This design comes from an exercise in tuning for a short achievable clock period and few clock cycles on the open sky130 flow, not from production work.
At most, simulation tests tie the RTL to the original design; equivalence was not proved.
Not every run is shown, and edits may drop behaviour that the tests do not exercise.
For run 2, only the layout was checked, not whether the RTL still works.
Power figures rest on the tool's default switching activity, not on a simulated workload.

==> design/flow/design.v <==
module Adder(
 	input [31:0] data1, 
 	input [31:0] data2, 
 	output [31:0] data_o 
);
assign data_o=data1+data2; 
endmodule
module MUX32b(
 	input [31:0] data1, 
 	input [31:0] data2, 
 	input select, 
 	output [31:0] data_o 
 );
assign	data_o=(select)? data1:data2; 
endmodule
module MUX5b(
 	input [4:0] data1, 
 	input [4:0] data2, 
 	input select, 
 	output [4:0] data_o 
);
assign data_o=(select)?data1:data2; 
endmodule
module MUX9b(
 	input [8:0] data1, 
 	input [8:0] data2, 
 	input select, 
 	output [8:0] data_o 
);
assign data_o=(select)?data1:data2; 
endmodule
module MUX32b_3to1(
 	input [31:0] data1, 
 	input [31:0] data2, 
	input [31:0] data3, 
 	input [1:0]select, 
 	output [31:0] data_o 
 );
assign	data_o=(select==2'd0)? data1:(select==2'd1)? data2:data3; 
endmodule
module SE(
 	input [15:0] data_i, 
 	output [31:0] data_o 
);
assign	data_o={16'd0,data_i};
endmodule
module PC(
	input [31:0] Next_Instruction, 
	input PCWrite, 
	input rst, 
 	input clk, 
 	output reg [31:0] Instruction_Address 
);
always@(posedge clk)begin
	if(rst) Instruction_Address<=32'd0;
	else if(PCWrite) Instruction_Address<=Next_Instruction; 
end
endmodule
module IF_ID(
 	input [31:0] Instruction_in, 
 	input clk, 
	input rst, 
	input IF_ID_Write, 
 	output reg [31:0] Instruction_out 
);
always@(posedge clk)begin 
	if(rst) Instruction_out<=32'd0;
	else if(IF_ID_Write) Instruction_out<=Instruction_in;
end
endmodule
module Hazard_detection(
	input [4:0]IF_ID_RSAddress, 
	input [4:0]IF_ID_RTAddress, 
	input [4:0]ID_EX_RTAddress, 
	input ID_EX_MemRead, 
	input ID_EX_MemWrite, 
	output reg Flashctrl, 
	output reg PCWrite, 
	output reg IF_ID_Write 
);
always@(IF_ID_RSAddress or IF_ID_RTAddress or ID_EX_RTAddress or ID_EX_MemRead or ID_EX_MemWrite)begin
	Flashctrl=0;
	PCWrite=1;
	IF_ID_Write=1;
	if(ID_EX_MemRead && ((ID_EX_RTAddress == IF_ID_RSAddress)|(ID_EX_RTAddress==IF_ID_RTAddress)))begin 
		Flashctrl=1;
		PCWrite=0;
		IF_ID_Write=0;
	end
end
endmodule
module Control(
 	input [5:0] Op, 
 	output reg [2:0] ALUOp, 
 	output reg RegDst, 
 	output reg MemRead, 
 	output reg MemtoReg, 
 	output reg MemWrite, 
 	output reg ALUSrc, 
 	output reg RegWrite 
);
always@(Op)begin
	ALUOp=3'd0;
	RegDst=0;
	MemRead=0;
	MemWrite=0;
 	ALUSrc=0;
 	RegWrite=0;
	MemtoReg=0;
	case(Op)
		6'd8:{ALUOp,RegDst,MemRead,MemtoReg,MemWrite,ALUSrc,RegWrite}=9'b000_0_0_0_0_1_1; 
		6'd9:{ALUOp,RegDst,MemRead,MemtoReg,MemWrite,ALUSrc,RegWrite}=9'b001_0_0_0_0_1_1; 
		6'd20:{ALUOp,RegDst,MemRead,MemtoReg,MemWrite,ALUSrc,RegWrite}=9'b010_1_0_0_0_0_1; 
		6'd35:{ALUOp,RegDst,MemRead,MemtoReg,MemWrite,ALUSrc,RegWrite}=9'b000_0_1_1_0_1_1; 
		6'd43:{ALUOp,RegDst,MemRead,MemtoReg,MemWrite,ALUSrc,RegWrite}=9'b000_0_0_0_1_1_0; 
	endcase
end	
endmodule
module RF(
 	input clk, 
	input RegWrite, 
 	input [4:0] RS_Address, 
 	input [4:0] RT_Address, 
 	input [4:0] RD_Address, 
 	output [31:0] RSdata, 
 	output [31:0] RTdata, 
	input [31:0] RDdata 
);
reg [31:0] register[31:1]; 
always@(posedge clk)begin
	if(RegWrite && (RD_Address!=5'd0)) register[RD_Address]<=RDdata; 
end
assign RSdata=(RS_Address==5'd0)?32'd0:(RegWrite && (RD_Address==RS_Address))?RDdata:register[RS_Address];
assign RTdata=(RT_Address==5'd0)?32'd0:(RegWrite && (RD_Address==RT_Address))?RDdata:register[RT_Address];
endmodule
module ID_EX(
 	input [31:0] RS_data_in, 
	input [31:0] RT_data_in, 
	input [31:0] immediate_in, 
	input [4:0] shamt_in, 
	input [5:0] funct_in, 
	input [4:0] RS_Address_in, 
	input [4:0] RT_Address_in, 
	input [4:0] RD_Address_in, 
	input [8:0]Ctrl, 
 	input clk, 
	input rst, 
 	output reg  [31:0] RS_data_out, 
	output reg  [31:0] RT_data_out, 
	output reg  [31:0] immediate_out, 
	output reg  [4:0] shamt_out, 
	output reg  [5:0] funct_out, 
	output reg  [4:0] RS_Address_out, 
	output reg  [4:0] RT_Address_out, 
	output reg  [4:0] RD_Address_out, 
	output reg RegWrite_out, 
	output reg MemtoReg_out, 
	output reg MemRead_out, 
 	output reg MemWrite_out, 
	(* fsm_encoding = "none" *) output reg [2:0] ALUOp_out, 
 	output reg RegDst_out, 
 	output reg ALUSrc_out 
);
always@(posedge clk)begin 
	RS_data_out<=RS_data_in;
	RT_data_out<=RT_data_in;
	immediate_out<=immediate_in;
	shamt_out<=shamt_in;
	funct_out<=funct_in;
	RS_Address_out<=RS_Address_in;
	RT_Address_out<=RT_Address_in;
	RD_Address_out<=RD_Address_in;
	MemtoReg_out<=Ctrl[7];
	ALUOp_out<=Ctrl[4:2];
 	RegDst_out<=Ctrl[1];
 	ALUSrc_out<=Ctrl[0];
	if(rst)begin
		RegWrite_out<=1'b0;
		MemRead_out<=1'b0;
 		MemWrite_out<=1'b0;
	end
	else begin
		RegWrite_out<=Ctrl[8];
		MemRead_out<=Ctrl[6];
 		MemWrite_out<=Ctrl[5];
	end
end
endmodule
module ALUctrl(
 	input [5:0] funct, 
 	input [2:0] ALUOp, 
 	output reg [5:0] operation 
);
always@(funct or ALUOp)begin
	operation=6'd0; 
	case(ALUOp) 
		3'b010:begin 
			case(funct)
				6'd21:operation=6'd27; 
				6'd22:operation=6'd28; 
				6'd23:operation=6'd29; 
				6'd24:operation=6'd30; 
				6'd25:operation=6'd31; 
				6'd26:operation=6'd32; 
				6'd27:operation=6'd33; 
				default:operation=6'd0;
		      	endcase
		end
		3'b000:operation=6'd27; 
		3'b001:operation=6'd28; 
		3'b101:operation=6'd28; 
		default:operation=6'd0;
	endcase
end
endmodule
module ALU(
	input [31:0] Source1,  
	input [31:0] Source2,  
	input [5:0] operation,  
	input [4:0] shamt,  
	output reg [31:0] result,  
	output zero 
);
assign zero=(result==0)?1:0; 
always@(Source1 or Source2 or operation or shamt)begin
	case(operation[5:0]) 
		6'd27: result=Source1+Source2; 
		6'd28: result=Source1-Source2; 
		6'd29: result=Source1>>shamt; 
		6'd30: result=Source1<<shamt; 
		6'd31: result=Source1^Source2; 
		6'd32: result=Source1&Source2; 
		6'd33: result=(Source1<Source2)?32'd1:32'd0; 
		default: result=32'd0; 
	endcase
end
endmodule
module Forwarding(
	input [4:0]ID_EX_RSAddress, 
	input [4:0]ID_EX_RTAddress, 
 	input [4:0]EX_MEM_WriteAddress, 
 	input [4:0]MEM_WB_WriteAddress, 
	input EX_MEM_RegWrite, 
 	input MEM_WB_RegWrite, 
 	output reg [1:0] ForwardA, 
	output reg [1:0] ForwardB 
);
always@(ID_EX_RSAddress or ID_EX_RTAddress or EX_MEM_WriteAddress or MEM_WB_WriteAddress  or EX_MEM_RegWrite or MEM_WB_RegWrite)begin
	ForwardA=2'b00;
	ForwardB=2'b00;
	if(EX_MEM_RegWrite&&(EX_MEM_WriteAddress!= 5'd0)&&(EX_MEM_WriteAddress==ID_EX_RSAddress)) ForwardA=2'b10; 
	else if(MEM_WB_RegWrite&&(MEM_WB_WriteAddress!= 5'd0)&&(MEM_WB_WriteAddress==ID_EX_RSAddress)) ForwardA=2'b01; 
	if(EX_MEM_RegWrite&&(EX_MEM_WriteAddress!= 5'd0)&&(EX_MEM_WriteAddress==ID_EX_RTAddress)) ForwardB=2'b10; 
	else if(MEM_WB_RegWrite&&(MEM_WB_WriteAddress!= 5'd0)&&(MEM_WB_WriteAddress==ID_EX_RTAddress)) ForwardB=2'b01; 
end
endmodule
module EX_MEM(
 	input [31:0] ALU_result_in, 
	input [31:0] RT_data_in, 
	input [4:0] Write_Address_in, 
	input RegWrite_in, 
	input MemtoReg_in, 
	input MemRead_in, 
 	input MemWrite_in, 
 	input clk, 
	input rst, 
 	output reg  [31:0] ALU_result_out, 
	output reg  [31:0] RT_data_out, 
	output reg  [4:0] Write_Address_out, 
	output reg RegWrite_out, 
	output reg MemtoReg_out, 
	output reg MemRead_out, 
 	output reg MemWrite_out 
);
always@(posedge clk)begin 
	ALU_result_out<=ALU_result_in;
	RT_data_out<=RT_data_in;
	Write_Address_out<=Write_Address_in;
	MemtoReg_out<=MemtoReg_in;
	if(rst)begin
		RegWrite_out<=1'b0;
		MemRead_out<=1'b0;
 		MemWrite_out<=1'b0;
	end
	else begin
		RegWrite_out<=RegWrite_in;
		MemRead_out<=MemRead_in;
 		MemWrite_out<=MemWrite_in;
	end
end
endmodule
module MEM_WB(
 	input [31:0] DM_data_in, 
	input [31:0] ALU_result_in, 
	input [4:0] Write_Address_in, 
 	input MemtoReg_in, 
 	input RegWrite_in, 
 	input clk, 
	input rst, 
 	output reg [31:0] DM_data_out, 
	output reg [31:0] ALU_result_out, 
	output reg [4:0] Write_Address_out, 
 	output reg MemtoReg_out, 
 	output reg RegWrite_out 
);
always@(posedge clk)begin 
	DM_data_out<=DM_data_in;
	ALU_result_out<=ALU_result_in;
	Write_Address_out<=Write_Address_in;
 	MemtoReg_out<=MemtoReg_in;
	if(rst) RegWrite_out<=1'b0;
 	else RegWrite_out<=RegWrite_in;
end
endmodule
module PipelineCPU(
 	input clk, 
 	input rst, 
 	output [31:0] imem_addr, 
 	input [31:0] imem_data, 
 	output [31:0] dmem_addr, 
 	output [31:0] dmem_wdata, 
 	output dmem_we, 
 	output dmem_re, 
 	input [31:0] dmem_rdata, 
 	output wb_en, 
 	output [4:0] wb_rd, 
 	output [31:0] wb_data 
);
wire [31:0]Instruction_Address; 
wire [31:0]Next_Address; 
wire [31:0]RSdata; 
wire [31:0]RTdata; 
wire [31:0]RDdata; 
wire [31:0]Instruction; 
wire [31:0]ALUSrc1; 
wire [31:0]ALUSrc2; 
wire [31:0]IF_ID_Instruction; 
wire IF_ID_Write; 
wire PCWrite; 
wire Flashctrl; 
wire [8:0]Ctrl; 
wire [31:0]ID_EX_RS_data; 
wire [31:0]ID_EX_RT_data; 
wire [31:0]ID_EX_immediate; 
wire [4:0]ID_EX_shamt; 
wire [5:0]ID_EX_funct; 
wire [4:0]ID_EX_RS_Address; 
wire [4:0]ID_EX_RT_Address; 
wire [4:0]ID_EX_RD_Address; 
wire [2:0]ID_EX_ALUOp; 
wire ID_EX_RegDst; 
wire ID_EX_MemRead; 
wire ID_EX_MemtoReg; 
wire ID_EX_MemWrite; 
wire ID_EX_ALUSrc; 
wire ID_EX_RegWrite; 
wire [31:0]immediate; 
wire [5:0]operation; 
wire [2:0]ALUOp; 
wire RegDst; 
wire MemRead; 
wire MemtoReg; 
wire MemWrite; 
wire ALUSrc; 
wire RegWrite; 
wire [4:0]Write_Address; 
wire [31:0]ALUResult; 
wire [31:0]EX_MEM_ALUResult; 
wire zero; 
wire [1:0]ForwardA; 
wire [1:0]ForwardB; 
wire [31:0]ForwardB_data; 
wire [31:0]EX_MEM_RT_data; 
wire [4:0]EX_MEM_Write_Address; 
wire EX_MEM_RegWrite; 
wire EX_MEM_MemtoReg; 
wire EX_MEM_MemRead; 
wire EX_MEM_MemWrite; 
wire [31:0]DM_data; 
wire [4:0]MEM_WB_Write_Address; 
wire [31:0]MEM_WB_DM_data; 
wire [31:0]MEM_WB_ALUResult; 
wire MEM_WB_RegWrite; 
wire MEM_WB_MemtoReg; 
PC PC(Next_Address,PCWrite,rst,clk,Instruction_Address);
Adder Adder(32'd4,Instruction_Address,Next_Address);
assign imem_addr=Instruction_Address;
assign Instruction=imem_data;
IF_ID IF_ID(Instruction,clk,rst,IF_ID_Write,IF_ID_Instruction);
Hazard_detection Hazard_detection(IF_ID_Instruction[25:21],IF_ID_Instruction[20:16],ID_EX_RT_Address,
	                          ID_EX_MemRead,ID_EX_MemWrite,
	                          Flashctrl,PCWrite,IF_ID_Write);
Control ctrl(IF_ID_Instruction[31:26],ALUOp,RegDst,MemRead,MemtoReg,MemWrite,ALUSrc,RegWrite);
MUX9b MUX_ID(9'd0,{RegWrite,MemtoReg,MemRead,MemWrite,ALUOp,RegDst,ALUSrc},Flashctrl,Ctrl);
RF RF(clk,MEM_WB_RegWrite,IF_ID_Instruction[25:21],IF_ID_Instruction[20:16],MEM_WB_Write_Address,RSdata,RTdata,RDdata);
SE SE(IF_ID_Instruction[15:0],immediate);
ID_EX ID_EX(RSdata,RTdata,immediate,IF_ID_Instruction[10:6],IF_ID_Instruction[5:0],IF_ID_Instruction[25:21],IF_ID_Instruction[20:16],IF_ID_Instruction[15:11],
	    Ctrl,clk,rst,
	    ID_EX_RS_data,ID_EX_RT_data,ID_EX_immediate,ID_EX_shamt,ID_EX_funct,ID_EX_RS_Address,ID_EX_RT_Address,ID_EX_RD_Address,
	    ID_EX_RegWrite,ID_EX_MemtoReg,ID_EX_MemRead,ID_EX_MemWrite,ID_EX_ALUOp,ID_EX_RegDst,ID_EX_ALUSrc);
MUX32b_3to1 MUX_EX1(ID_EX_RS_data,RDdata,EX_MEM_ALUResult,ForwardA,ALUSrc1);
MUX32b_3to1 MUX_EX2(ID_EX_RT_data,RDdata,EX_MEM_ALUResult,ForwardB,ForwardB_data);
MUX32b MUX_EX3(ID_EX_immediate,ForwardB_data,ID_EX_ALUSrc,ALUSrc2);
ALUctrl ALUctrl(ID_EX_funct,ID_EX_ALUOp,operation);
ALU ALU(ALUSrc1,ALUSrc2,operation,ID_EX_shamt,ALUResult,zero);
MUX5b MUX_EX4(ID_EX_RD_Address,ID_EX_RT_Address,ID_EX_RegDst,Write_Address);
Forwarding Forwarding(ID_EX_RS_Address,ID_EX_RT_Address,EX_MEM_Write_Address,MEM_WB_Write_Address,
                      EX_MEM_RegWrite,MEM_WB_RegWrite,
                      ForwardA,ForwardB);
EX_MEM EX_MEM(ALUResult,ForwardB_data,Write_Address,ID_EX_RegWrite,ID_EX_MemtoReg,ID_EX_MemRead,ID_EX_MemWrite,clk,rst,
 	      EX_MEM_ALUResult,EX_MEM_RT_data,EX_MEM_Write_Address,
              EX_MEM_RegWrite,EX_MEM_MemtoReg,EX_MEM_MemRead,EX_MEM_MemWrite);
assign dmem_addr=EX_MEM_ALUResult;
assign dmem_wdata=EX_MEM_RT_data;
assign dmem_we=EX_MEM_MemWrite;
assign dmem_re=EX_MEM_MemRead;
assign DM_data=dmem_rdata;
MEM_WB MEM_WB(DM_data,EX_MEM_ALUResult,EX_MEM_Write_Address,EX_MEM_MemtoReg,EX_MEM_RegWrite,clk,rst,
              MEM_WB_DM_data,MEM_WB_ALUResult,MEM_WB_Write_Address,
              MEM_WB_MemtoReg,MEM_WB_RegWrite);
MUX32b MUX_WB(MEM_WB_DM_data,MEM_WB_ALUResult,MEM_WB_MemtoReg,RDdata);
assign wb_en=MEM_WB_RegWrite;
assign wb_rd=MEM_WB_Write_Address;
assign wb_data=RDdata;
endmodule
==> design/flow/run.sh <==
#!/bin/bash
# synth_recipe.tcl (not shown) runs the flow's synth.tcl, then flattens the netlist and writes it again
# the make line also repeats each setting of config.mk as NAME=value (left out here)
make -C /OpenROAD-flow-scripts/flow DESIGN_CONFIG=/design/flow/config.mk WORK_HOME=/design/flow/orfs CLKGATE_MAP_FILE= SYNTH_SCRIPT=/design/flow/synth_recipe.tcl finish
==> design/flow/config.mk <==
export PLATFORM = sky130hd
export DESIGN_NAME = PipelineCPU
export DESIGN_NICKNAME = PipelineCPU
export VERILOG_FILES = /design/flow/design.v
export SDC_FILE = /design/flow/constraint.sdc
export NUM_CORES = 4
export LEC_CHECK = 0
export CAP_MARGIN = 20
export CORE_MARGIN = 2
export CORE_UTILIZATION = 45
export SLEW_MARGIN = 20
==> design/flow/constraint.sdc <==
create_clock -name core_clock -period 6.5 [get_ports {clk}]
set_input_delay 1.3000 -clock core_clock [delete_from_list [all_inputs] [get_ports {clk}]]
set_output_delay 1.3000 -clock core_clock [all_outputs]
set_load 0.01 [all_outputs]
Run 1, pin placement:
Drawn at 1 px/micron. Pins as bars across the die edge, other pins in grey.
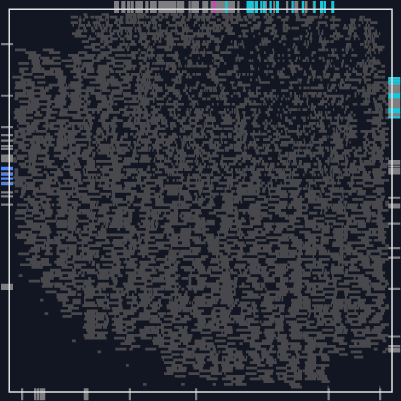
- blue: wb_rd (pins 5; direction output; edge west)
- magenta: wb_en (pins 1; direction output; edge north)
- cyan: dmem_addr (pins 32; direction output; edge 22 north, 10 east)
- all pins by edge: 112 north, 51 east, 26 west, 13 south

Run 1, signal wires by layer:
Drawn at 1.5 px/micron.
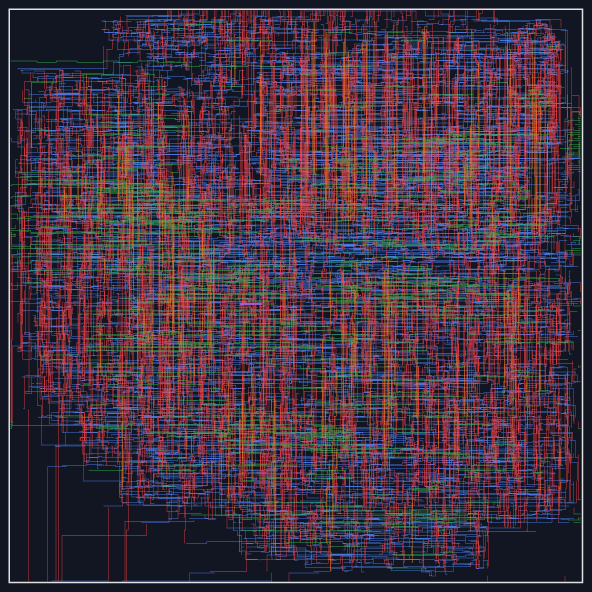
- green: M3 (wire length 22.0 mm)
- purple: M5 (wire length 12.9 microns)
- orange: M4 (wire length 10,700 microns)
- blue: M1 (wire length 90.4 mm)
- red: M2 (wire length 104 mm)

Run 1, static IR drop:
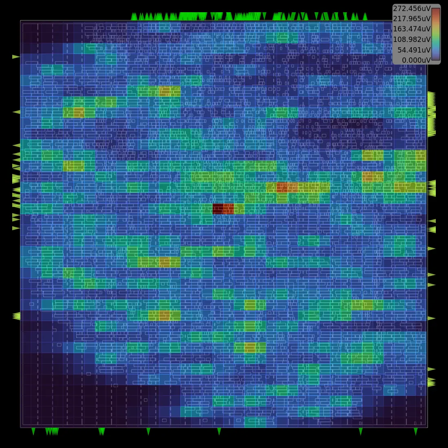
Power Internal: 16.1 mW
net switching power: 6.92 mW
overall power: 23.0 mW
P per Cell Area: 314 nW/um^2

-- run 1: layout make-up --
class	count	area (sq um)	share of cell area (%)
Sequential cell	1296	35900	49.0
Multi-Input combinational cell	2731	26700	36.5
Clock buffer	197	3930	5.36
Clock inverter	63	587	0.801
Inverter	116	435	0.595
Tap cell	1890	2360	3.23
Timing Repair Buffer	355	3310	4.52
-- run 1: placed cells by master (no fill, tap or decap), types with 146 or more instances in the layout --
cell             count
nor2_1             234
clkdlybuf4s50_1    198
a21oi_1            310
o21ai_0            174
mux2_2             171
dfxtp_1            290
edfxtp_1           992
clkbuf_16          146
nand2_1            178
mux4_2             479
mux2i_1            253
-- run 1: layer usage --
metal / part of all wire (%) / wire length, microns / up-vias / GRT usage, %
met4: 4.7 / 10700 / 2 / 13.5
met5: 0.0053 / 12 / - / 0
met3: 9.7 / 22000 / 495 / 6.46
met1: 40 / 90400 / 22600 / 42.5
li1: - / - / 18200 / -
met2: 46 / 104000 / 2551 / 47.7
-- run 1: cell families (layout without fill, tap and decap cells) --
kind of cell / Yosys count / in the layout / synth area share, %
compound gates: 882 / 882 / 9.04
xor+xnor: 75 / 75 / 1.03
fa+ha+maj: 68 / 68 / 1.35
buf+inv: 469 / 731 / 2.85
flops: 1296 / 1296 / 56.0
mux: 905 / 905 / 23.9
other cells: 1 / 2 / 0.00586
simple gates: 799 / 799 / 5.83
-- run 1: sequential cells by signal, summed over array words and instances, names as in the netlist, 2 cells and up --
| signal | count |
|---|---|
| ID_EX.shamt_out | 4 |
| EX_MEM.RT_data_out | 32 |
| EX_MEM.Write_Address_out | 5 |
| ID_EX.ALUOp_out | 2 |
| EX_MEM.ALU_result_out | 32 |
| ID_EX.immediate_out | 2 |
| MEM_WB.Write_Address_out | 5 |
| ID_EX.RD_Address_out | 5 |
| MEM_WB.ALU_result_out | 32 |
| IF_ID.Instruction_out | 32 |
| ID_EX.RT_data_out | 32 |
| ID_EX.RS_data_out | 32 |
| PC.Instruction_Address | 30 |
| RF.register | 992 |
| ID_EX.RT_Address_out | 5 |
| ID_EX.funct_out | 5 |
| ID_EX.RS_Address_out | 5 |
| MEM_WB.DM_data_out | 32 |
==> impl_metrics.csv, run 1 <==
group,metric,value,unit
min_path,hold_class,"flop to flop",
sta,skew,0.0264,ns
worst_setup_path,critPathMaxFanout,6,
synthesis,netlist_area,64000,sq um
power,p_comb_share,20.0,%
synthesis,synth.top_cell.area_share,46.5,%
global_routing,antenna_found_initial,6,
worst_setup_path,cp_top_family,"compound AO/OA/AOI/OAI gates",
routing,ant_nets,0,
sta,setup_tns,0,ns
power,clockPowerShare,34.6,%
routing,routed_wl,227,mm
min_path,holdPathEnd,"EX_MEM.MemtoReg_out$_DFF_P_",
sta,hold_viol_final,0,
synthesis,async_reset_ff_share,0,%
sta,finalCriticalPeriod,6.06,ns
sta,holdWs,0.340,ns
worst_setup_path,reg2reg_slack,0.44,ns
worst_setup_path,startpoint,"MEM_WB.Write_Address_out[4]$_DFF_P_",
routing,drt_iter0_markers,5527,
run_status,status,"finished clean",
synthesis,syn_inst,4495,
synthesis,synth.area.top_cells,"edfxtp_1 (47%), mux4_2 (17%), dfxtp_1 (9.5%), mux2i_1 (4.0%), mux2_2 (3.0%)",
power,sw_frac_of_total,30.1,%
min_path,min-delay-start,"ID_EX.MemtoReg_out$_SDFF_PP0_",
sta,slew_viol_final,0,
placed_design,placed_area,68700,sq um
floorplanning,die_x,381,microns
sta,setup_violations,0,
worst_setup_path,cp-start-kind,"flop",
worst_setup_path,path_common_cell,"o21ai_0",
sta,worst_slew_pin_slew,1.15,ns
synthesis,synthTopCellsByCount,"edfxtp_1 (992), mux4_2 (479), a21oi_1 (310), dfxtp_1 (304), nor2_1 (266)",
worst_setup_path,reg2reg_to,"EX_MEM.ALU_result_out[28]$_DFF_P_",
clocking,cts_tree,"done",
clocking,numCtsBuffers,145,
power,leakagePower,24.1,nW
clocking,cts_resized,0,
worst_setup_path,crit_path_max_incr_delay,0.65,ns
worst_setup_path,crit_required,7.15,ns
Testbench counts for the RTL of run 1, summed over its fixed seeds: cycles 6,158.
--- run 2 (changed files replaced; the others as in run 1) ---
==> design/flow/design.v <==
module Adder(
 	input [31:0] data1, 
 	input [31:0] data2, 
 	output [31:0] data_o 
);
assign data_o=data1+data2; 
endmodule
module MUX32b(
 	input [31:0] data1, 
 	input [31:0] data2, 
 	input select, 
 	output [31:0] data_o 
 );
assign	data_o=(select)? data1:data2; 
endmodule
module MUX5b(
 	input [4:0] data1, 
 	input [4:0] data2, 
 	input select, 
 	output [4:0] data_o 
);
assign data_o=(select)?data1:data2; 
endmodule
module MUX9b(
 	input [8:0] data1, 
 	input [8:0] data2, 
 	input select, 
 	output [8:0] data_o 
);
assign data_o=(select)?data1:data2; 
endmodule
module MUX32b_3to1(
 	input [31:0] data1, 
 	input [31:0] data2, 
	input [31:0] data3, 
 	input [1:0]select, 
 	output [31:0] data_o 
 );
assign	data_o=(select==2'd0)? data1:(select==2'd1)? data2:data3; 
endmodule
module SE(
 	input [15:0] data_i, 
 	output [31:0] data_o 
);
assign	data_o={16'd0,data_i};
endmodule
module PC(
	input [31:0] Next_Instruction, 
	input PCWrite, 
	input rst, 
 	input clk, 
 	output reg [31:0] Instruction_Address 
);
always@(posedge clk)begin
	if(rst) Instruction_Address<=32'd0;
	else if(PCWrite) Instruction_Address<=Next_Instruction; 
end
endmodule
module IF_ID(
 	input [31:0] Instruction_in, 
 	input clk, 
	input rst, 
	input IF_ID_Write, 
 	output reg [31:0] Instruction_out 
);
always@(posedge clk)begin 
	if(rst) Instruction_out<=32'd0;
	else if(IF_ID_Write) Instruction_out<=Instruction_in;
end
endmodule
module Hazard_detection(
	input [4:0]IF_ID_RSAddress, 
	input [4:0]IF_ID_RTAddress, 
	input [4:0]ID_EX_RTAddress, 
	input ID_EX_MemRead, 
	input ID_EX_MemWrite, 
	output reg Flashctrl, 
	output reg PCWrite, 
	output reg IF_ID_Write 
);
always@(IF_ID_RSAddress or IF_ID_RTAddress or ID_EX_RTAddress or ID_EX_MemRead or ID_EX_MemWrite)begin
	Flashctrl=0;
	PCWrite=1;
	IF_ID_Write=1;
	if(ID_EX_MemRead && ((ID_EX_RTAddress == IF_ID_RSAddress)|(ID_EX_RTAddress==IF_ID_RTAddress)))begin 
		Flashctrl=1;
		PCWrite=0;
		IF_ID_Write=0;
	end
end
endmodule
module Control(
 	input [5:0] Op, 
 	output reg [2:0] ALUOp, 
 	output reg RegDst, 
 	output reg MemRead, 
 	output reg MemtoReg, 
 	output reg MemWrite, 
 	output reg ALUSrc, 
 	output reg RegWrite 
);
always@(Op)begin
	ALUOp=3'd0;
	RegDst=0;
	MemRead=0;
	MemWrite=0;
 	ALUSrc=0;
 	RegWrite=0;
	MemtoReg=0;
	case(Op)
		6'd8:{ALUOp,RegDst,MemRead,MemtoReg,MemWrite,ALUSrc,RegWrite}=9'b000_0_0_0_0_1_1; 
		6'd9:{ALUOp,RegDst,MemRead,MemtoReg,MemWrite,ALUSrc,RegWrite}=9'b001_0_0_0_0_1_1; 
		6'd20:{ALUOp,RegDst,MemRead,MemtoReg,MemWrite,ALUSrc,RegWrite}=9'b010_1_0_0_0_0_1; 
		6'd35:{ALUOp,RegDst,MemRead,MemtoReg,MemWrite,ALUSrc,RegWrite}=9'b000_0_1_1_0_1_1; 
		6'd43:{ALUOp,RegDst,MemRead,MemtoReg,MemWrite,ALUSrc,RegWrite}=9'b000_0_0_0_1_1_0; 
	endcase
end	
endmodule
module RF(
 	input clk, 
	input RegWrite, 
 	input [4:0] RS_Address, 
 	input [4:0] RT_Address, 
 	input [4:0] RD_Address, 
 	output [31:0] RSdata, 
 	output [31:0] RTdata, 
	input [31:0] RDdata 
);
reg [31:0] register[31:1]; 
always@(posedge clk)begin
	if(RegWrite && (RD_Address!=5'd0)) register[RD_Address]<=RDdata; 
end
assign RSdata=(RS_Address==5'd0)?32'd0:(RegWrite && (RD_Address==RS_Address))?RDdata:register[RS_Address];
assign RTdata=(RT_Address==5'd0)?32'd0:(RegWrite && (RD_Address==RT_Address))?RDdata:register[RT_Address];
endmodule
module ID_EX(
 	input [31:0] RS_data_in, 
	input [31:0] RT_data_in, 
	input [31:0] immediate_in, 
	input [4:0] shamt_in, 
	input [5:0] funct_in, 
	input [4:0] RS_Address_in, 
	input [4:0] RT_Address_in, 
	input [4:0] RD_Address_in, 
	input [8:0]Ctrl, 
 	input clk, 
	input rst, 
 	output reg  [31:0] RS_data_out, 
	output reg  [31:0] RT_data_out, 
	output reg  [31:0] immediate_out, 
	output reg  [4:0] shamt_out, 
	output reg  [5:0] funct_out, 
	output reg  [4:0] RS_Address_out, 
	output reg  [4:0] RT_Address_out, 
	output reg  [4:0] RD_Address_out, 
	output reg RegWrite_out, 
	output reg MemtoReg_out, 
	output reg MemRead_out, 
 	output reg MemWrite_out, 
	(* fsm_encoding = "none" *) output reg [2:0] ALUOp_out, 
 	output reg RegDst_out, 
 	output reg ALUSrc_out 
);
always@(posedge clk)begin 
	RS_data_out<=RS_data_in;
	RT_data_out<=RT_data_in;
	immediate_out<=immediate_in;
	shamt_out<=shamt_in;
	funct_out<=funct_in;
	RS_Address_out<=RS_Address_in;
	RT_Address_out<=RT_Address_in;
	RD_Address_out<=RD_Address_in;
	MemtoReg_out<=Ctrl[7];
	ALUOp_out<=Ctrl[4:2];
 	RegDst_out<=Ctrl[1];
 	ALUSrc_out<=Ctrl[0];
	if(rst)begin
		RegWrite_out<=1'b0;
		MemRead_out<=1'b0;
 		MemWrite_out<=1'b0;
	end
	else begin
		RegWrite_out<=Ctrl[8];
		MemRead_out<=Ctrl[6];
 		MemWrite_out<=Ctrl[5];
	end
end
endmodule
module ALUctrl(
 	input [5:0] funct, 
 	input [2:0] ALUOp, 
 	output reg [5:0] operation 
);
always@(funct or ALUOp)begin
	operation=6'd0; 
	case(ALUOp) 
		3'b010:begin 
			case(funct)
				6'd21:operation=6'd27; 
				6'd22:operation=6'd28; 
				6'd23:operation=6'd29; 
				6'd24:operation=6'd30; 
				6'd25:operation=6'd31; 
				6'd26:operation=6'd32; 
				6'd27:operation=6'd33; 
				default:operation=6'd0;
		      	endcase
		end
		3'b000:operation=6'd27; 
		3'b001:operation=6'd28; 
		3'b101:operation=6'd28; 
		default:operation=6'd0;
	endcase
end
endmodule
module ALU(
	input [31:0] Source1,  
	input [31:0] Source2,  
	input [5:0] operation,  
	input [4:0] shamt,  
	output reg [31:0] result,  
	output zero 
);
assign zero=(result==0)?1:0; 
always@(Source1 or Source2 or operation or shamt)begin
	case(operation[5:0]) 
		6'd27: result=Source1+Source2; 
		6'd28: result=Source1-Source2; 
		6'd29: result=Source1>>shamt; 
		6'd30: result=Source1<<shamt; 
		6'd31: result=Source1^Source2; 
		6'd32: result=Source1&Source2; 
		6'd33: result=(Source1<Source2)?32'd1:32'd0; 
		default: result=32'd0; 
	endcase
end
endmodule
module Forwarding(
	input [4:0]ID_EX_RSAddress, 
	input [4:0]ID_EX_RTAddress, 
 	input [4:0]EX_MEM_WriteAddress, 
 	input [4:0]MEM_WB_WriteAddress, 
	input EX_MEM_RegWrite, 
 	input MEM_WB_RegWrite, 
 	output reg [1:0] ForwardA, 
	output reg [1:0] ForwardB 
);
always@(ID_EX_RSAddress or ID_EX_RTAddress or EX_MEM_WriteAddress or MEM_WB_WriteAddress  or EX_MEM_RegWrite or MEM_WB_RegWrite)begin
	ForwardA=2'b00;
	ForwardB=2'b00;
	if(EX_MEM_RegWrite&&(EX_MEM_WriteAddress!= 5'd0)&&(EX_MEM_WriteAddress==ID_EX_RSAddress)) ForwardA=2'b10; 
	else if(MEM_WB_RegWrite&&(MEM_WB_WriteAddress!= 5'd0)&&(MEM_WB_WriteAddress==ID_EX_RSAddress)) ForwardA=2'b01; 
	if(EX_MEM_RegWrite&&(EX_MEM_WriteAddress!= 5'd0)&&(EX_MEM_WriteAddress==ID_EX_RTAddress)) ForwardB=2'b10; 
	else if(MEM_WB_RegWrite&&(MEM_WB_WriteAddress!= 5'd0)&&(MEM_WB_WriteAddress==ID_EX_RTAddress)) ForwardB=2'b01; 
end
endmodule
module EX_MEM(
 	input [31:0] ALU_result_in, 
	input [31:0] RT_data_in, 
	input [4:0] Write_Address_in, 
	input RegWrite_in, 
	input MemtoReg_in, 
	input MemRead_in, 
 	input MemWrite_in, 
 	input clk, 
	input rst, 
 	output reg  [31:0] ALU_result_out, 
	output reg  [31:0] RT_data_out, 
	output reg  [4:0] Write_Address_out, 
	output reg RegWrite_out, 
	output reg MemtoReg_out, 
	output reg MemRead_out, 
 	output reg MemWrite_out 
);
always@(posedge clk)begin 
	ALU_result_out<=ALU_result_in;
	RT_data_out<=RT_data_in;
	Write_Address_out<=Write_Address_in;
	MemtoReg_out<=MemtoReg_in;
	if(rst)begin
		RegWrite_out<=1'b0;
		MemRead_out<=1'b0;
 		MemWrite_out<=1'b0;
	end
	else begin
		RegWrite_out<=RegWrite_in;
		MemRead_out<=MemRead_in;
 		MemWrite_out<=MemWrite_in;
	end
end
endmodule
module MEM_WB(
 	input [31:0] DM_data_in, 
	input [31:0] ALU_result_in, 
	input [4:0] Write_Address_in, 
 	input MemtoReg_in, 
 	input RegWrite_in, 
 	input clk, 
	input rst, 
 	output reg [31:0] DM_data_out, 
	output reg [31:0] ALU_result_out, 
	output reg [4:0] Write_Address_out, 
 	output reg MemtoReg_out, 
 	output reg RegWrite_out 
);
always@(posedge clk)begin 
	DM_data_out<=DM_data_in;
	ALU_result_out<=ALU_result_in;
	Write_Address_out<=Write_Address_in;
 	MemtoReg_out<=MemtoReg_in;
	if(rst) RegWrite_out<=1'b0;
 	else RegWrite_out<=RegWrite_in;
end
endmodule
module PipelineCPU(
 	input clk, 
 	input rst, 
 	output [31:0] imem_addr, 
 	input [31:0] imem_data, 
 	output [31:0] dmem_addr, 
 	output [31:0] dmem_wdata, 
 	output dmem_we, 
 	output dmem_re, 
 	input [31:0] dmem_rdata, 
 	output wb_en, 
 	output [4:0] wb_rd, 
 	output [31:0] wb_data 
);
reg [31:0] pc;
reg [31:0] d_ins;              
reg [31:0] e_a, e_b, e_sd;     
reg [4:0]  e_sh;
reg [4:0]  e_dest;
reg        e_wr, e_rd, e_st;   
reg        e_fa, e_fb, e_fsd;  
reg        e_add, e_sub, e_srl, e_sll, e_xor, e_and, e_slt;
reg [31:0] m_res, m_sd;        
reg [4:0]  m_dest;
reg        m_wr, m_rd, m_st;
reg [31:0] w_data;             
reg [4:0]  w_dest;
reg        w_wr;
reg [31:0] rf [1:31];
wire [31:0] mem_val = m_rd ? dmem_rdata : m_res;
wire [5:0] op = d_ins[31:26];
wire [4:0] rs = d_ins[25:21];
wire [4:0] rt = d_ins[20:16];
wire [4:0] rd = d_ins[15:11];
wire [5:0] fn = d_ins[5:0];
wire is_r   = (op == 6'd20);
wire is_ai  = (op == 6'd8);
wire is_si  = (op == 6'd9);
wire is_lw  = (op == 6'd35);
wire is_sw  = (op == 6'd43);
wire f_add = is_r & (fn == 6'd21);
wire f_sub = is_r & (fn == 6'd22);
wire f_srl = is_r & (fn == 6'd23);
wire f_sll = is_r & (fn == 6'd24);
wire f_xor = is_r & (fn == 6'd25);
wire f_and = is_r & (fn == 6'd26);
wire f_slt = is_r & (fn == 6'd27);
wire [4:0] dest = is_r ? rd : rt;
wire wr = (is_r | is_ai | is_si | is_lw) & (dest != 5'd0);
wire use_rs = f_add | f_sub | f_srl | f_sll | f_xor | f_and | f_slt | is_ai | is_si | is_lw | is_sw;
wire use_rt = f_add | f_sub | f_xor | f_and | f_slt;
wire stall = e_rd & e_wr & ((use_rs & (e_dest == rs)) | (use_rt & (e_dest == rt)));
wire m_fs = m_wr & (m_dest == rs);
wire m_ft = m_wr & (m_dest == rt);
wire [31:0] rs_val = (rs == 5'd0) ? 32'd0 : m_fs ? mem_val : rf[rs];
wire [31:0] rt_val = (rt == 5'd0) ? 32'd0 : m_ft ? mem_val : rf[rt];
wire [31:0] a = e_fa ? m_res : e_a;
wire [31:0] b = e_fb ? m_res : e_b;
wire [32:0] sum = {1'b0, a} + {1'b0, b ^ {32{e_sub}}} + {32'd0, e_sub};
wire [31:0] res = ({32{e_add}} & sum[31:0])
                | ({32{e_srl}} & (a >> e_sh))
                | ({32{e_sll}} & (a << e_sh))
                | ({32{e_xor}} & (a ^ b))
                | ({32{e_and}} & (a & b))
                | {31'd0, e_slt & ~sum[32]};
wire [31:0] sd = e_fsd ? mem_val : e_sd;
always @(posedge clk) begin
	if (rst) begin
		pc <= 32'd0;
		d_ins <= 32'd0;
	end else if (!stall) begin
		pc <= pc + 32'd4;
		d_ins <= imem_data;
	end
end
always @(posedge clk) begin
	e_a <= rs_val;
	e_b <= is_r ? rt_val : {16'd0, d_ins[15:0]};
	e_sd <= rt_val;
	e_sh <= d_ins[10:6];
	e_dest <= dest;
	e_fa <= e_wr & (e_dest == rs);
	e_fb <= e_wr & (e_dest == rt) & is_r;
	e_fsd <= e_wr & (e_dest == rt);
	e_add <= f_add | f_sub | is_ai | is_si | is_lw | is_sw;
	e_sub <= f_sub | f_slt | is_si;
	e_srl <= f_srl;
	e_sll <= f_sll;
	e_xor <= f_xor;
	e_and <= f_and;
	e_slt <= f_slt;
	if (rst | stall) begin
		e_wr <= 1'b0;
		e_rd <= 1'b0;
		e_st <= 1'b0;
	end else begin
		e_wr <= wr;
		e_rd <= is_lw;
		e_st <= is_sw;
	end
end
always @(posedge clk) begin
	m_res <= res;
	m_sd <= sd;
	m_dest <= e_dest;
	if (rst) begin
		m_wr <= 1'b0;
		m_rd <= 1'b0;
		m_st <= 1'b0;
	end else begin
		m_wr <= e_wr;
		m_rd <= e_rd;
		m_st <= e_st;
	end
end
always @(posedge clk) begin
	w_data <= mem_val;
	w_dest <= m_dest;
	if (rst) w_wr <= 1'b0;
	else w_wr <= m_wr;
end
always @(posedge clk) begin
	if (m_wr) rf[m_dest] <= mem_val;
end
assign imem_addr = pc;
assign dmem_addr = m_res;
assign dmem_wdata = m_sd;
assign dmem_we = m_st;
assign dmem_re = m_rd;
assign wb_en = w_wr;
assign wb_rd = w_dest;
assign wb_data = w_data;
endmodule
==> design/flow/config.mk <==
export PLATFORM = sky130hd
export DESIGN_NAME = PipelineCPU
export DESIGN_NICKNAME = PipelineCPU
export VERILOG_FILES = /design/flow/design.v
export SDC_FILE = /design/flow/constraint.sdc
export NUM_CORES = 4
export LEC_CHECK = 0
export ABC_CLOCK_PERIOD_IN_PS = 2500
export CAP_MARGIN = 20
export CORE_MARGIN = 2
export CORE_UTILIZATION = 45
export SETUP_SLACK_MARGIN = 3.5
export SLEW_MARGIN = 20
export TNS_END_PERCENT = 100
Run 2, static IR drop:
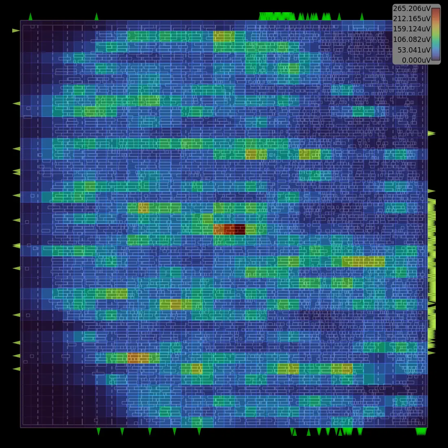
net switching power: 5.14 mW
P per Cell Area: 266 nW/um^2
overall power: 20.2 mW
Power Internal: 15.1 mW

Run 2, signal wires by layer:
Drawn at 1.5 px/micron.
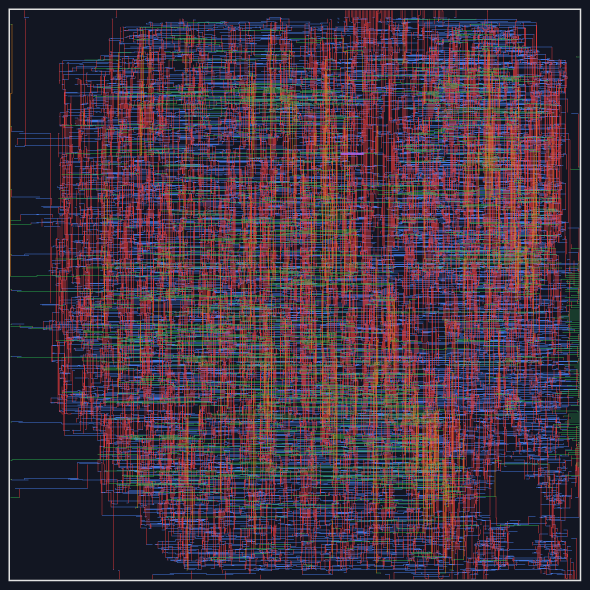
- blue: M1 (wire length 91.2 mm)
- green: M3 (wire length 23.9 mm)
- red: M2 (wire length 103 mm)
- purple: M5 (wire length 13.8 microns)
- orange: M4 (wire length 8,760 microns)

==> run 2 against run 1 <==
  * Power down 12%
  * Combinational power down 44%
  * Non-clock buffer count rose by 107
  * Critical path type unchanged
  * Critical endpoint is now m_res[24]$_DFF_P_
  * Area after synthesis down 0.75%
  * Count of clock-buffer cells in the layout is 11 higher
  * Register-to-register slack improved by 2.4 ns
  * Fmax grew 67%
  * Routed wire length grew 0.15%
  * Clock skew is 0.0085 ns higher
==> impl_metrics.csv, run 2 <==
group,metric,value,unit
power,leakagePower,25.6,nW
clocking,numCtsBuffers,144,
finish,multi_input_area_share,36.5,%
sta,holdWs,0.384,ns
worst_setup_path,critPathMaxFanout,6,
worst_setup_path,crit_required,7.18,ns
finish,dominant_cells,"sequential cells",
sta,finalCriticalPeriod,3.62,ns
finish,multiInputGateArea,27700,sq um
routing,drt_iter0_markers,5889,
sta,skew,0.0349,ns
synthesis,async_reset_ff_share,0,%
sta,slew_viol_final,0,
finish,mostFrequentLayoutCells,"edfxtp_1 (992), mux4_2 (542), nor2_1 (260)",
finish,final-seq-area,35900,sq um
synthesis,synth.area.top_cells,"edfxtp_1 (47%), mux4_2 (19%), dfxtp_1 (9.3%), mux2i_1 (4.0%), mux2_2 (3.4%)",
finish,seq_cells,1288,
finish,final_common_cell,"edfxtp_1",
worst_setup_path,reg2reg_slack,2.88,ns
finish,clock_buffers,208,
run_status,status,"finished clean",
routing,ant_nets,0,
worst_setup_path,cp-start-kind,"flop",
sta,setup_violations,0,
synthesis,synthTopCellsByCount,"edfxtp_1 (992), mux4_2 (542), dfxtp_1 (296), nor2_1 (295), mux2i_1 (256)",
finish,seq_share,47.2,%
finish,buffer_area_share,6.53,%
sta,worst_slew_pin_slew,1.28,ns
placed_design,placed_area,68000,sq um
finish,clock_area_share,6.43,%
worst_setup_path,startpoint,"e_fb$_DFF_P_",
synthesis,syn_inst,4146,
finish,n_all_inverters,44,
sta,setup_tns,0,ns
worst_setup_path,path_common_cell,"nor2b_4",
worst_setup_path,reg2reg_to,"m_res[24]$_DFF_P_",
clocking,cts_tree,"done",
finish,buffers,462,
sta,hold_viol_final,0,
[run 2: cell count changes in the layout (fill, tap and decap cells not counted), moves of 65 or more]
| cell | before | now |
|---|---|---|
| clkdlybuf4s50_1 | 198 | 90 |
| o21ai_0 | 174 | 90 |
| dfxtp_1 | 290 | 225 |
| dlygate4sd2_1 | 0 | 96 |
| a21oi_1 | 310 | 145 |
[run 2: metrics by stage]
step | cells | worst slack, ns
finish | 6429 | 2.88
floorplan | 4147 | 2.78
global placement | 6008 | 2.11
global route | 6426 | 2.78
CTS | 6378 | 2.91
detailed placement | 6009 | 2.08
[run 2: critical path, delay by kind of cell (launching register included)]
kind                     cells  cell delay [ns]
AND/OR/NAND/NOR              4             1.00
adder cells (fa/ha/maj)      1             0.42
multiplexers                 1             0.25
buffers and inverters        2             0.30
flip-flops                   1             0.37
AO/OA/AOI/OAI                7             1.16
[run 2: timing repair]
item	4_1_cts	5_1_grt
pin swaps	41	30
buffers inserted	90	39
endpoints found under the setup margin	474	367
gates cloned	10	8
gates resized for setup	344	116
[run 2: worst min path at each step]
stage	from	end	slack, ns	cells after the start
after floorplan	m_dest[0]$_DFF_P_	w_dest[0]$_DFF_P_	0.33	0
after global placement	d_ins[9]$_SDFFE_PP0N_	e_sh[3]$_DFF_P_	0.37	0
after detailed placement	d_ins[9]$_SDFFE_PP0N_	e_sh[3]$_DFF_P_	0.37	0
after CTS	d_ins[9]$_SDFFE_PP0N_	e_sh[3]$_DFF_P_	0.37	0
after global routing	d_ins[9]$_SDFFE_PP0N_	e_sh[3]$_DFF_P_	0.39	0
final	d_ins[9]$_SDFFE_PP0N_	e_sh[3]$_DFF_P_	0.38	0
[run 2: layer usage]
layer	vias to the layer above	track usage (%)	part of all wire [%]
li1	17400	-	-
met1	22400	43.4	40
met2	2653	47.3	45
met3	429	6.88	11
met4	2	10.9	3.9
met5	-	0	0.0057
[run 2: kinds of logic after synthesis]
group                      synth area share, %
muxes                                     26.7
DFF                                       56.2
xor gates and xnor gates                  1.57
other                                  0.00590
adders and majority gates                 1.29
and+or+nand+nor                           5.16
buffers and inverters                     2.48
AOI/OAI and AO/OA                         6.64
[run 2: report_power, final]
group,switching (mW),total [mW],internal (mW)
registers,0.212,9.19,8.98
logic,1.47,2.57,1.11
clock network,3.46,8.44,4.98
total,5.14,20.2,15.1
==> run 2 -> run 3 <==
--- a/design/flow/design.v
+++ b/design/flow/design.v
@@ -330,2 +330,4 @@
 reg [31:0] d_ins;              
+reg        d_stall;            
+reg        d_fs, d_ft;         
 reg [31:0] e_a, e_b, e_sd;     
@@ -333,4 +335,5 @@
 reg [4:0]  e_dest;
+reg [31:1] e_we;               
 reg        e_wr, e_rd, e_st;   
-reg        e_fa, e_fb, e_fsd;  
+reg        e_fsd;              
 reg        e_add, e_sub, e_srl, e_sll, e_xor, e_and, e_slt;
@@ -338,2 +341,3 @@
 reg [4:0]  m_dest;
+reg [31:1] m_we;
 reg        m_wr, m_rd, m_st;
@@ -363,19 +367,58 @@
 wire wr = (is_r | is_ai | is_si | is_lw) & (dest != 5'd0);
-wire use_rs = f_add | f_sub | f_srl | f_sll | f_xor | f_and | f_slt | is_ai | is_si | is_lw | is_sw;
-wire use_rt = f_add | f_sub | f_xor | f_and | f_slt;
-wire stall = e_rd & e_wr & ((use_rs & (e_dest == rs)) | (use_rt & (e_dest == rt)));
-wire m_fs = m_wr & (m_dest == rs);
-wire m_ft = m_wr & (m_dest == rt);
-wire [31:0] rs_val = (rs == 5'd0) ? 32'd0 : m_fs ? mem_val : rf[rs];
-wire [31:0] rt_val = (rt == 5'd0) ? 32'd0 : m_ft ? mem_val : rf[rt];
-wire [31:0] a = e_fa ? m_res : e_a;
-wire [31:0] b = e_fb ? m_res : e_b;
-wire [32:0] sum = {1'b0, a} + {1'b0, b ^ {32{e_sub}}} + {32'd0, e_sub};
-wire [31:0] res = ({32{e_add}} & sum[31:0])
-                | ({32{e_srl}} & (a >> e_sh))
-                | ({32{e_sll}} & (a << e_sh))
-                | ({32{e_xor}} & (a ^ b))
-                | ({32{e_and}} & (a & b))
-                | {31'd0, e_slt & ~sum[32]};
-wire [31:0] sd = e_fsd ? mem_val : e_sd;
+reg [31:0] rf_s, rf_t;
+always @(*) begin
+	rf_s = (rs == 5'd0) ? 32'd0 : rf[rs];
+	rf_t = (rt == 5'd0) ? 32'd0 : rf[rt];
+end
+wire [31:0] rs_val = d_fs ? mem_val : rf_s;
+wire [31:0] rt_val = d_ft ? mem_val : rf_t;
+wire [5:0] i_op = imem_data[31:26];
+wire [4:0] i_rs = imem_data[25:21];
+wire [4:0] i_rt = imem_data[20:16];
+wire [5:0] i_fn = imem_data[5:0];
+wire i_r = (i_op == 6'd20);
+wire i_use_rt = i_r & ((i_fn == 6'd21) | (i_fn == 6'd22) | (i_fn == 6'd25) | (i_fn == 6'd26) | (i_fn == 6'd27));
+wire i_use_rs = (i_r & (i_fn >= 6'd21) & (i_fn <= 6'd27)) | (i_op == 6'd8) | (i_op == 6'd9) | (i_op == 6'd35) | (i_op == 6'd43);
+wire stall_next = !d_stall & is_lw & wr & ((i_use_rs & (i_rs == rt)) | (i_use_rt & (i_rt == rt)));
+wire [4:0] n_rs = d_stall ? rs : i_rs;
+wire [4:0] n_rt = d_stall ? rt : i_rt;
+wire fs_next = e_wr & (e_dest == n_rs);
+wire ft_next = e_wr & (e_dest == n_rt);
+wire [31:0] a = e_a;
+wire [31:0] b = e_b;
+wire [31:0] s_add = a + b;
+wire [32:0] s_sub = {1'b0, a} - {1'b0, b};
+wire [31:0] s_srl = a >> e_sh;
+wire [31:0] s_sll = a << e_sh;
+wire [31:0] s_xor = a ^ b;
+wire [31:0] s_and = a & b;
+wire [31:0] res = ({32{e_add}} & s_add)
+                | ({32{e_sub}} & s_sub[31:0])
+                | ({32{e_srl}} & s_srl)
+                | ({32{e_sll}} & s_sll)
+                | ({32{e_xor}} & s_xor)
+                | ({32{e_and}} & s_and)
+                | {31'd0, e_slt & s_sub[32]};
+wire [31:0] sd = e_fsd ? dmem_rdata : e_sd;
+wire fa = e_wr & (e_dest == rs);
+wire fb = e_wr & (e_dest == rt) & is_r;
+wire fd = e_wr & (e_dest == rt);
+wire [31:0] b_id = is_r ? rt_val : {16'd0, d_ins[15:0]};
+wire [31:0] a_next = ({32{fa & e_add}} & s_add)
+                   | ({32{fa & e_sub}} & s_sub[31:0])
+                   | ({32{fa & e_srl}} & s_srl)
+                   | ({32{fa & e_sll}} & s_sll)
+                   | ({32{fa & e_xor}} & s_xor)
+                   | ({32{fa & e_and}} & s_and)
+                   | {31'd0, fa & e_slt & s_sub[32]}
+                   | ({32{~fa}} & rs_val);
+wire [31:0] b_next = ({32{fb & e_add}} & s_add)
+                   | ({32{fb & e_sub}} & s_sub[31:0])
+                   | ({32{fb & e_srl}} & s_srl)
+                   | ({32{fb & e_sll}} & s_sll)
+                   | ({32{fb & e_xor}} & s_xor)
+                   | ({32{fb & e_and}} & s_and)
+                   | {31'd0, fb & e_slt & s_sub[32]}
+                   | ({32{~fb}} & b_id);
+wire [31:0] sd_next = (fd & !e_rd) ? res : rt_val;
 always @(posedge clk) begin
@@ -384,18 +427,25 @@
 		d_ins <= 32'd0;
-	end else if (!stall) begin
-		pc <= pc + 32'd4;
-		d_ins <= imem_data;
+		d_stall <= 1'b0;
+		d_fs <= 1'b0;
+		d_ft <= 1'b0;
+	end else begin
+		if (!d_stall) begin
+			pc <= pc + 32'd4;
+			d_ins <= imem_data;
+		end
+		d_stall <= stall_next;
+		d_fs <= fs_next;
+		d_ft <= ft_next;
 	end
 end
+integer k;
 always @(posedge clk) begin
-	e_a <= rs_val;
-	e_b <= is_r ? rt_val : {16'd0, d_ins[15:0]};
-	e_sd <= rt_val;
+	e_a <= a_next;
+	e_b <= b_next;
+	e_sd <= sd_next;
 	e_sh <= d_ins[10:6];
 	e_dest <= dest;
-	e_fa <= e_wr & (e_dest == rs);
-	e_fb <= e_wr & (e_dest == rt) & is_r;
-	e_fsd <= e_wr & (e_dest == rt);
-	e_add <= f_add | f_sub | is_ai | is_si | is_lw | is_sw;
-	e_sub <= f_sub | f_slt | is_si;
+	e_fsd <= fd & e_rd;
+	e_add <= f_add | is_ai | is_lw | is_sw;
+	e_sub <= f_sub | is_si;
 	e_srl <= f_srl;
@@ -405,3 +455,3 @@
 	e_slt <= f_slt;
-	if (rst | stall) begin
+	if (rst | d_stall) begin
 		e_wr <= 1'b0;
@@ -409,2 +459,3 @@
 		e_st <= 1'b0;
+		e_we <= 31'd0;
 	end else begin
@@ -413,2 +464,3 @@
 		e_st <= is_sw;
+		for (k = 1; k < 32; k = k + 1) e_we[k] <= wr & (dest == k);
 	end
@@ -423,2 +475,3 @@
 		m_st <= 1'b0;
+		m_we <= 31'd0;
 	end else begin
@@ -427,2 +480,3 @@
 		m_st <= e_st;
+		m_we <= e_we;
 	end
@@ -436,3 +490,4 @@
 always @(posedge clk) begin
-	if (m_wr) rf[m_dest] <= mem_val;
+	for (k = 1; k < 32; k = k + 1)
+		if (m_we[k]) rf[k] <= mem_val;
 end
--- a/design/flow/config.mk
+++ b/design/flow/config.mk
@@ -7,7 +7,6 @@
 export LEC_CHECK = 0
-export ABC_CLOCK_PERIOD_IN_PS = 2500
 export CAP_MARGIN = 20
 export CORE_MARGIN = 2
-export CORE_UTILIZATION = 45
-export SETUP_SLACK_MARGIN = 3.5
+export CORE_UTILIZATION = 35
+export SETUP_SLACK_MARGIN = 4.0
 export SLEW_MARGIN = 20
Run 3, signal wires by layer:
Drawn at 1.5 px/micron.
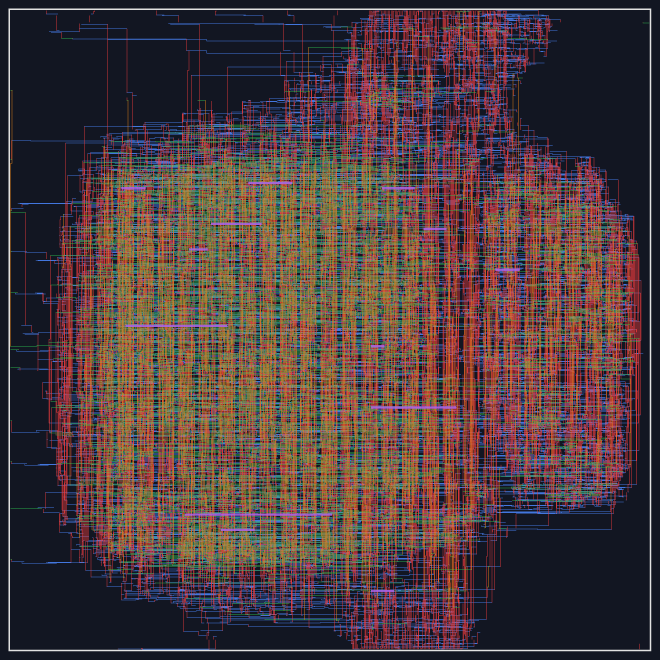
- red: M2 (wire length 149 mm)
- blue: M1 (wire length 116 mm)
- orange: M4 (wire length 42.1 mm)
- green: M3 (wire length 60.5 mm)
- purple: M5 (wire length 395 microns)
Tot GR Track Use: 38.8%
Vias: 62,000
Routed WL: 368 mm
mean routed wirelength per cell: 43.4 microns

Run 3, close-up of the layout:
Window x 295 to 345, y 82 to 132 microns. Cells in grey, sequential cells in the stronger grey; small squares are vias.
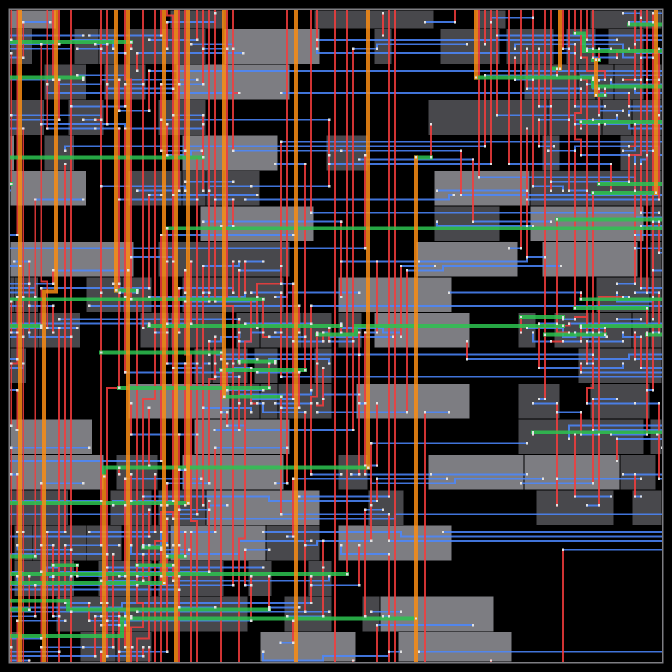
- green: M3
- red: M2
- orange: M4
- blue: M1
- most frequent: dfxtp_1 (12), dfxtp_4 (10), a21oi_2 (7)
- sequential cells in the window: 26
- netlist names of flops here include: e_b (9), e_a (6), e_sd (5)
- cells with their middle in the window: 116

==> run 3 against run 2 <==
  * Still clean
  * Routed wire length is 62% higher
  * Clock power is 3.7% higher
  * Worst setup slack better by 0.35 ns
  * Sequential share of layout area is 3.3 points lower
  * Sequential cell count is 58 higher
  * Cell count is 32% higher
  * Non-clock buffer count is 557 higher
  * First-iteration DRC count is 140% higher
  * Critical endpoint is now e_b[16]$_DFF_P_
==> impl_metrics.csv, run 3 <==
group,metric,value,unit
global_routing,met3_usage,19.3,%
global_routing,globalRouteMet1Util,43.3,%
clocking,cts_setup_buffers,453,
synthesis,syn_inst,5202,
global_routing,grt-busiest-layer,"met2",
synthesis,synth.top_cell.area_share,47.7,%
clocking,cts_tree,"done",
finish,largest_reg_flops,992,
routing,wl_met2,149,mm
worst_setup_path,reg2reg_slack,3.23,ns
power,leakagePower,30.1,nW
routing,drt_iter0_markers,14300,
synthesis,synth.area.top_cells,"edfxtp_1 (48%), dfxtp_1 (11%), a22oi_1 (9.0%), mux4_2 (2.8%), clkbuf_1 (2.0%)",
synthesis,netlist_area,62500,sq um
sta,hold_viol_final,0,
run_status,status,"finished clean",
routing,wl_met3,60.5,mm
worst_setup_path,crit_required,7.23,ns
finish,mostFrequentLayoutCells,"edfxtp_1 (992), a22oi_1 (714), buf_4 (507)",
worst_setup_path,reg2reg_to,"e_b[16]$_DFF_P_",
global_routing,antenna_found_initial,27,
min_path,min-delay-start,"m_dest[1]$_DFF_P_",
routing,ant_nets,0,
placed_design,pre_cts_ws,1.70,ns
sta,slew_viol_final,0,
global_routing,grtUsageMet2,55.3,%
sta,skew,0.0414,ns
min_path,holdPathEnd,"w_dest[1]$_DFF_P_",
Testbench counts for the RTL of run 3, summed over its fixed seeds: cycles 6,046.
run 3: changes by cell type in the layout (fill, tap and decap cells not counted), moves of 145 or more:
cell	change
mux4_2	-465
mux2i_1	-174
buf_4	+331
buf_6	+242
a22oi_1	+702
nand4_1	+145
run 3: cells by family (layout without fill, tap and decap cells):
family / after synthesis / count (layout) / synth area share (%)
buffers and inverters: 513 / 1394 / 3.24
and+or+nand+nor: 1366 / 1375 / 11.3
muxes: 247 / 247 / 5.70
adders and majority gates: 68 / 68 / 1.39
other: 1 / 25 / 0.00600
AOI/OAI and AO/OA: 1584 / 1584 / 18.3
xor gates and xnor gates: 77 / 77 / 1.08
DFF: 1346 / 1346 / 59.0
run 3: layout make-up:
cell class	instances	area, sq um
fill	15400	92900
sequential	1346	37300
multi-input combinational	3353	28400
timing repair buffer	1019	10800
clock buffer	200	4150
tap	2355	2950
clock inverter	70	853
inverter	104	432
antenna	23	57.6
timing repair inverter	1	7.51
run 3: how the worst max path moves through the flow:
stage                      startpoint         endpoint  cells past startpoint
3_3_place_gp   d_ins[18]$_SDFFE_PP0N_   e_b[4]$_DFF_P_                      9
2_1_floorplan          e_a[0]$_DFF_P_  e_b[14]$_DFF_P_                     12
5_1_grt                e_a[0]$_DFF_P_  e_a[18]$_DFF_P_                     14
4_1_cts                e_a[0]$_DFF_P_  e_b[24]$_DFF_P_                     13
3_5_place_dp   d_ins[18]$_SDFFE_PP0N_   e_b[4]$_DFF_P_                      9
6_report       d_ins[20]$_SDFFE_PP0N_  e_b[16]$_DFF_P_                     13
run 3: power by group:
part,internal (mW),total (mW),switching (mW)
logic,1.64,3.99,2.35
registers,9.39,9.65,0.263
clock network,5.01,8.75,3.74
run 3: stage by stage:
stage	instances	utilization, %	hold WS (ns)	cell area, sq um	total power [mW]
floorplan	5203	-	0.310	63000	11.2
global placement	7543	38.3	0.315	68100	12.4
detailed placement	7545	38.3	0.312	68200	12.4
CTS	8290	46.1	0.328	82000	21.8
global route	8450	47.7	0.330	84900	22.8
finish	8471	47.8	0.324	84900	22.4
run 3: critical path, stage by stage (launching register included):
cell and delay, ns:
dfxtp_4 0.36, buf_8 0.14, buf_4 0.13, nor3b_4 0.04, buf_12 0.17, buf_6 0.19, buf_4 0.17, and3_1 0.19
a2111oi_0 0.52, nand3_1 0.21, nor4_2 0.33, a2bb2oi_2 0.37, a21oi_1 0.13, a21boi_2 0.20
==> run 3 -> run 4 <==
--- a/design/flow/design.v
+++ b/design/flow/design.v
@@ -333,3 +333,4 @@
 reg [31:0] e_a, e_b, e_sd;     
-reg [4:0]  e_sh;
+reg [3:0]  e_l1, e_l2, e_r1, e_r2;  
+reg [1:0]  e_l3, e_r3;              
 reg [4:0]  e_dest;
@@ -337,4 +338,4 @@
 reg        e_wr, e_rd, e_st;   
-reg        e_fsd;              
-reg        e_add, e_sub, e_srl, e_sll, e_xor, e_and, e_slt;
+reg        e_fsd, e_fsm;       
+reg        e_add, e_sub, e_xor, e_and, e_slt;
 reg [31:0] m_res, m_sd;        
@@ -390,4 +391,12 @@
 wire [32:0] s_sub = {1'b0, a} - {1'b0, b};
-wire [31:0] s_srl = a >> e_sh;
-wire [31:0] s_sll = a << e_sh;
+wire [31:0] l1 = ({32{e_l1[0]}} & a) | ({32{e_l1[1]}} & (a << 1))
+               | ({32{e_l1[2]}} & (a << 2)) | ({32{e_l1[3]}} & (a << 3));
+wire [31:0] l2 = ({32{e_l2[0]}} & l1) | ({32{e_l2[1]}} & (l1 << 4))
+               | ({32{e_l2[2]}} & (l1 << 8)) | ({32{e_l2[3]}} & (l1 << 12));
+wire [31:0] s_sll = ({32{e_l3[0]}} & l2) | ({32{e_l3[1]}} & (l2 << 16));
+wire [31:0] r1 = ({32{e_r1[0]}} & a) | ({32{e_r1[1]}} & (a >> 1))
+               | ({32{e_r1[2]}} & (a >> 2)) | ({32{e_r1[3]}} & (a >> 3));
+wire [31:0] r2 = ({32{e_r2[0]}} & r1) | ({32{e_r2[1]}} & (r1 >> 4))
+               | ({32{e_r2[2]}} & (r1 >> 8)) | ({32{e_r2[3]}} & (r1 >> 12));
+wire [31:0] s_srl = ({32{e_r3[0]}} & r2) | ({32{e_r3[1]}} & (r2 >> 16));
 wire [31:0] s_xor = a ^ b;
@@ -396,4 +405,4 @@
                 | ({32{e_sub}} & s_sub[31:0])
-                | ({32{e_srl}} & s_srl)
-                | ({32{e_sll}} & s_sll)
+                | s_srl
+                | s_sll
                 | ({32{e_xor}} & s_xor)
@@ -401,3 +410,3 @@
                 | {31'd0, e_slt & s_sub[32]};
-wire [31:0] sd = e_fsd ? dmem_rdata : e_sd;
+wire [31:0] sd = e_fsd ? dmem_rdata : e_fsm ? m_res : e_sd;
 wire fa = e_wr & (e_dest == rs);
@@ -408,4 +417,4 @@
                    | ({32{fa & e_sub}} & s_sub[31:0])
-                   | ({32{fa & e_srl}} & s_srl)
-                   | ({32{fa & e_sll}} & s_sll)
+                   | ({32{fa}} & s_srl)
+                   | ({32{fa}} & s_sll)
                    | ({32{fa & e_xor}} & s_xor)
@@ -416,4 +425,4 @@
                    | ({32{fb & e_sub}} & s_sub[31:0])
-                   | ({32{fb & e_srl}} & s_srl)
-                   | ({32{fb & e_sll}} & s_sll)
+                   | ({32{fb}} & s_srl)
+                   | ({32{fb}} & s_sll)
                    | ({32{fb & e_xor}} & s_xor)
@@ -422,3 +431,2 @@
                    | ({32{~fb}} & b_id);
-wire [31:0] sd_next = (fd & !e_rd) ? res : rt_val;
 always @(posedge clk) begin
@@ -444,10 +452,16 @@
 	e_b <= b_next;
-	e_sd <= sd_next;
-	e_sh <= d_ins[10:6];
+	e_sd <= rt_val;
+	for (k = 0; k < 4; k = k + 1) begin
+		e_l1[k] <= f_sll & (d_ins[7:6] == k);
+		e_l2[k] <= f_sll & (d_ins[9:8] == k);
+		e_r1[k] <= f_srl & (d_ins[7:6] == k);
+		e_r2[k] <= f_srl & (d_ins[9:8] == k);
+	end
+	e_l3 <= {f_sll & d_ins[10], f_sll & ~d_ins[10]};
+	e_r3 <= {f_srl & d_ins[10], f_srl & ~d_ins[10]};
 	e_dest <= dest;
 	e_fsd <= fd & e_rd;
+	e_fsm <= fd & ~e_rd;
 	e_add <= f_add | is_ai | is_lw | is_sw;
 	e_sub <= f_sub | is_si;
-	e_srl <= f_srl;
-	e_sll <= f_sll;
 	e_xor <= f_xor;
--- a/design/flow/config.mk
+++ b/design/flow/config.mk
@@ -9,4 +9,4 @@
 export CORE_MARGIN = 2
-export CORE_UTILIZATION = 35
-export SETUP_SLACK_MARGIN = 4.0
+export CORE_UTILIZATION = 40
+export SETUP_SLACK_MARGIN = 3.8
 export SLEW_MARGIN = 20
Run 4, close-up of the layout:
Window x 271 to 321, y 74 to 124 microns. Cells in grey, sequential cells in the stronger grey; small squares are vias.
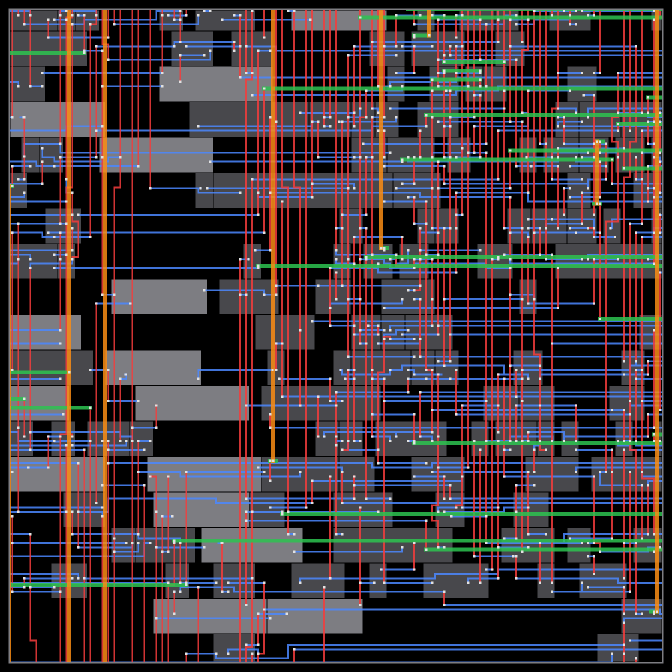
- blue: M1
- orange: M4
- green: M3
- red: M2
- netlist names of flops here include: e_a (7), e_b (5)
- cells with their middle in the window: 133
- sequential cells in the window: 14
- most frequent: a21oi_1 (12)

Run 4, clock distribution:
Drawn at 1 px/micron.
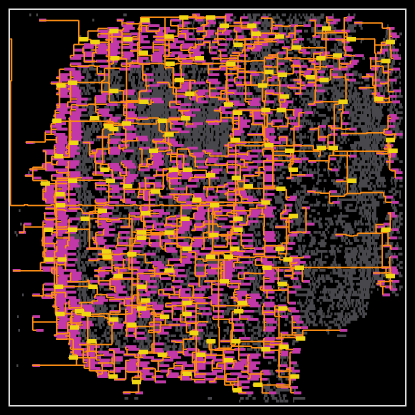
- yellow: clock-net drivers (count 147)
- magenta: flip-flops (count 1,360)
- orange: clock wires (length 17,100 microns)
- routed clock nets: 148
Clock Power Share: 40.3%
Clk. pwr: 8.60 mW
worst clock skew: 0.0281 ns
clk latency of the worst-skew pair: 0.83 ns

==> run 4 against run 3 <==
  * Still clean
  * Cell count decreased by 6.6%
  * Count of clock-buffer cells in the layout decreased by 9
  * Clock power decreased by 2%
  * Fmax increased by 5.1%
  * Worst setup slack improved by 0.16 ns
  * Sequential power increased by 0.8%
  * First-iteration DRC count decreased by 4.5%
  * Critical endpoint is now e_a[16]$_DFF_P_
  * Largest cell class unchanged
  * Largest power group unchanged
==> impl_metrics.csv, run 4 <==
group,metric,value,unit
worst_setup_path,reg2reg_slack,3.39,ns
synthesis,synth.top_cell.area_share,48.7,%
synthesis,synth_compound_area_share,21.1,%
finish,largest_reg_flops,992,
placed_design,placed_area,65900,sq um
sta,setup_tns,0,ns
finish,stdcell_count,7915,
synthesis,synthXorXnorAreaFrac,1.19,%
placed_design,dp_cells,7187,
power,leakagePower,27.4,nW
synthesis,netlist_area,61200,sq um
synthesis,synth-simple-area-share,10.0,%
power,power,21.3,mW
finish,final_common_cell,"edfxtp_1",
sta,setup_violations,0,
floorplanning,die_x,395,microns
synthesis,synth.mux.area_fraction,1.97,%
worst_setup_path,critPathMaxFanout,21,
run_status,status,"finished clean",
finish,largest_register,"rf",
sta,worst_slew_pin_slew,1.22,ns
global_routing,antenna_found_initial,14,
synthesis,synth_fa_ha_area_share,1.44,%
routing,routed_wl,321,mm
synthesis,synth_top_family_by_area,"compound AO/OA/AOI/OAI gates",
finish,design_area,78500,sq um
clocking,numCtsBuffers,147,
sta,timing.final.ws_setup,3.39,ns
min_path,whs_path_depth,0,
sta,hold_viol_final,0,
Testbench counts for the RTL of run 4, summed over its fixed seeds: cycles 6,046.
## run 4: changes by cell type after synthesis, sizes merged, moves of 29 or more
cell,before,now
mux2,82,35
nand4,153,124
a21oi,239,205
mux4,78,0
nand2,240,432
nand3,145,110
clkbuf,328,213
a22o,20,62
and3,155,21
a22oi,753,984
buf,81,194
a2111oi,55,11
and2,46,14
## run 4: cells by family after synthesis
kind of cell | Yosys count
fa+ha+maj | 69
other cells | 1
xor+xnor | 83
flops | 1360
mux | 116
simple gates | 1290
buf+inv | 514
compound gates | 1758
## run 4: how the worst min path moves through the flow
stage / slack [ns] / endpoint
final: 0.33 / w_dest[0]$_DFF_P_
after global routing: 0.33 / w_dest[2]$_DFF_P_
after CTS: 0.33 / w_dest[3]$_DFF_P_
after detailed placement: 0.31 / w_dest[3]$_DFF_P_
after global placement: 0.31 / w_dest[0]$_DFF_P_
after floorplan: 0.31 / w_dest[0]$_DFF_P_
## run 4: final cells by class
| cell class | instances | area, sq um | share of cell area, % |
|---|---|---|---|
| Antenna cell | 13 | 32.5 | 0.0414 |
| Clock buffer | 191 | 4030 | 5.13 |
| Clock inverter | 77 | 818 | 1.04 |
| Inverter | 107 | 429 | 0.547 |
| Multi-Input combinational cell | 3319 | 25300 | 32.2 |
| Sequential cell | 1360 | 37500 | 47.7 |
| Tap cell | 2030 | 2540 | 3.23 |
| Timing Repair Buffer | 818 | 7870 | 10.0 |
## run 4: repair_timing
action                     4_1_cts  5_1_grt
setup endpoints to repair      295      144
gates cloned                     4        9
buffers inserted               319      115
resized for setup             1181      255
hold buffers                     0        0
pin swaps                      210      173
## run 4: layer usage
metal / track usage [%] / vias up / wire length (microns)
li1: - / 21600 / -
met1: 46.0 / 27600 / 104000
met2: 56.0 / 6192 / 130000
met3: 16.6 / 2009 / 53200
met4: 28.6 / 28 / 33200
met5: 1.26 / - / 927
## run 4: critical path: stages (launching register included)
cell	delay [ns]
dfxtp_2	0.32
buf_8	0.14
buf_4	0.15
or3b_4	0.43
buf_4	0.17
nor2_4	0.15
buf_8	0.39
a22oi_1	0.12
nand4_1	0.12
nor2_1	0.06
a21oi_1	0.63
a211oi_1	0.17
a21oi_2	0.17
## run 4: where the power goes
part | switching (mW) | internal [mW]
logic | 1.84 | 1.15
clock network | 3.69 | 4.91
registers | 0.214 | 9.52
==> run 4 -> run 5 <==
--- a/design/flow/design.v
+++ b/design/flow/design.v
@@ -330,2 +330,3 @@
 reg [31:0] d_ins;              
+reg [31:1] d_rs_oh, d_rt_oh;   
 reg        d_stall;            
@@ -348,2 +349,3 @@
 reg [31:0] rf [1:31];
+integer k;
 wire [31:0] mem_val = m_rd ? dmem_rdata : m_res;
@@ -369,5 +371,10 @@
 reg [31:0] rf_s, rf_t;
+integer j;
 always @(*) begin
-	rf_s = (rs == 5'd0) ? 32'd0 : rf[rs];
-	rf_t = (rt == 5'd0) ? 32'd0 : rf[rt];
+	rf_s = 32'd0;
+	rf_t = 32'd0;
+	for (j = 1; j < 32; j = j + 1) begin
+		rf_s = rf_s | ({32{d_rs_oh[j]}} & rf[j]);
+		rf_t = rf_t | ({32{d_rt_oh[j]}} & rf[j]);
+	end
 end
@@ -435,2 +442,4 @@
 		d_ins <= 32'd0;
+		d_rs_oh <= 31'd0;
+		d_rt_oh <= 31'd0;
 		d_stall <= 1'b0;
@@ -442,2 +451,6 @@
 			d_ins <= imem_data;
+			for (k = 1; k < 32; k = k + 1) begin
+				d_rs_oh[k] <= (imem_data[25:21] == k);
+				d_rt_oh[k] <= (imem_data[20:16] == k);
+			end
 		end
@@ -448,3 +461,2 @@
 end
-integer k;
 always @(posedge clk) begin
--- a/design/flow/config.mk
+++ b/design/flow/config.mk
@@ -9,4 +9,4 @@
 export CORE_MARGIN = 2
-export CORE_UTILIZATION = 40
-export SETUP_SLACK_MARGIN = 3.8
+export CORE_UTILIZATION = 45
+export SETUP_SLACK_MARGIN = 3.6
 export SLEW_MARGIN = 20
Run 5, close-up of the layout:
Window x 256 to 306, y 69 to 119 microns. Cells in grey, sequential cells in the stronger grey; small squares are vias.
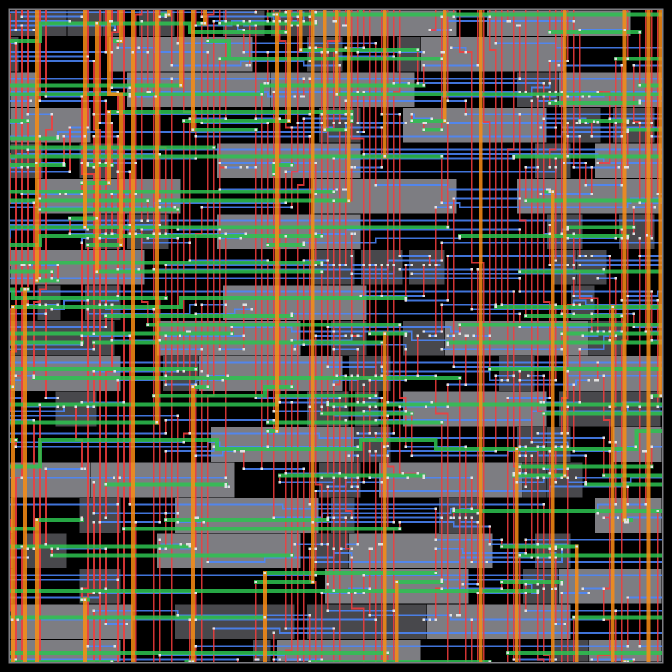
- orange: M4
- green: M3
- blue: M1
- red: M2
- sequential cells in the window: 36
- netlist names of flops here include: rf (36)
- most frequent: edfxtp_1 (36), a22oi_1 (17), a22o_1 (10)
- cells with their middle in the window: 91

Run 5, signal wires by layer:
Drawn at 1.5 px/micron.
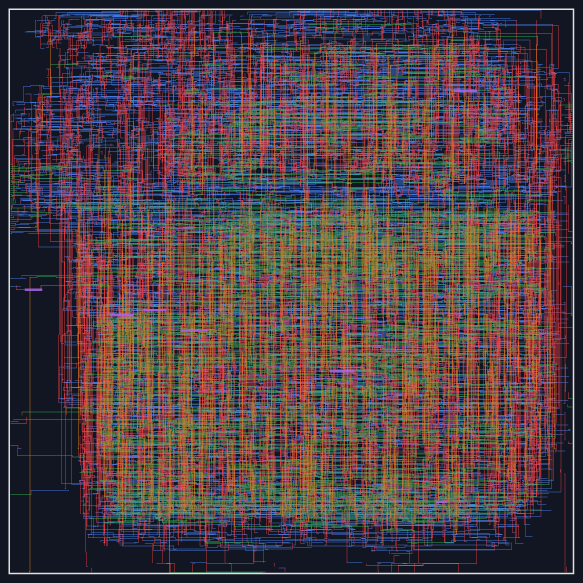
- green: M3 (wire length 53.4 mm)
- red: M2 (wire length 120 mm)
- purple: M5 (wire length 88.5 microns)
- blue: M1 (wire length 110 mm)
- orange: M4 (wire length 27.9 mm)

==> run 5 against run 4 <==
  * Register-to-register slack worse by 0.13 ns
  * Combinational power is 39% lower
  * Design area is 6.7% lower
  * Via count is 4.1% lower
  * Fmax fell by 3.9%
  * Worst setup slack lost 0.13 ns
  * First-iteration DRC count down 8.4%
  * Non-clock buffer count is 365 lower
  * Synthesized cell count down 1.4%
  * Critical path depth down 3
==> impl_metrics.csv, run 5 <==
group,metric,value,unit
placed_design,dp_cells,6864,
routing,wl_per_cell,43.1,microns
sta,timing.final.ws_setup,3.26,ns
sta,holdWs,0.330,ns
finish,largest_reg_flops,992,
placed_design,pre_cts_ws,2.46,ns
worst_setup_path,critPathSlowestCell,"nor3_2",
routing,routed_wl,311,mm
sta,worst_slew_pin_slew,1.30,ns
worst_setup_path,path_cells,"buf_4, a22o_1, a221oi_1, nand3_1, nor3_2, a21oi_1, o21ai_0, a21oi_2, a21o_1",
worst_setup_path,startpoint,"d_rt_oh[22]$_SDFFE_PP0N_",
worst_setup_path,cp-start-kind,"flop",
run_status,status,"finished clean",
min_path,hold_class,"flop to flop",
sta,setup_tns,0,ns
power,leakagePower,25.8,nW
finish,largest_register,"rf",
sta,skew,0.0355,ns
sta,hold_viol_final,0,
worst_setup_path,crit_required,7.20,ns
synthesis,synthTopCellsByCount,"edfxtp_1 (992), a22oi_1 (774), dfxtp_1 (430), clkbuf_1 (347), nand2_1 (269)",
synthesis,async_reset_ff_share,0,%
power,power,20.8,mW
clocking,clk_latency,0.82,ns
synthesis,syn_inst,5118,
sta,setup_violations,0,
synthesis,netlist_area,62000,sq um
power,cellPowerDensity,283,nW/um^2
synthesis,synth.top_cell.area_share,48.1,%
worst_setup_path,critPathMaxFanout,13,
clocking,cts_tree,"done",
sta,finalCriticalPeriod,3.24,ns
finish,stdcell_count,7224,
routing,wl_met3,53.4,mm
routing,drt-met1-wl,110,mm
floorplanning,die_x,375,microns
routing,vias,55100,
synthesis,synth.area.top_cells,"edfxtp_1 (48%), dfxtp_1 (14%), a22oi_1 (9.4%), a22o_1 (3.6%), a221oi_1 (3.5%)",
clocking,cts_hold_buf,0,
global_routing,antenna_found_initial,18,
routing,wl_met2,120,mm
clocking,numCtsBuffers,150,
worst_setup_path,worst-path-buf-inv,1,
global_routing,track_usage,42.8,%
sta,slew_viol_final,0,
placed_design,placed_area,66300,sq um
Testbench counts for the RTL of run 5, summed over its fixed seeds: cycles 6,046.
[run 5: cell type report]
cell class,instances,area (sq um)
inverters,134,515
multi-input cells,3136,22800
diodes,12,30.0
flip-flops and latches,1422,38700
clock inverters,71,788
clock buffers,202,4270
fillers,11600,63900
repair buffers,453,3940
well taps,1794,2240
[run 5: path summary, 6_finish.rpt]
check	cells past startpoint	endpoint	slack, ns
worst max-delay path	9	e_b[0]$_DFF_P_	3.26
worst min-delay path	0	w_dest[1]$_DFF_P_	0.33
worst max register to register	9	e_b[0]$_DFF_P_	3.26
worst min register to register	0	w_dest[1]$_DFF_P_	0.33
[run 5: where the power goes]
part / total, mW / switching, mW / internal (mW) / leakage [nW]
Sequential: 10.0 / 0.202 / 9.82 / 12.8
Clock: 8.92 / 3.75 / 5.17 / 2.46
Combinational: 1.81 / 1.15 / 0.656 / 10.5
Total: 20.8 / 5.10 / 15.7 / 25.8
[run 5: kinds of logic after synthesis]
group / Yosys count / synth area share [%]
AO/OA/AOI/OAI: 1791 / 21.6
flip-flops: 1422 / 61.9
AND/OR/NAND/NOR: 1064 / 8.30
buffers and inverters: 561 / 3.48
multiplexers: 125 / 2.05
XOR/XNOR: 87 / 1.23
adder cells (fa/ha/maj): 67 / 1.38
other: 1 / 0.00605
[run 5: repair_timing]
action / in CTS / in global routing
pin swaps: 44 / 46
setup endpoints to repair: 656 / 124
buffers inserted: 38 / 37
gates resized for setup: 372 / 115
hold endpoints to repair: 0 / 0
[run 5: metal layers]
metal,GRT usage [%],up-vias
li1,-,20800
met4,29.1,14
met5,0.206,-
met2,57.2,5873
met3,19.5,1528
met1,55.0,26900
==> run 5 -> run 6 <==
--- a/design/flow/design.v
+++ b/design/flow/design.v
@@ -330,5 +330,6 @@
 reg [31:0] d_ins;              
-reg [31:1] d_rs_oh, d_rt_oh;   
 reg        d_stall;            
 reg        d_fs, d_ft;         
+reg        d_fws, d_fwt;       
+reg [31:0] d_rsv, d_rtv;       
 reg [31:0] e_a, e_b, e_sd;     
@@ -349,3 +350,2 @@
 reg [31:0] rf [1:31];
-integer k;
 wire [31:0] mem_val = m_rd ? dmem_rdata : m_res;
@@ -370,14 +370,4 @@
 wire wr = (is_r | is_ai | is_si | is_lw) & (dest != 5'd0);
-reg [31:0] rf_s, rf_t;
-integer j;
-always @(*) begin
-	rf_s = 32'd0;
-	rf_t = 32'd0;
-	for (j = 1; j < 32; j = j + 1) begin
-		rf_s = rf_s | ({32{d_rs_oh[j]}} & rf[j]);
-		rf_t = rf_t | ({32{d_rt_oh[j]}} & rf[j]);
-	end
-end
-wire [31:0] rs_val = d_fs ? mem_val : rf_s;
-wire [31:0] rt_val = d_ft ? mem_val : rf_t;
+wire [31:0] rs_val = d_fs ? mem_val : d_fws ? w_data : d_rsv;
+wire [31:0] rt_val = d_ft ? mem_val : d_fwt ? w_data : d_rtv;
 wire [5:0] i_op = imem_data[31:26];
@@ -394,2 +384,9 @@
 wire ft_next = e_wr & (e_dest == n_rt);
+wire fws_next = m_wr & (m_dest == n_rs);
+wire fwt_next = m_wr & (m_dest == n_rt);
+reg [31:0] rf_s, rf_t;
+always @(*) begin
+	rf_s = (n_rs == 5'd0) ? 32'd0 : rf[n_rs];
+	rf_t = (n_rt == 5'd0) ? 32'd0 : rf[n_rt];
+end
 wire [31:0] a = e_a;
@@ -442,4 +439,2 @@
 		d_ins <= 32'd0;
-		d_rs_oh <= 31'd0;
-		d_rt_oh <= 31'd0;
 		d_stall <= 1'b0;
@@ -447,2 +442,6 @@
 		d_ft <= 1'b0;
+		d_fws <= 1'b0;
+		d_fwt <= 1'b0;
+		d_rsv <= 32'd0;
+		d_rtv <= 32'd0;
 	end else begin
@@ -451,6 +450,2 @@
 			d_ins <= imem_data;
-			for (k = 1; k < 32; k = k + 1) begin
-				d_rs_oh[k] <= (imem_data[25:21] == k);
-				d_rt_oh[k] <= (imem_data[20:16] == k);
-			end
 		end
@@ -459,4 +454,9 @@
 		d_ft <= ft_next;
+		d_fws <= fws_next;
+		d_fwt <= fwt_next;
+		d_rsv <= rf_s;
+		d_rtv <= rf_t;
 	end
 end
+integer k;
 always @(posedge clk) begin
--- a/design/flow/config.mk
+++ b/design/flow/config.mk
@@ -9,4 +9,4 @@
 export CORE_MARGIN = 2
-export CORE_UTILIZATION = 45
-export SETUP_SLACK_MARGIN = 3.6
+export CORE_UTILIZATION = 40
+export SETUP_SLACK_MARGIN = 3.8
 export SLEW_MARGIN = 20
Run 6, close-up of the layout:
Window x 278 to 328, y 76 to 126 microns. Cells in grey, sequential cells in the stronger grey; small squares are vias.
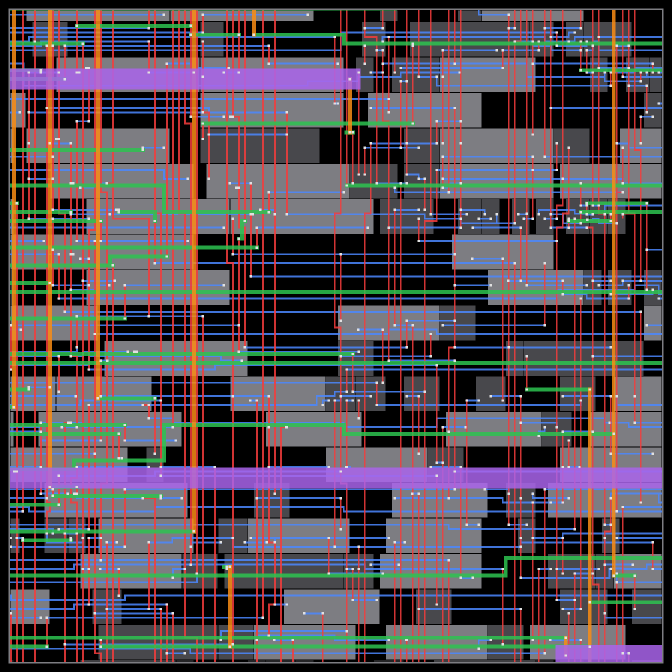
- orange: M4
- green: M3
- red: M2
- blue: M1
- purple: M5
- netlist names of flops here include: rf (14), m_we (10), e_we (7)
- sequential cells in the window: 42
- cells with their middle in the window: 99
- most frequent: dfxtp_1 (14), buf_4 (14), edfxtp_1 (14)

Run 6, static IR drop:
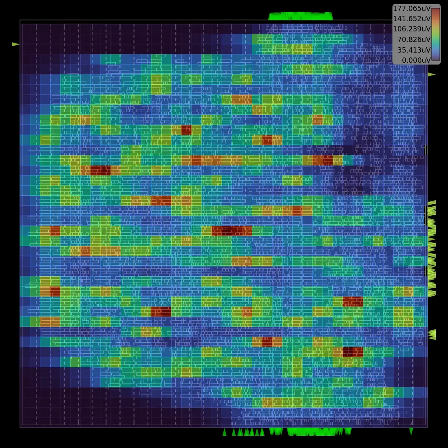
net switching power: 5.74 mW
Power Internal: 16.3 mW

==> run 6 against run 5 <==
  * Largest power group unchanged
  * Critical path depth rose by 6
  * Critical endpoint is now e_b[24]$_DFF_P_
  * Clock power rose by 6.4%
  * Non-clock buffer count rose by 483
  * Worst setup slack improved by 0.088 ns
  * Power rose by 6.2%
  * Register-to-register slack improved by 0.09 ns
  * First-iteration DRC count rose by 14%
  * Design area rose by 15%
  * Via count rose by 12%
  * Critical path type unchanged
==> impl_metrics.csv, run 6 <==
group,metric,value,unit
routing,ant_nets,0,
sta,timing.final.ws_setup,3.35,ns
sta,setup_tns,0,ns
finish,mostFrequentLayoutCells,"edfxtp_1 (992), a22oi_1 (662), buf_4 (470)",
global_routing,antenna_found_initial,25,
sta,slew_viol_final,0,
routing,wl_per_cell,43.3,microns
synthesis,async_reset_ff_share,0,%
placed_design,pre_cts_ws,1.44,ns
synthesis,synth-simple-area-share,9.41,%
run_status,status,"finished clean",
finish,stdcell_count,8291,
clocking,clk_latency,0.86,ns
synthesis,syn_inst,5398,
synthesis,netlist_area,64000,sq um
synthesis,synth.mux.area_fraction,3.11,%
placed_design,placed_area,69400,sq um
global_routing,globalRouteMet1Util,49.3,%
synthesis,synth_compound_area_share,21.1,%
power,leakagePower,29.6,nW
clocking,cts_tree,"done",
sta,setup_violations,0,
clocking,numCtsBuffers,152,
global_routing,grt-busiest-layer,"met2",
worst_setup_path,crit_required,7.19,ns
finish,largest_reg_flops,992,
global_routing,grtUsageMet2,58.5,%
global_routing,met3_usage,19.9,%
synthesis,synth.top_cell.area_share,46.6,%
Testbench counts for the RTL of run 6, summed over its fixed seeds: cycles 6,046.
==> run 6: cell types whose count changed after synthesis, sizes merged, moves of 58 or more <==
| cell | delta |
|---|---|
| buf | +115 |
| clkbuf | -115 |
| o21ai | +111 |
| nor2 | +90 |
| nand2 | +88 |
| a22o | -72 |
| a22oi | -68 |
| a221oi | -58 |
==> run 6: what timing repair did <==
item                                    in CTS  in global routing
hold endpoints to repair                     0                  0
endpoints found under the setup margin     284                188
gates resized for setup                   1135                526
gates cloned                                10                 14
hold buffers                                 0                  0
setup buffers                              332                195
pin swaps                                  175                273
==> run 6: through the flow <==
step	total power, mW	util (%)	hold WS [ns]
after floorplan	11.1	-	0.373
after global placement	12.0	43.7	0.397
after detailed placement	12.0	43.7	0.401
after CTS	21.6	50.3	0.409
after global routing	22.4	53.0	0.411
final	22.0	53.1	0.406
==> run 6: critical path, stage by stage (launching register included) <==
cell	delay (ns)
dfxtp_4	0.37
inv_4	0.04
ha_4	0.14
inv_2	0.05
fa_2	0.23
a211oi_4	0.09
nor4_4	0.40
o211ai_2	0.18
a211oi_4	0.23
buf_6	0.16
nand2b_4	0.15
buf_4	0.11
and4_4	0.23
mux2i_4	0.33
and2_4	0.21
a21oi_1	0.07
==> run 6: final timing paths <==
path                      from                end  slack [ns]  cells past startpoint
max reg2reg     e_a[0]$_DFF_P_    e_b[24]$_DFF_P_        3.35                     15
max             e_a[0]$_DFF_P_    e_b[24]$_DFF_P_        3.35                     15
min          m_dest[3]$_DFF_P_  w_dest[3]$_DFF_P_        0.41                      0
min reg2reg  m_dest[3]$_DFF_P_  w_dest[3]$_DFF_P_        0.41                      0
==> run 6: report_power, final <==
group	internal, mW	switching (mW)	leakage, nW	total (mW)
Sequential	9.83	0.255	12.9	10.1
Combinational	0.965	1.50	14.1	2.46
Clock	5.51	3.98	2.63	9.49
==> run 6: area by class of cell <==
| type | count | area [sq um] |
|---|---|---|
| Fill cell | 13300 | 74400 |
| Antenna cell | 21 | 52.6 |
| Tap cell | 2072 | 2590 |
| Inverter | 105 | 415 |
| Timing Repair Buffer | 936 | 9540 |
| Clock buffer | 190 | 4110 |
| Multi-Input combinational cell | 3451 | 27300 |
| Sequential cell | 1426 | 38900 |
| Clock inverter | 90 | 1310 |
==> run 6 -> run 7 <==
--- a/design/flow/design.v
+++ b/design/flow/design.v
@@ -334,2 +334,3 @@
 reg [31:0] d_rsv, d_rtv;       
+reg [31:0] e_as;               
 reg [31:0] e_a, e_b, e_sd;     
@@ -341,3 +342,3 @@
 reg        e_fsd, e_fsm;       
-reg        e_add, e_sub, e_xor, e_and, e_slt;
+reg        e_add, e_inv, e_xor, e_and, e_slt;
 reg [31:0] m_res, m_sd;        
@@ -392,7 +393,11 @@
 wire [31:0] a = e_a;
-wire [31:0] b = e_b;
-wire [31:0] s_add = a + b;
-wire [32:0] s_sub = {1'b0, a} - {1'b0, b};
-wire [31:0] l1 = ({32{e_l1[0]}} & a) | ({32{e_l1[1]}} & (a << 1))
-               | ({32{e_l1[2]}} & (a << 2)) | ({32{e_l1[3]}} & (a << 3));
+wire [31:0] bx = e_b;           
+wire [31:0] b = bx;              
+wire [33:0] t_sum = {1'b0, a, 1'b1} + {1'b0, bx, e_inv};
+wire [31:0] s_sum = t_sum[32:1];
+wire lt = ~t_sum[33];
+wire [31:0] p = a ^ bx;
+wire [31:0] cin = s_sum ^ p;    
+wire [31:0] l1 = ({32{e_l1[0]}} & e_as) | ({32{e_l1[1]}} & (e_as << 1))
+               | ({32{e_l1[2]}} & (e_as << 2)) | ({32{e_l1[3]}} & (e_as << 3));
 wire [31:0] l2 = ({32{e_l2[0]}} & l1) | ({32{e_l2[1]}} & (l1 << 4))
@@ -400,4 +405,4 @@
 wire [31:0] s_sll = ({32{e_l3[0]}} & l2) | ({32{e_l3[1]}} & (l2 << 16));
-wire [31:0] r1 = ({32{e_r1[0]}} & a) | ({32{e_r1[1]}} & (a >> 1))
-               | ({32{e_r1[2]}} & (a >> 2)) | ({32{e_r1[3]}} & (a >> 3));
+wire [31:0] r1 = ({32{e_r1[0]}} & e_as) | ({32{e_r1[1]}} & (e_as >> 1))
+               | ({32{e_r1[2]}} & (e_as >> 2)) | ({32{e_r1[3]}} & (e_as >> 3));
 wire [31:0] r2 = ({32{e_r2[0]}} & r1) | ({32{e_r2[1]}} & (r1 >> 4))
@@ -407,9 +412,6 @@
 wire [31:0] s_and = a & b;
-wire [31:0] res = ({32{e_add}} & s_add)
-                | ({32{e_sub}} & s_sub[31:0])
-                | s_srl
-                | s_sll
-                | ({32{e_xor}} & s_xor)
-                | ({32{e_and}} & s_and)
-                | {31'd0, e_slt & s_sub[32]};
+wire [31:0] e_res = s_srl | s_sll | ({32{e_xor}} & s_xor) | ({32{e_and}} & s_and);
+wire [31:0] res0 = e_res | ({32{e_add}} & p);
+wire [31:0] res1 = e_res | ({32{e_add}} & ~p);
+wire [31:0] res = ((~cin & res0) | (cin & res1)) | {31'd0, e_slt & lt};
 wire [31:0] sd = e_fsd ? dmem_rdata : e_fsm ? m_res : e_sd;
@@ -419,18 +421,15 @@
 wire [31:0] b_id = is_r ? rt_val : {16'd0, d_ins[15:0]};
-wire [31:0] a_next = ({32{fa & e_add}} & s_add)
-                   | ({32{fa & e_sub}} & s_sub[31:0])
-                   | ({32{fa}} & s_srl)
-                   | ({32{fa}} & s_sll)
-                   | ({32{fa & e_xor}} & s_xor)
-                   | ({32{fa & e_and}} & s_and)
-                   | {31'd0, fa & e_slt & s_sub[32]}
-                   | ({32{~fa}} & rs_val);
-wire [31:0] b_next = ({32{fb & e_add}} & s_add)
-                   | ({32{fb & e_sub}} & s_sub[31:0])
-                   | ({32{fb}} & s_srl)
-                   | ({32{fb}} & s_sll)
-                   | ({32{fb & e_xor}} & s_xor)
-                   | ({32{fb & e_and}} & s_and)
-                   | {31'd0, fb & e_slt & s_sub[32]}
-                   | ({32{~fb}} & b_id);
+wire [31:0] ea = ({32{fa}} & e_res) | ({32{~fa}} & rs_val);
+wire [31:0] a0 = ea | ({32{fa & e_add}} & p);
+wire [31:0] a1 = ea | ({32{fa & e_add}} & ~p);
+wire [31:0] a_next = ((~cin & a0) | (cin & a1)) | {31'd0, fa & e_slt & lt};
+wire [31:0] eb = ({32{fb}} & e_res) | ({32{~fb}} & b_id);
+wire inv_id = f_sub | f_slt | is_si;
+wire [31:0] b0 = eb | ({32{fb & e_add}} & p);
+wire [31:0] b1 = eb | ({32{fb & e_add}} & ~p);
+wire [31:0] bx0 = b0 ^ {32{inv_id}};
+wire [31:0] bx1 = b1 ^ {32{inv_id}};
+wire [31:0] bxm = (~cin & bx0) | (cin & bx1);
+wire b_bit0 = ((~cin[0] & b0[0]) | (cin[0] & b1[0]) | (fb & e_slt & lt)) ^ inv_id;
+wire [31:0] b_next = {bxm[31:1], b_bit0};
 always @(posedge clk) begin
@@ -463,2 +462,3 @@
 	e_a <= a_next;
+	e_as <= {32{f_srl | f_sll}} & a_next;
 	e_b <= b_next;
@@ -476,4 +476,4 @@
 	e_fsm <= fd & ~e_rd;
-	e_add <= f_add | is_ai | is_lw | is_sw;
-	e_sub <= f_sub | is_si;
+	e_add <= f_add | f_sub | is_ai | is_si | is_lw | is_sw;
+	e_inv <= f_sub | f_slt | is_si;
 	e_xor <= f_xor;
Run 7, clock distribution:
Drawn at 1 px/micron.
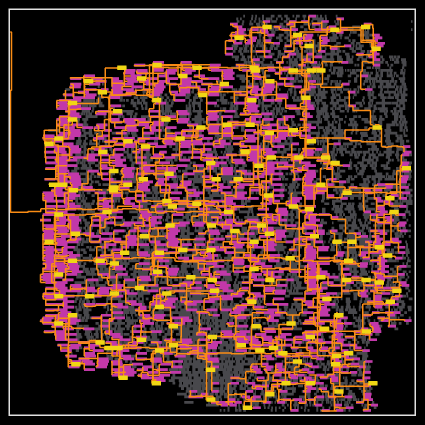
- yellow: clock-net drivers (count 153)
- magenta: flip-flops (count 1,458)
- orange: clock wires (length 18,400 microns)
- routed clock nets: 154
Clock Power Share: 43.2%
worst clock skew: 0.0459 ns
clk latency of the worst-skew pair: 0.85 ns
Clk. pwr: 9.08 mW

Run 7, static IR drop:
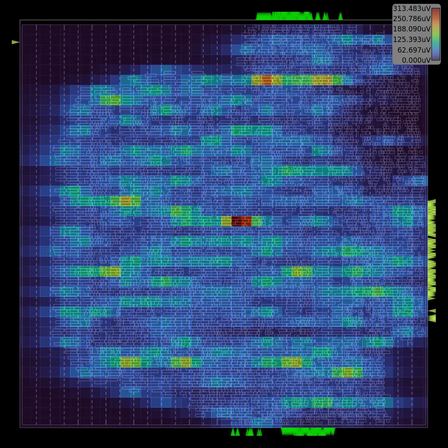
P per Cell Area: 255 nW/um^2
Power Internal: 15.8 mW
overall power: 21.0 mW
net switching power: 5.27 mW

==> run 7 against run 6 <==
  * Sequential cell count is 32 higher
  * Routed wire length fell by 0.79%
  * Critical path depth fell by 7
  * Sequential share of layout area is 1.6 points higher
  * Count of clock-buffer cells in the layout grew 31
  * Worst setup slack improved by 0.21 ns
  * Design area decreased by 2.0%
  * Core utilization fell by 1.2 points
==> impl_metrics.csv, run 7 <==
group,metric,value,unit
run_status,status,"finished clean",
routing,vias,62000,
sta,slew_viol_final,0,
worst_setup_path,rr_worst_depth,8,
synthesis,synth.area.top_cells,"edfxtp_1 (46%), dfxtp_1 (15%), a22oi_1 (7.6%), a22o_1 (2.7%), mux2i_1 (2.3%)",
routing,routed_wl,356,mm
worst_setup_path,path_cells,"fa_2, a222oi_1, o21ai_1, a211oi_2, o21ai_1, buf_6, a21o_1, nor2b_1",
sta,setup_tns,0,ns
placed_design,placed_area,69500,sq um
worst_setup_path,reg2reg_slack,3.56,ns
worst_setup_path,path_common_cell,"o21ai_1",
finish,final_common_cell,"edfxtp_1",
worst_setup_path,critPathSlowestCell,"a222oi_1",
sta,setup_violations,0,
synthesis,netlist_area,64200,sq um
synthesis,syn_inst,5316,
sta,worst_slew_pin_slew,1.26,ns
placed_design,dp_cells,7354,
clocking,cts_hold_buf,0,
min_path,hold_class,"flop to flop",
global_routing,track_usage,40.8,%
sta,finalCriticalPeriod,2.94,ns
sta,timing.final.ws_setup,3.56,ns
global_routing,antenna_found_initial,39,
floorplanning,die_x,405,microns
worst_setup_path,critPathMaxFanout,3,
worst_setup_path,cp_top_family,"compound AO/OA/AOI/OAI gates",
sta,holdWs,0.397,ns
finish,largest_register,"rf",
finish,fill_cells,13300,
min_path,min-delay-start,"m_dest[1]$_DFF_P_",
power,p_comb_share,8.4,%
finish,mostFrequentLayoutCells,"edfxtp_1 (992), a22oi_1 (606), buf_4 (431)",
clocking,numCtsBuffers,153,
synthesis,synth.top_cell.area_share,46.4,%
min_path,whs_path_depth,0,
worst_setup_path,worst-path-buf-inv,1,
finish,design_area,82500,sq um
synthesis,synthTopCellsByCount,"edfxtp_1 (992), a22oi_1 (652), dfxtp_1 (466), nand2_1 (346), o21ai_0 (255)",
finish,stdcell_count,8152,
power,seq_power_share,48.4,%
power,sw_frac_of_total,25.1,%
routing,ant_nets,0,
routing,wl_per_cell,43.7,microns
worst_setup_path,rr_startpoint,"e_b[0]$_DFF_P_",
routing,drt_iter0_markers,15200,
Testbench counts for the RTL of run 7, summed over its fixed seeds: cycles 6,046.
run 7: cell types whose count changed after synthesis, sizes merged, moves of 21 or more:
cell / before / now
nor2: 338 / 242
a22oi: 706 / 653
inv: 103 / 51
nor3: 72 / 114
o21ai: 228 / 270
ha: 67 / 33
buf: 193 / 225
dfxtp: 434 / 466
clkbuf: 234 / 210
a21oi: 212 / 191
nor2b: 52 / 73
run 7: timing repair:
action | in CTS | in global routing
pin swaps | 138 | 199
endpoints found under the hold margin | 0 | 0
gates resized for setup | 1078 | 384
setup endpoints to repair | 312 | 210
buffers inserted | 269 | 172
cloned | 16 | 23
run 7: worst max-delay path by stage:
stage                         start                   end  slack (ns)  depth (start not counted)
global placement      imem_data[20]  d_rtv[20]$_SDFF_PP0_        1.59                         10
detailed placement    imem_data[20]  d_rtv[25]$_SDFF_PP0_        1.58                         10
global route         e_b[9]$_DFF_P_      e_as[24]$_DFF_P_        3.56                          9
floorplan             imem_data[24]  d_rsv[28]$_SDFF_PP0_        3.53                         10
finish               e_b[0]$_DFF_P_       e_as[0]$_DFF_P_        3.56                          8
CTS                 e_l1[0]$_DFF_P_      e_as[30]$_DFF_P_        3.63                          9
run 7: final cells by class:
class	count	area [sq um]	area share, %
Antenna cell	34	85.1	0.103
Clock buffer	221	4400	5.33
Clock inverter	63	693	0.840
Inverter	52	201	0.244
Multi-Input combinational cell	3373	25900	31.4
Sequential cell	1458	39400	47.8
Tap cell	2072	2590	3.14
Timing Repair Buffer	879	9250	11.2
run 7: cell families (layout without fill, tap and decap cells):
family | after synthesis | in the layout | share of synthesized area [%]
simple gates | 1249 | 1250 | 9.84
compound gates | 1809 | 1809 | 20.9
other cells | 1 | 36 | 0.00584
mux | 190 | 190 | 3.06
flops | 1458 | 1458 | 61.0
buf+inv | 487 | 1215 | 3.34
fa+ha+maj | 34 | 34 | 0.675
xor+xnor | 88 | 88 | 1.20
run 7: power by group through the flow:
stage / Sequential, mW / Combinational (mW) / Clock (mW)
floorplan: 10.3 / 0.718 / 0
global placement: 10.4 / 1.30 / 0
detailed placement: 10.4 / 1.31 / 0
CTS: 10.2 / 1.52 / 9.01
global route: 10.2 / 1.77 / 9.40
finish: 10.2 / 1.76 / 9.08
run 7: routing by layer:
metal	vias to the layer above	global-route usage (%)	wire (microns)
li1	22500	-	-
met5	-	1.93	1240
met3	2554	20.7	63300
met1	29500	48.0	115000
met4	39	30.9	39400
met2	7371	56.1	137000
==> run 7 -> run 8 <==
--- a/design/flow/config.mk
+++ b/design/flow/config.mk
@@ -9,4 +9,4 @@
 export CORE_MARGIN = 2
-export CORE_UTILIZATION = 40
-export SETUP_SLACK_MARGIN = 3.8
+export CORE_UTILIZATION = 36
+export SETUP_SLACK_MARGIN = 3.7
 export SLEW_MARGIN = 20
Run 8, static IR drop:
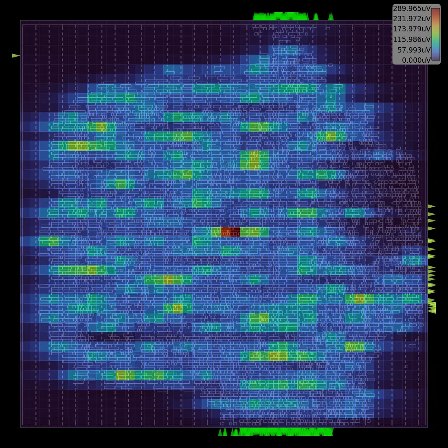
P per Cell Area: 263 nW/um^2
overall power: 21.2 mW
Power Internal: 15.9 mW
net switching power: 5.25 mW

Run 8, pin placement:
Drawn at 1 px/micron. Pins as bars across the die edge, other pins in grey.
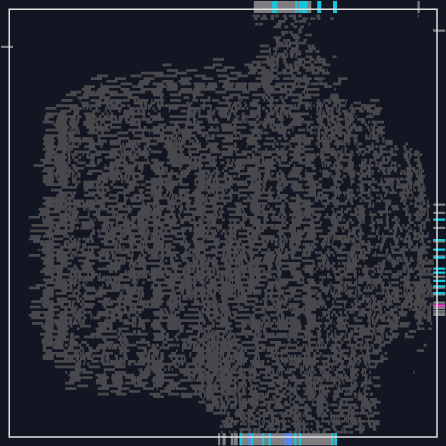
- blue: wb_rd (pins 5; direction output; edge south)
- magenta: wb_en (pins 1; direction output; edge east)
- cyan: dmem_addr (pins 32; direction output; edge 15 north, 9 east, 8 south)
- all pins by edge: 112 south, 64 north, 25 east, 1 west
Die Ht: 426 microns
PortBufs: 199
Die X: 426 microns

==> run 8 against run 7 <==
  * Clock power is 2.2% higher
  * Power is 0.58% higher
  * Global-route usage is 4.3 points lower
  * First-iteration DRC count hardly changed
  * Register-to-register slack better by 0.02 ns
  * Worst setup slack worse by 0.015 ns
  * Design area is 2.6% lower
  * Critical path type is now input pin to flop
  * Highest routed layer unchanged
==> impl_metrics.csv, run 8 <==
group,metric,value,unit
sta,timing.final.ws_setup,3.55,ns
finish,mostFrequentLayoutCells,"edfxtp_1 (992), a22oi_1 (626), dfxtp_1 (340)",
global_routing,globalRouteMet1Util,42.6,%
clocking,numCtsBuffers,157,
synthesis,netlist_area,64200,sq um
routing,routed_wl,353,mm
worst_setup_path,rr_worst_depth,9,
clocking,cts_tree,"done",
sta,setup_violations,0,
clocking,clk_latency,0.82,ns
routing,wl_met3,59.3,mm
finish,largest_reg_flops,992,
sta,rsz0062_at_grt,"yes",
routing,wl_per_cell,42.9,microns
worst_setup_path,startpoint,"imem_data[20]",
routing,vias,60200,
finish,largest_register,"rf",
routing,routed.top_layer,"met5",
synthesis,synthTopCellsByCount,"edfxtp_1 (992), a22oi_1 (652), dfxtp_1 (466), nand2_1 (346), o21ai_0 (255)",
synthesis,syn_inst,5316,
routing,drt-met1-wl,115,mm
sta,finalCriticalPeriod,2.95,ns
run_status,status,"finished clean",
synthesis,async_reset_ff_share,0,%
power,leakagePower,27.6,nW
sta,hold_viol_final,0,
global_routing,met3_usage,17.1,%
sta,worst_slew_pin_slew,1.25,ns
worst_setup_path,reg2reg_slack,3.58,ns
worst_setup_path,crit_required,7.24,ns
min_path,hold_class,"flop to flop",
placed_design,placed_area,70000,sq um
global_routing,grtUsageMet2,52.2,%
sta,skew,0.0381,ns
global_routing,grt_max_degree,65,
finish,fill_cells,15800,
synthesis,synth.top_cell.area_share,46.4,%
finish,design_area,80400,sq um
routing,ant_nets,0,
global_routing,antenna_found_initial,22,
[run 8: cell counts after synthesis]
No cell type changed its count.
[run 8: critical path, cell delays in order]
cell and delay (ns):
clkbuf_4 0.19, mux2i_4 0.14, buf_12 0.18, bufbuf_16 0.28, and3_4 0.25, a21oi_4 0.15
buf_6 0.54, o21ai_0 0.30, nor2_1 0.18
[run 8: worst min-delay path by stage]
stage	slack [ns]	cells past startpoint	start	end
detailed placement	0.40	0	m_dest[1]$_DFF_P_	w_dest[1]$_DFF_P_
floorplan	0.37	0	m_dest[0]$_DFF_P_	w_dest[0]$_DFF_P_
global route	0.41	0	m_dest[1]$_DFF_P_	w_dest[1]$_DFF_P_
global placement	0.39	0	m_dest[1]$_DFF_P_	w_dest[1]$_DFF_P_
CTS	0.40	0	m_dest[1]$_DFF_P_	w_dest[1]$_DFF_P_
finish	0.40	0	m_dest[1]$_DFF_P_	w_dest[1]$_DFF_P_
[run 8: per-stage QoR]
step | instances | hold WS [ns] | util [%]
finish | 8237 | 0.399 | 45.5
global placement | 7631 | 0.392 | 39.6
detailed placement | 7632 | 0.396 | 39.6
floorplan | 5317 | 0.373 | -
CTS | 8105 | 0.404 | 44.3
global route | 8212 | 0.415 | 45.4
[run 8: layout make-up]
cell class | count | area (sq um) | share of cell area [%]
Sequential cell | 1458 | 39400 | 49.0
Multi-Input combinational cell | 3376 | 25200 | 31.4
Timing Repair Buffer | 691 | 7280 | 9.06
Clock buffer | 211 | 4370 | 5.44
Tap cell | 2340 | 2930 | 3.64
Clock inverter | 79 | 900 | 1.12
Inverter | 52 | 195 | 0.243
Antenna cell | 30 | 75.1 | 0.0934
[run 8: cells by family (layout without fill, tap and decap cells)]
group	Yosys count	after routing	synth area share, %
buffers and inverters	487	1033	3.34
and+or+nand+nor	1249	1251	9.84
xor gates and xnor gates	88	88	1.20
adders and majority gates	34	34	0.675
AOI/OAI and AO/OA	1809	1809	20.9
muxes	190	192	3.06
other	1	32	0.00584
DFF	1458	1458	61.0
[run 8: repair_timing]
action	4_1_cts	5_1_grt
endpoints found under the hold margin	0	0
pin swaps	88	90
hold buffers	0	0
gates resized for setup	650	230
cloned	9	15
buffers inserted	174	87
endpoints found under the setup margin	291	147
[run 8: power breakdown]
group          total (mW)  internal (mW)  switching, mW  leakage, nW
clock                9.28           5.32           3.96         2.57
combinational        1.69          0.587           1.11         11.9
sequential           10.2           10.0          0.184         13.2

[separate check: timing with driven ports]
The flow's constraints put no driver on any port. The routed layouts listed below were extracted and timed again, unchanged, in two steps. Step 1, drivers: a clkbuf_16 drives clk and a buf_2 each remaining input, both assumed. Step 2 moves the port delays by t, midway between the first and last clock arrival at a register: inputs arrive t later, outputs are due t later. That takes back most of the time a late clock gives input paths. Three values: no drivers, after step 1, after step 2; two values: the first two.
run	t (ns)	setup slack, ns	hold WS [ns]	worst setup path at the end	worst register clock-pin slew, ns
run 1	0.847	0.444 / 0.444 / 0.444	0.340 / 0.340 / 0.340	register to register	0.07 / 0.07
run 2	0.870	2.879 / 2.879 / 2.763	0.384 / 0.384 / 0.384	input to register	0.07 / 0.07
run 3	0.910	3.230 / 3.230 / 2.502	0.324 / 0.324 / 0.324	input to register	0.08 / 0.08
run 4	0.892	3.388 / 3.388 / 3.019	0.326 / 0.326 / 0.326	input to register	0.07 / 0.07
run 5	0.880	3.262 / 3.262 / 2.667	0.330 / 0.330 / 0.330	input to register	0.07 / 0.07
run 6	0.920	3.350 / 3.350 / 2.691	0.406 / 0.406 / 0.406	input to register	0.08 / 0.08
run 7	0.920	3.560 / 3.560 / 2.708	0.397 / 0.397 / 0.397	input to register	0.07 / 0.07
run 8	0.889	3.545 / 3.585 / 2.719	0.399 / 0.399 / 0.399	input to register	0.07 / 0.07
After both steps setup and hold are still met in every run listed. For run 7, which loses most, drivers alone change the setup slack by 0.000 ns; drivers and shift together by -0.852 ns.
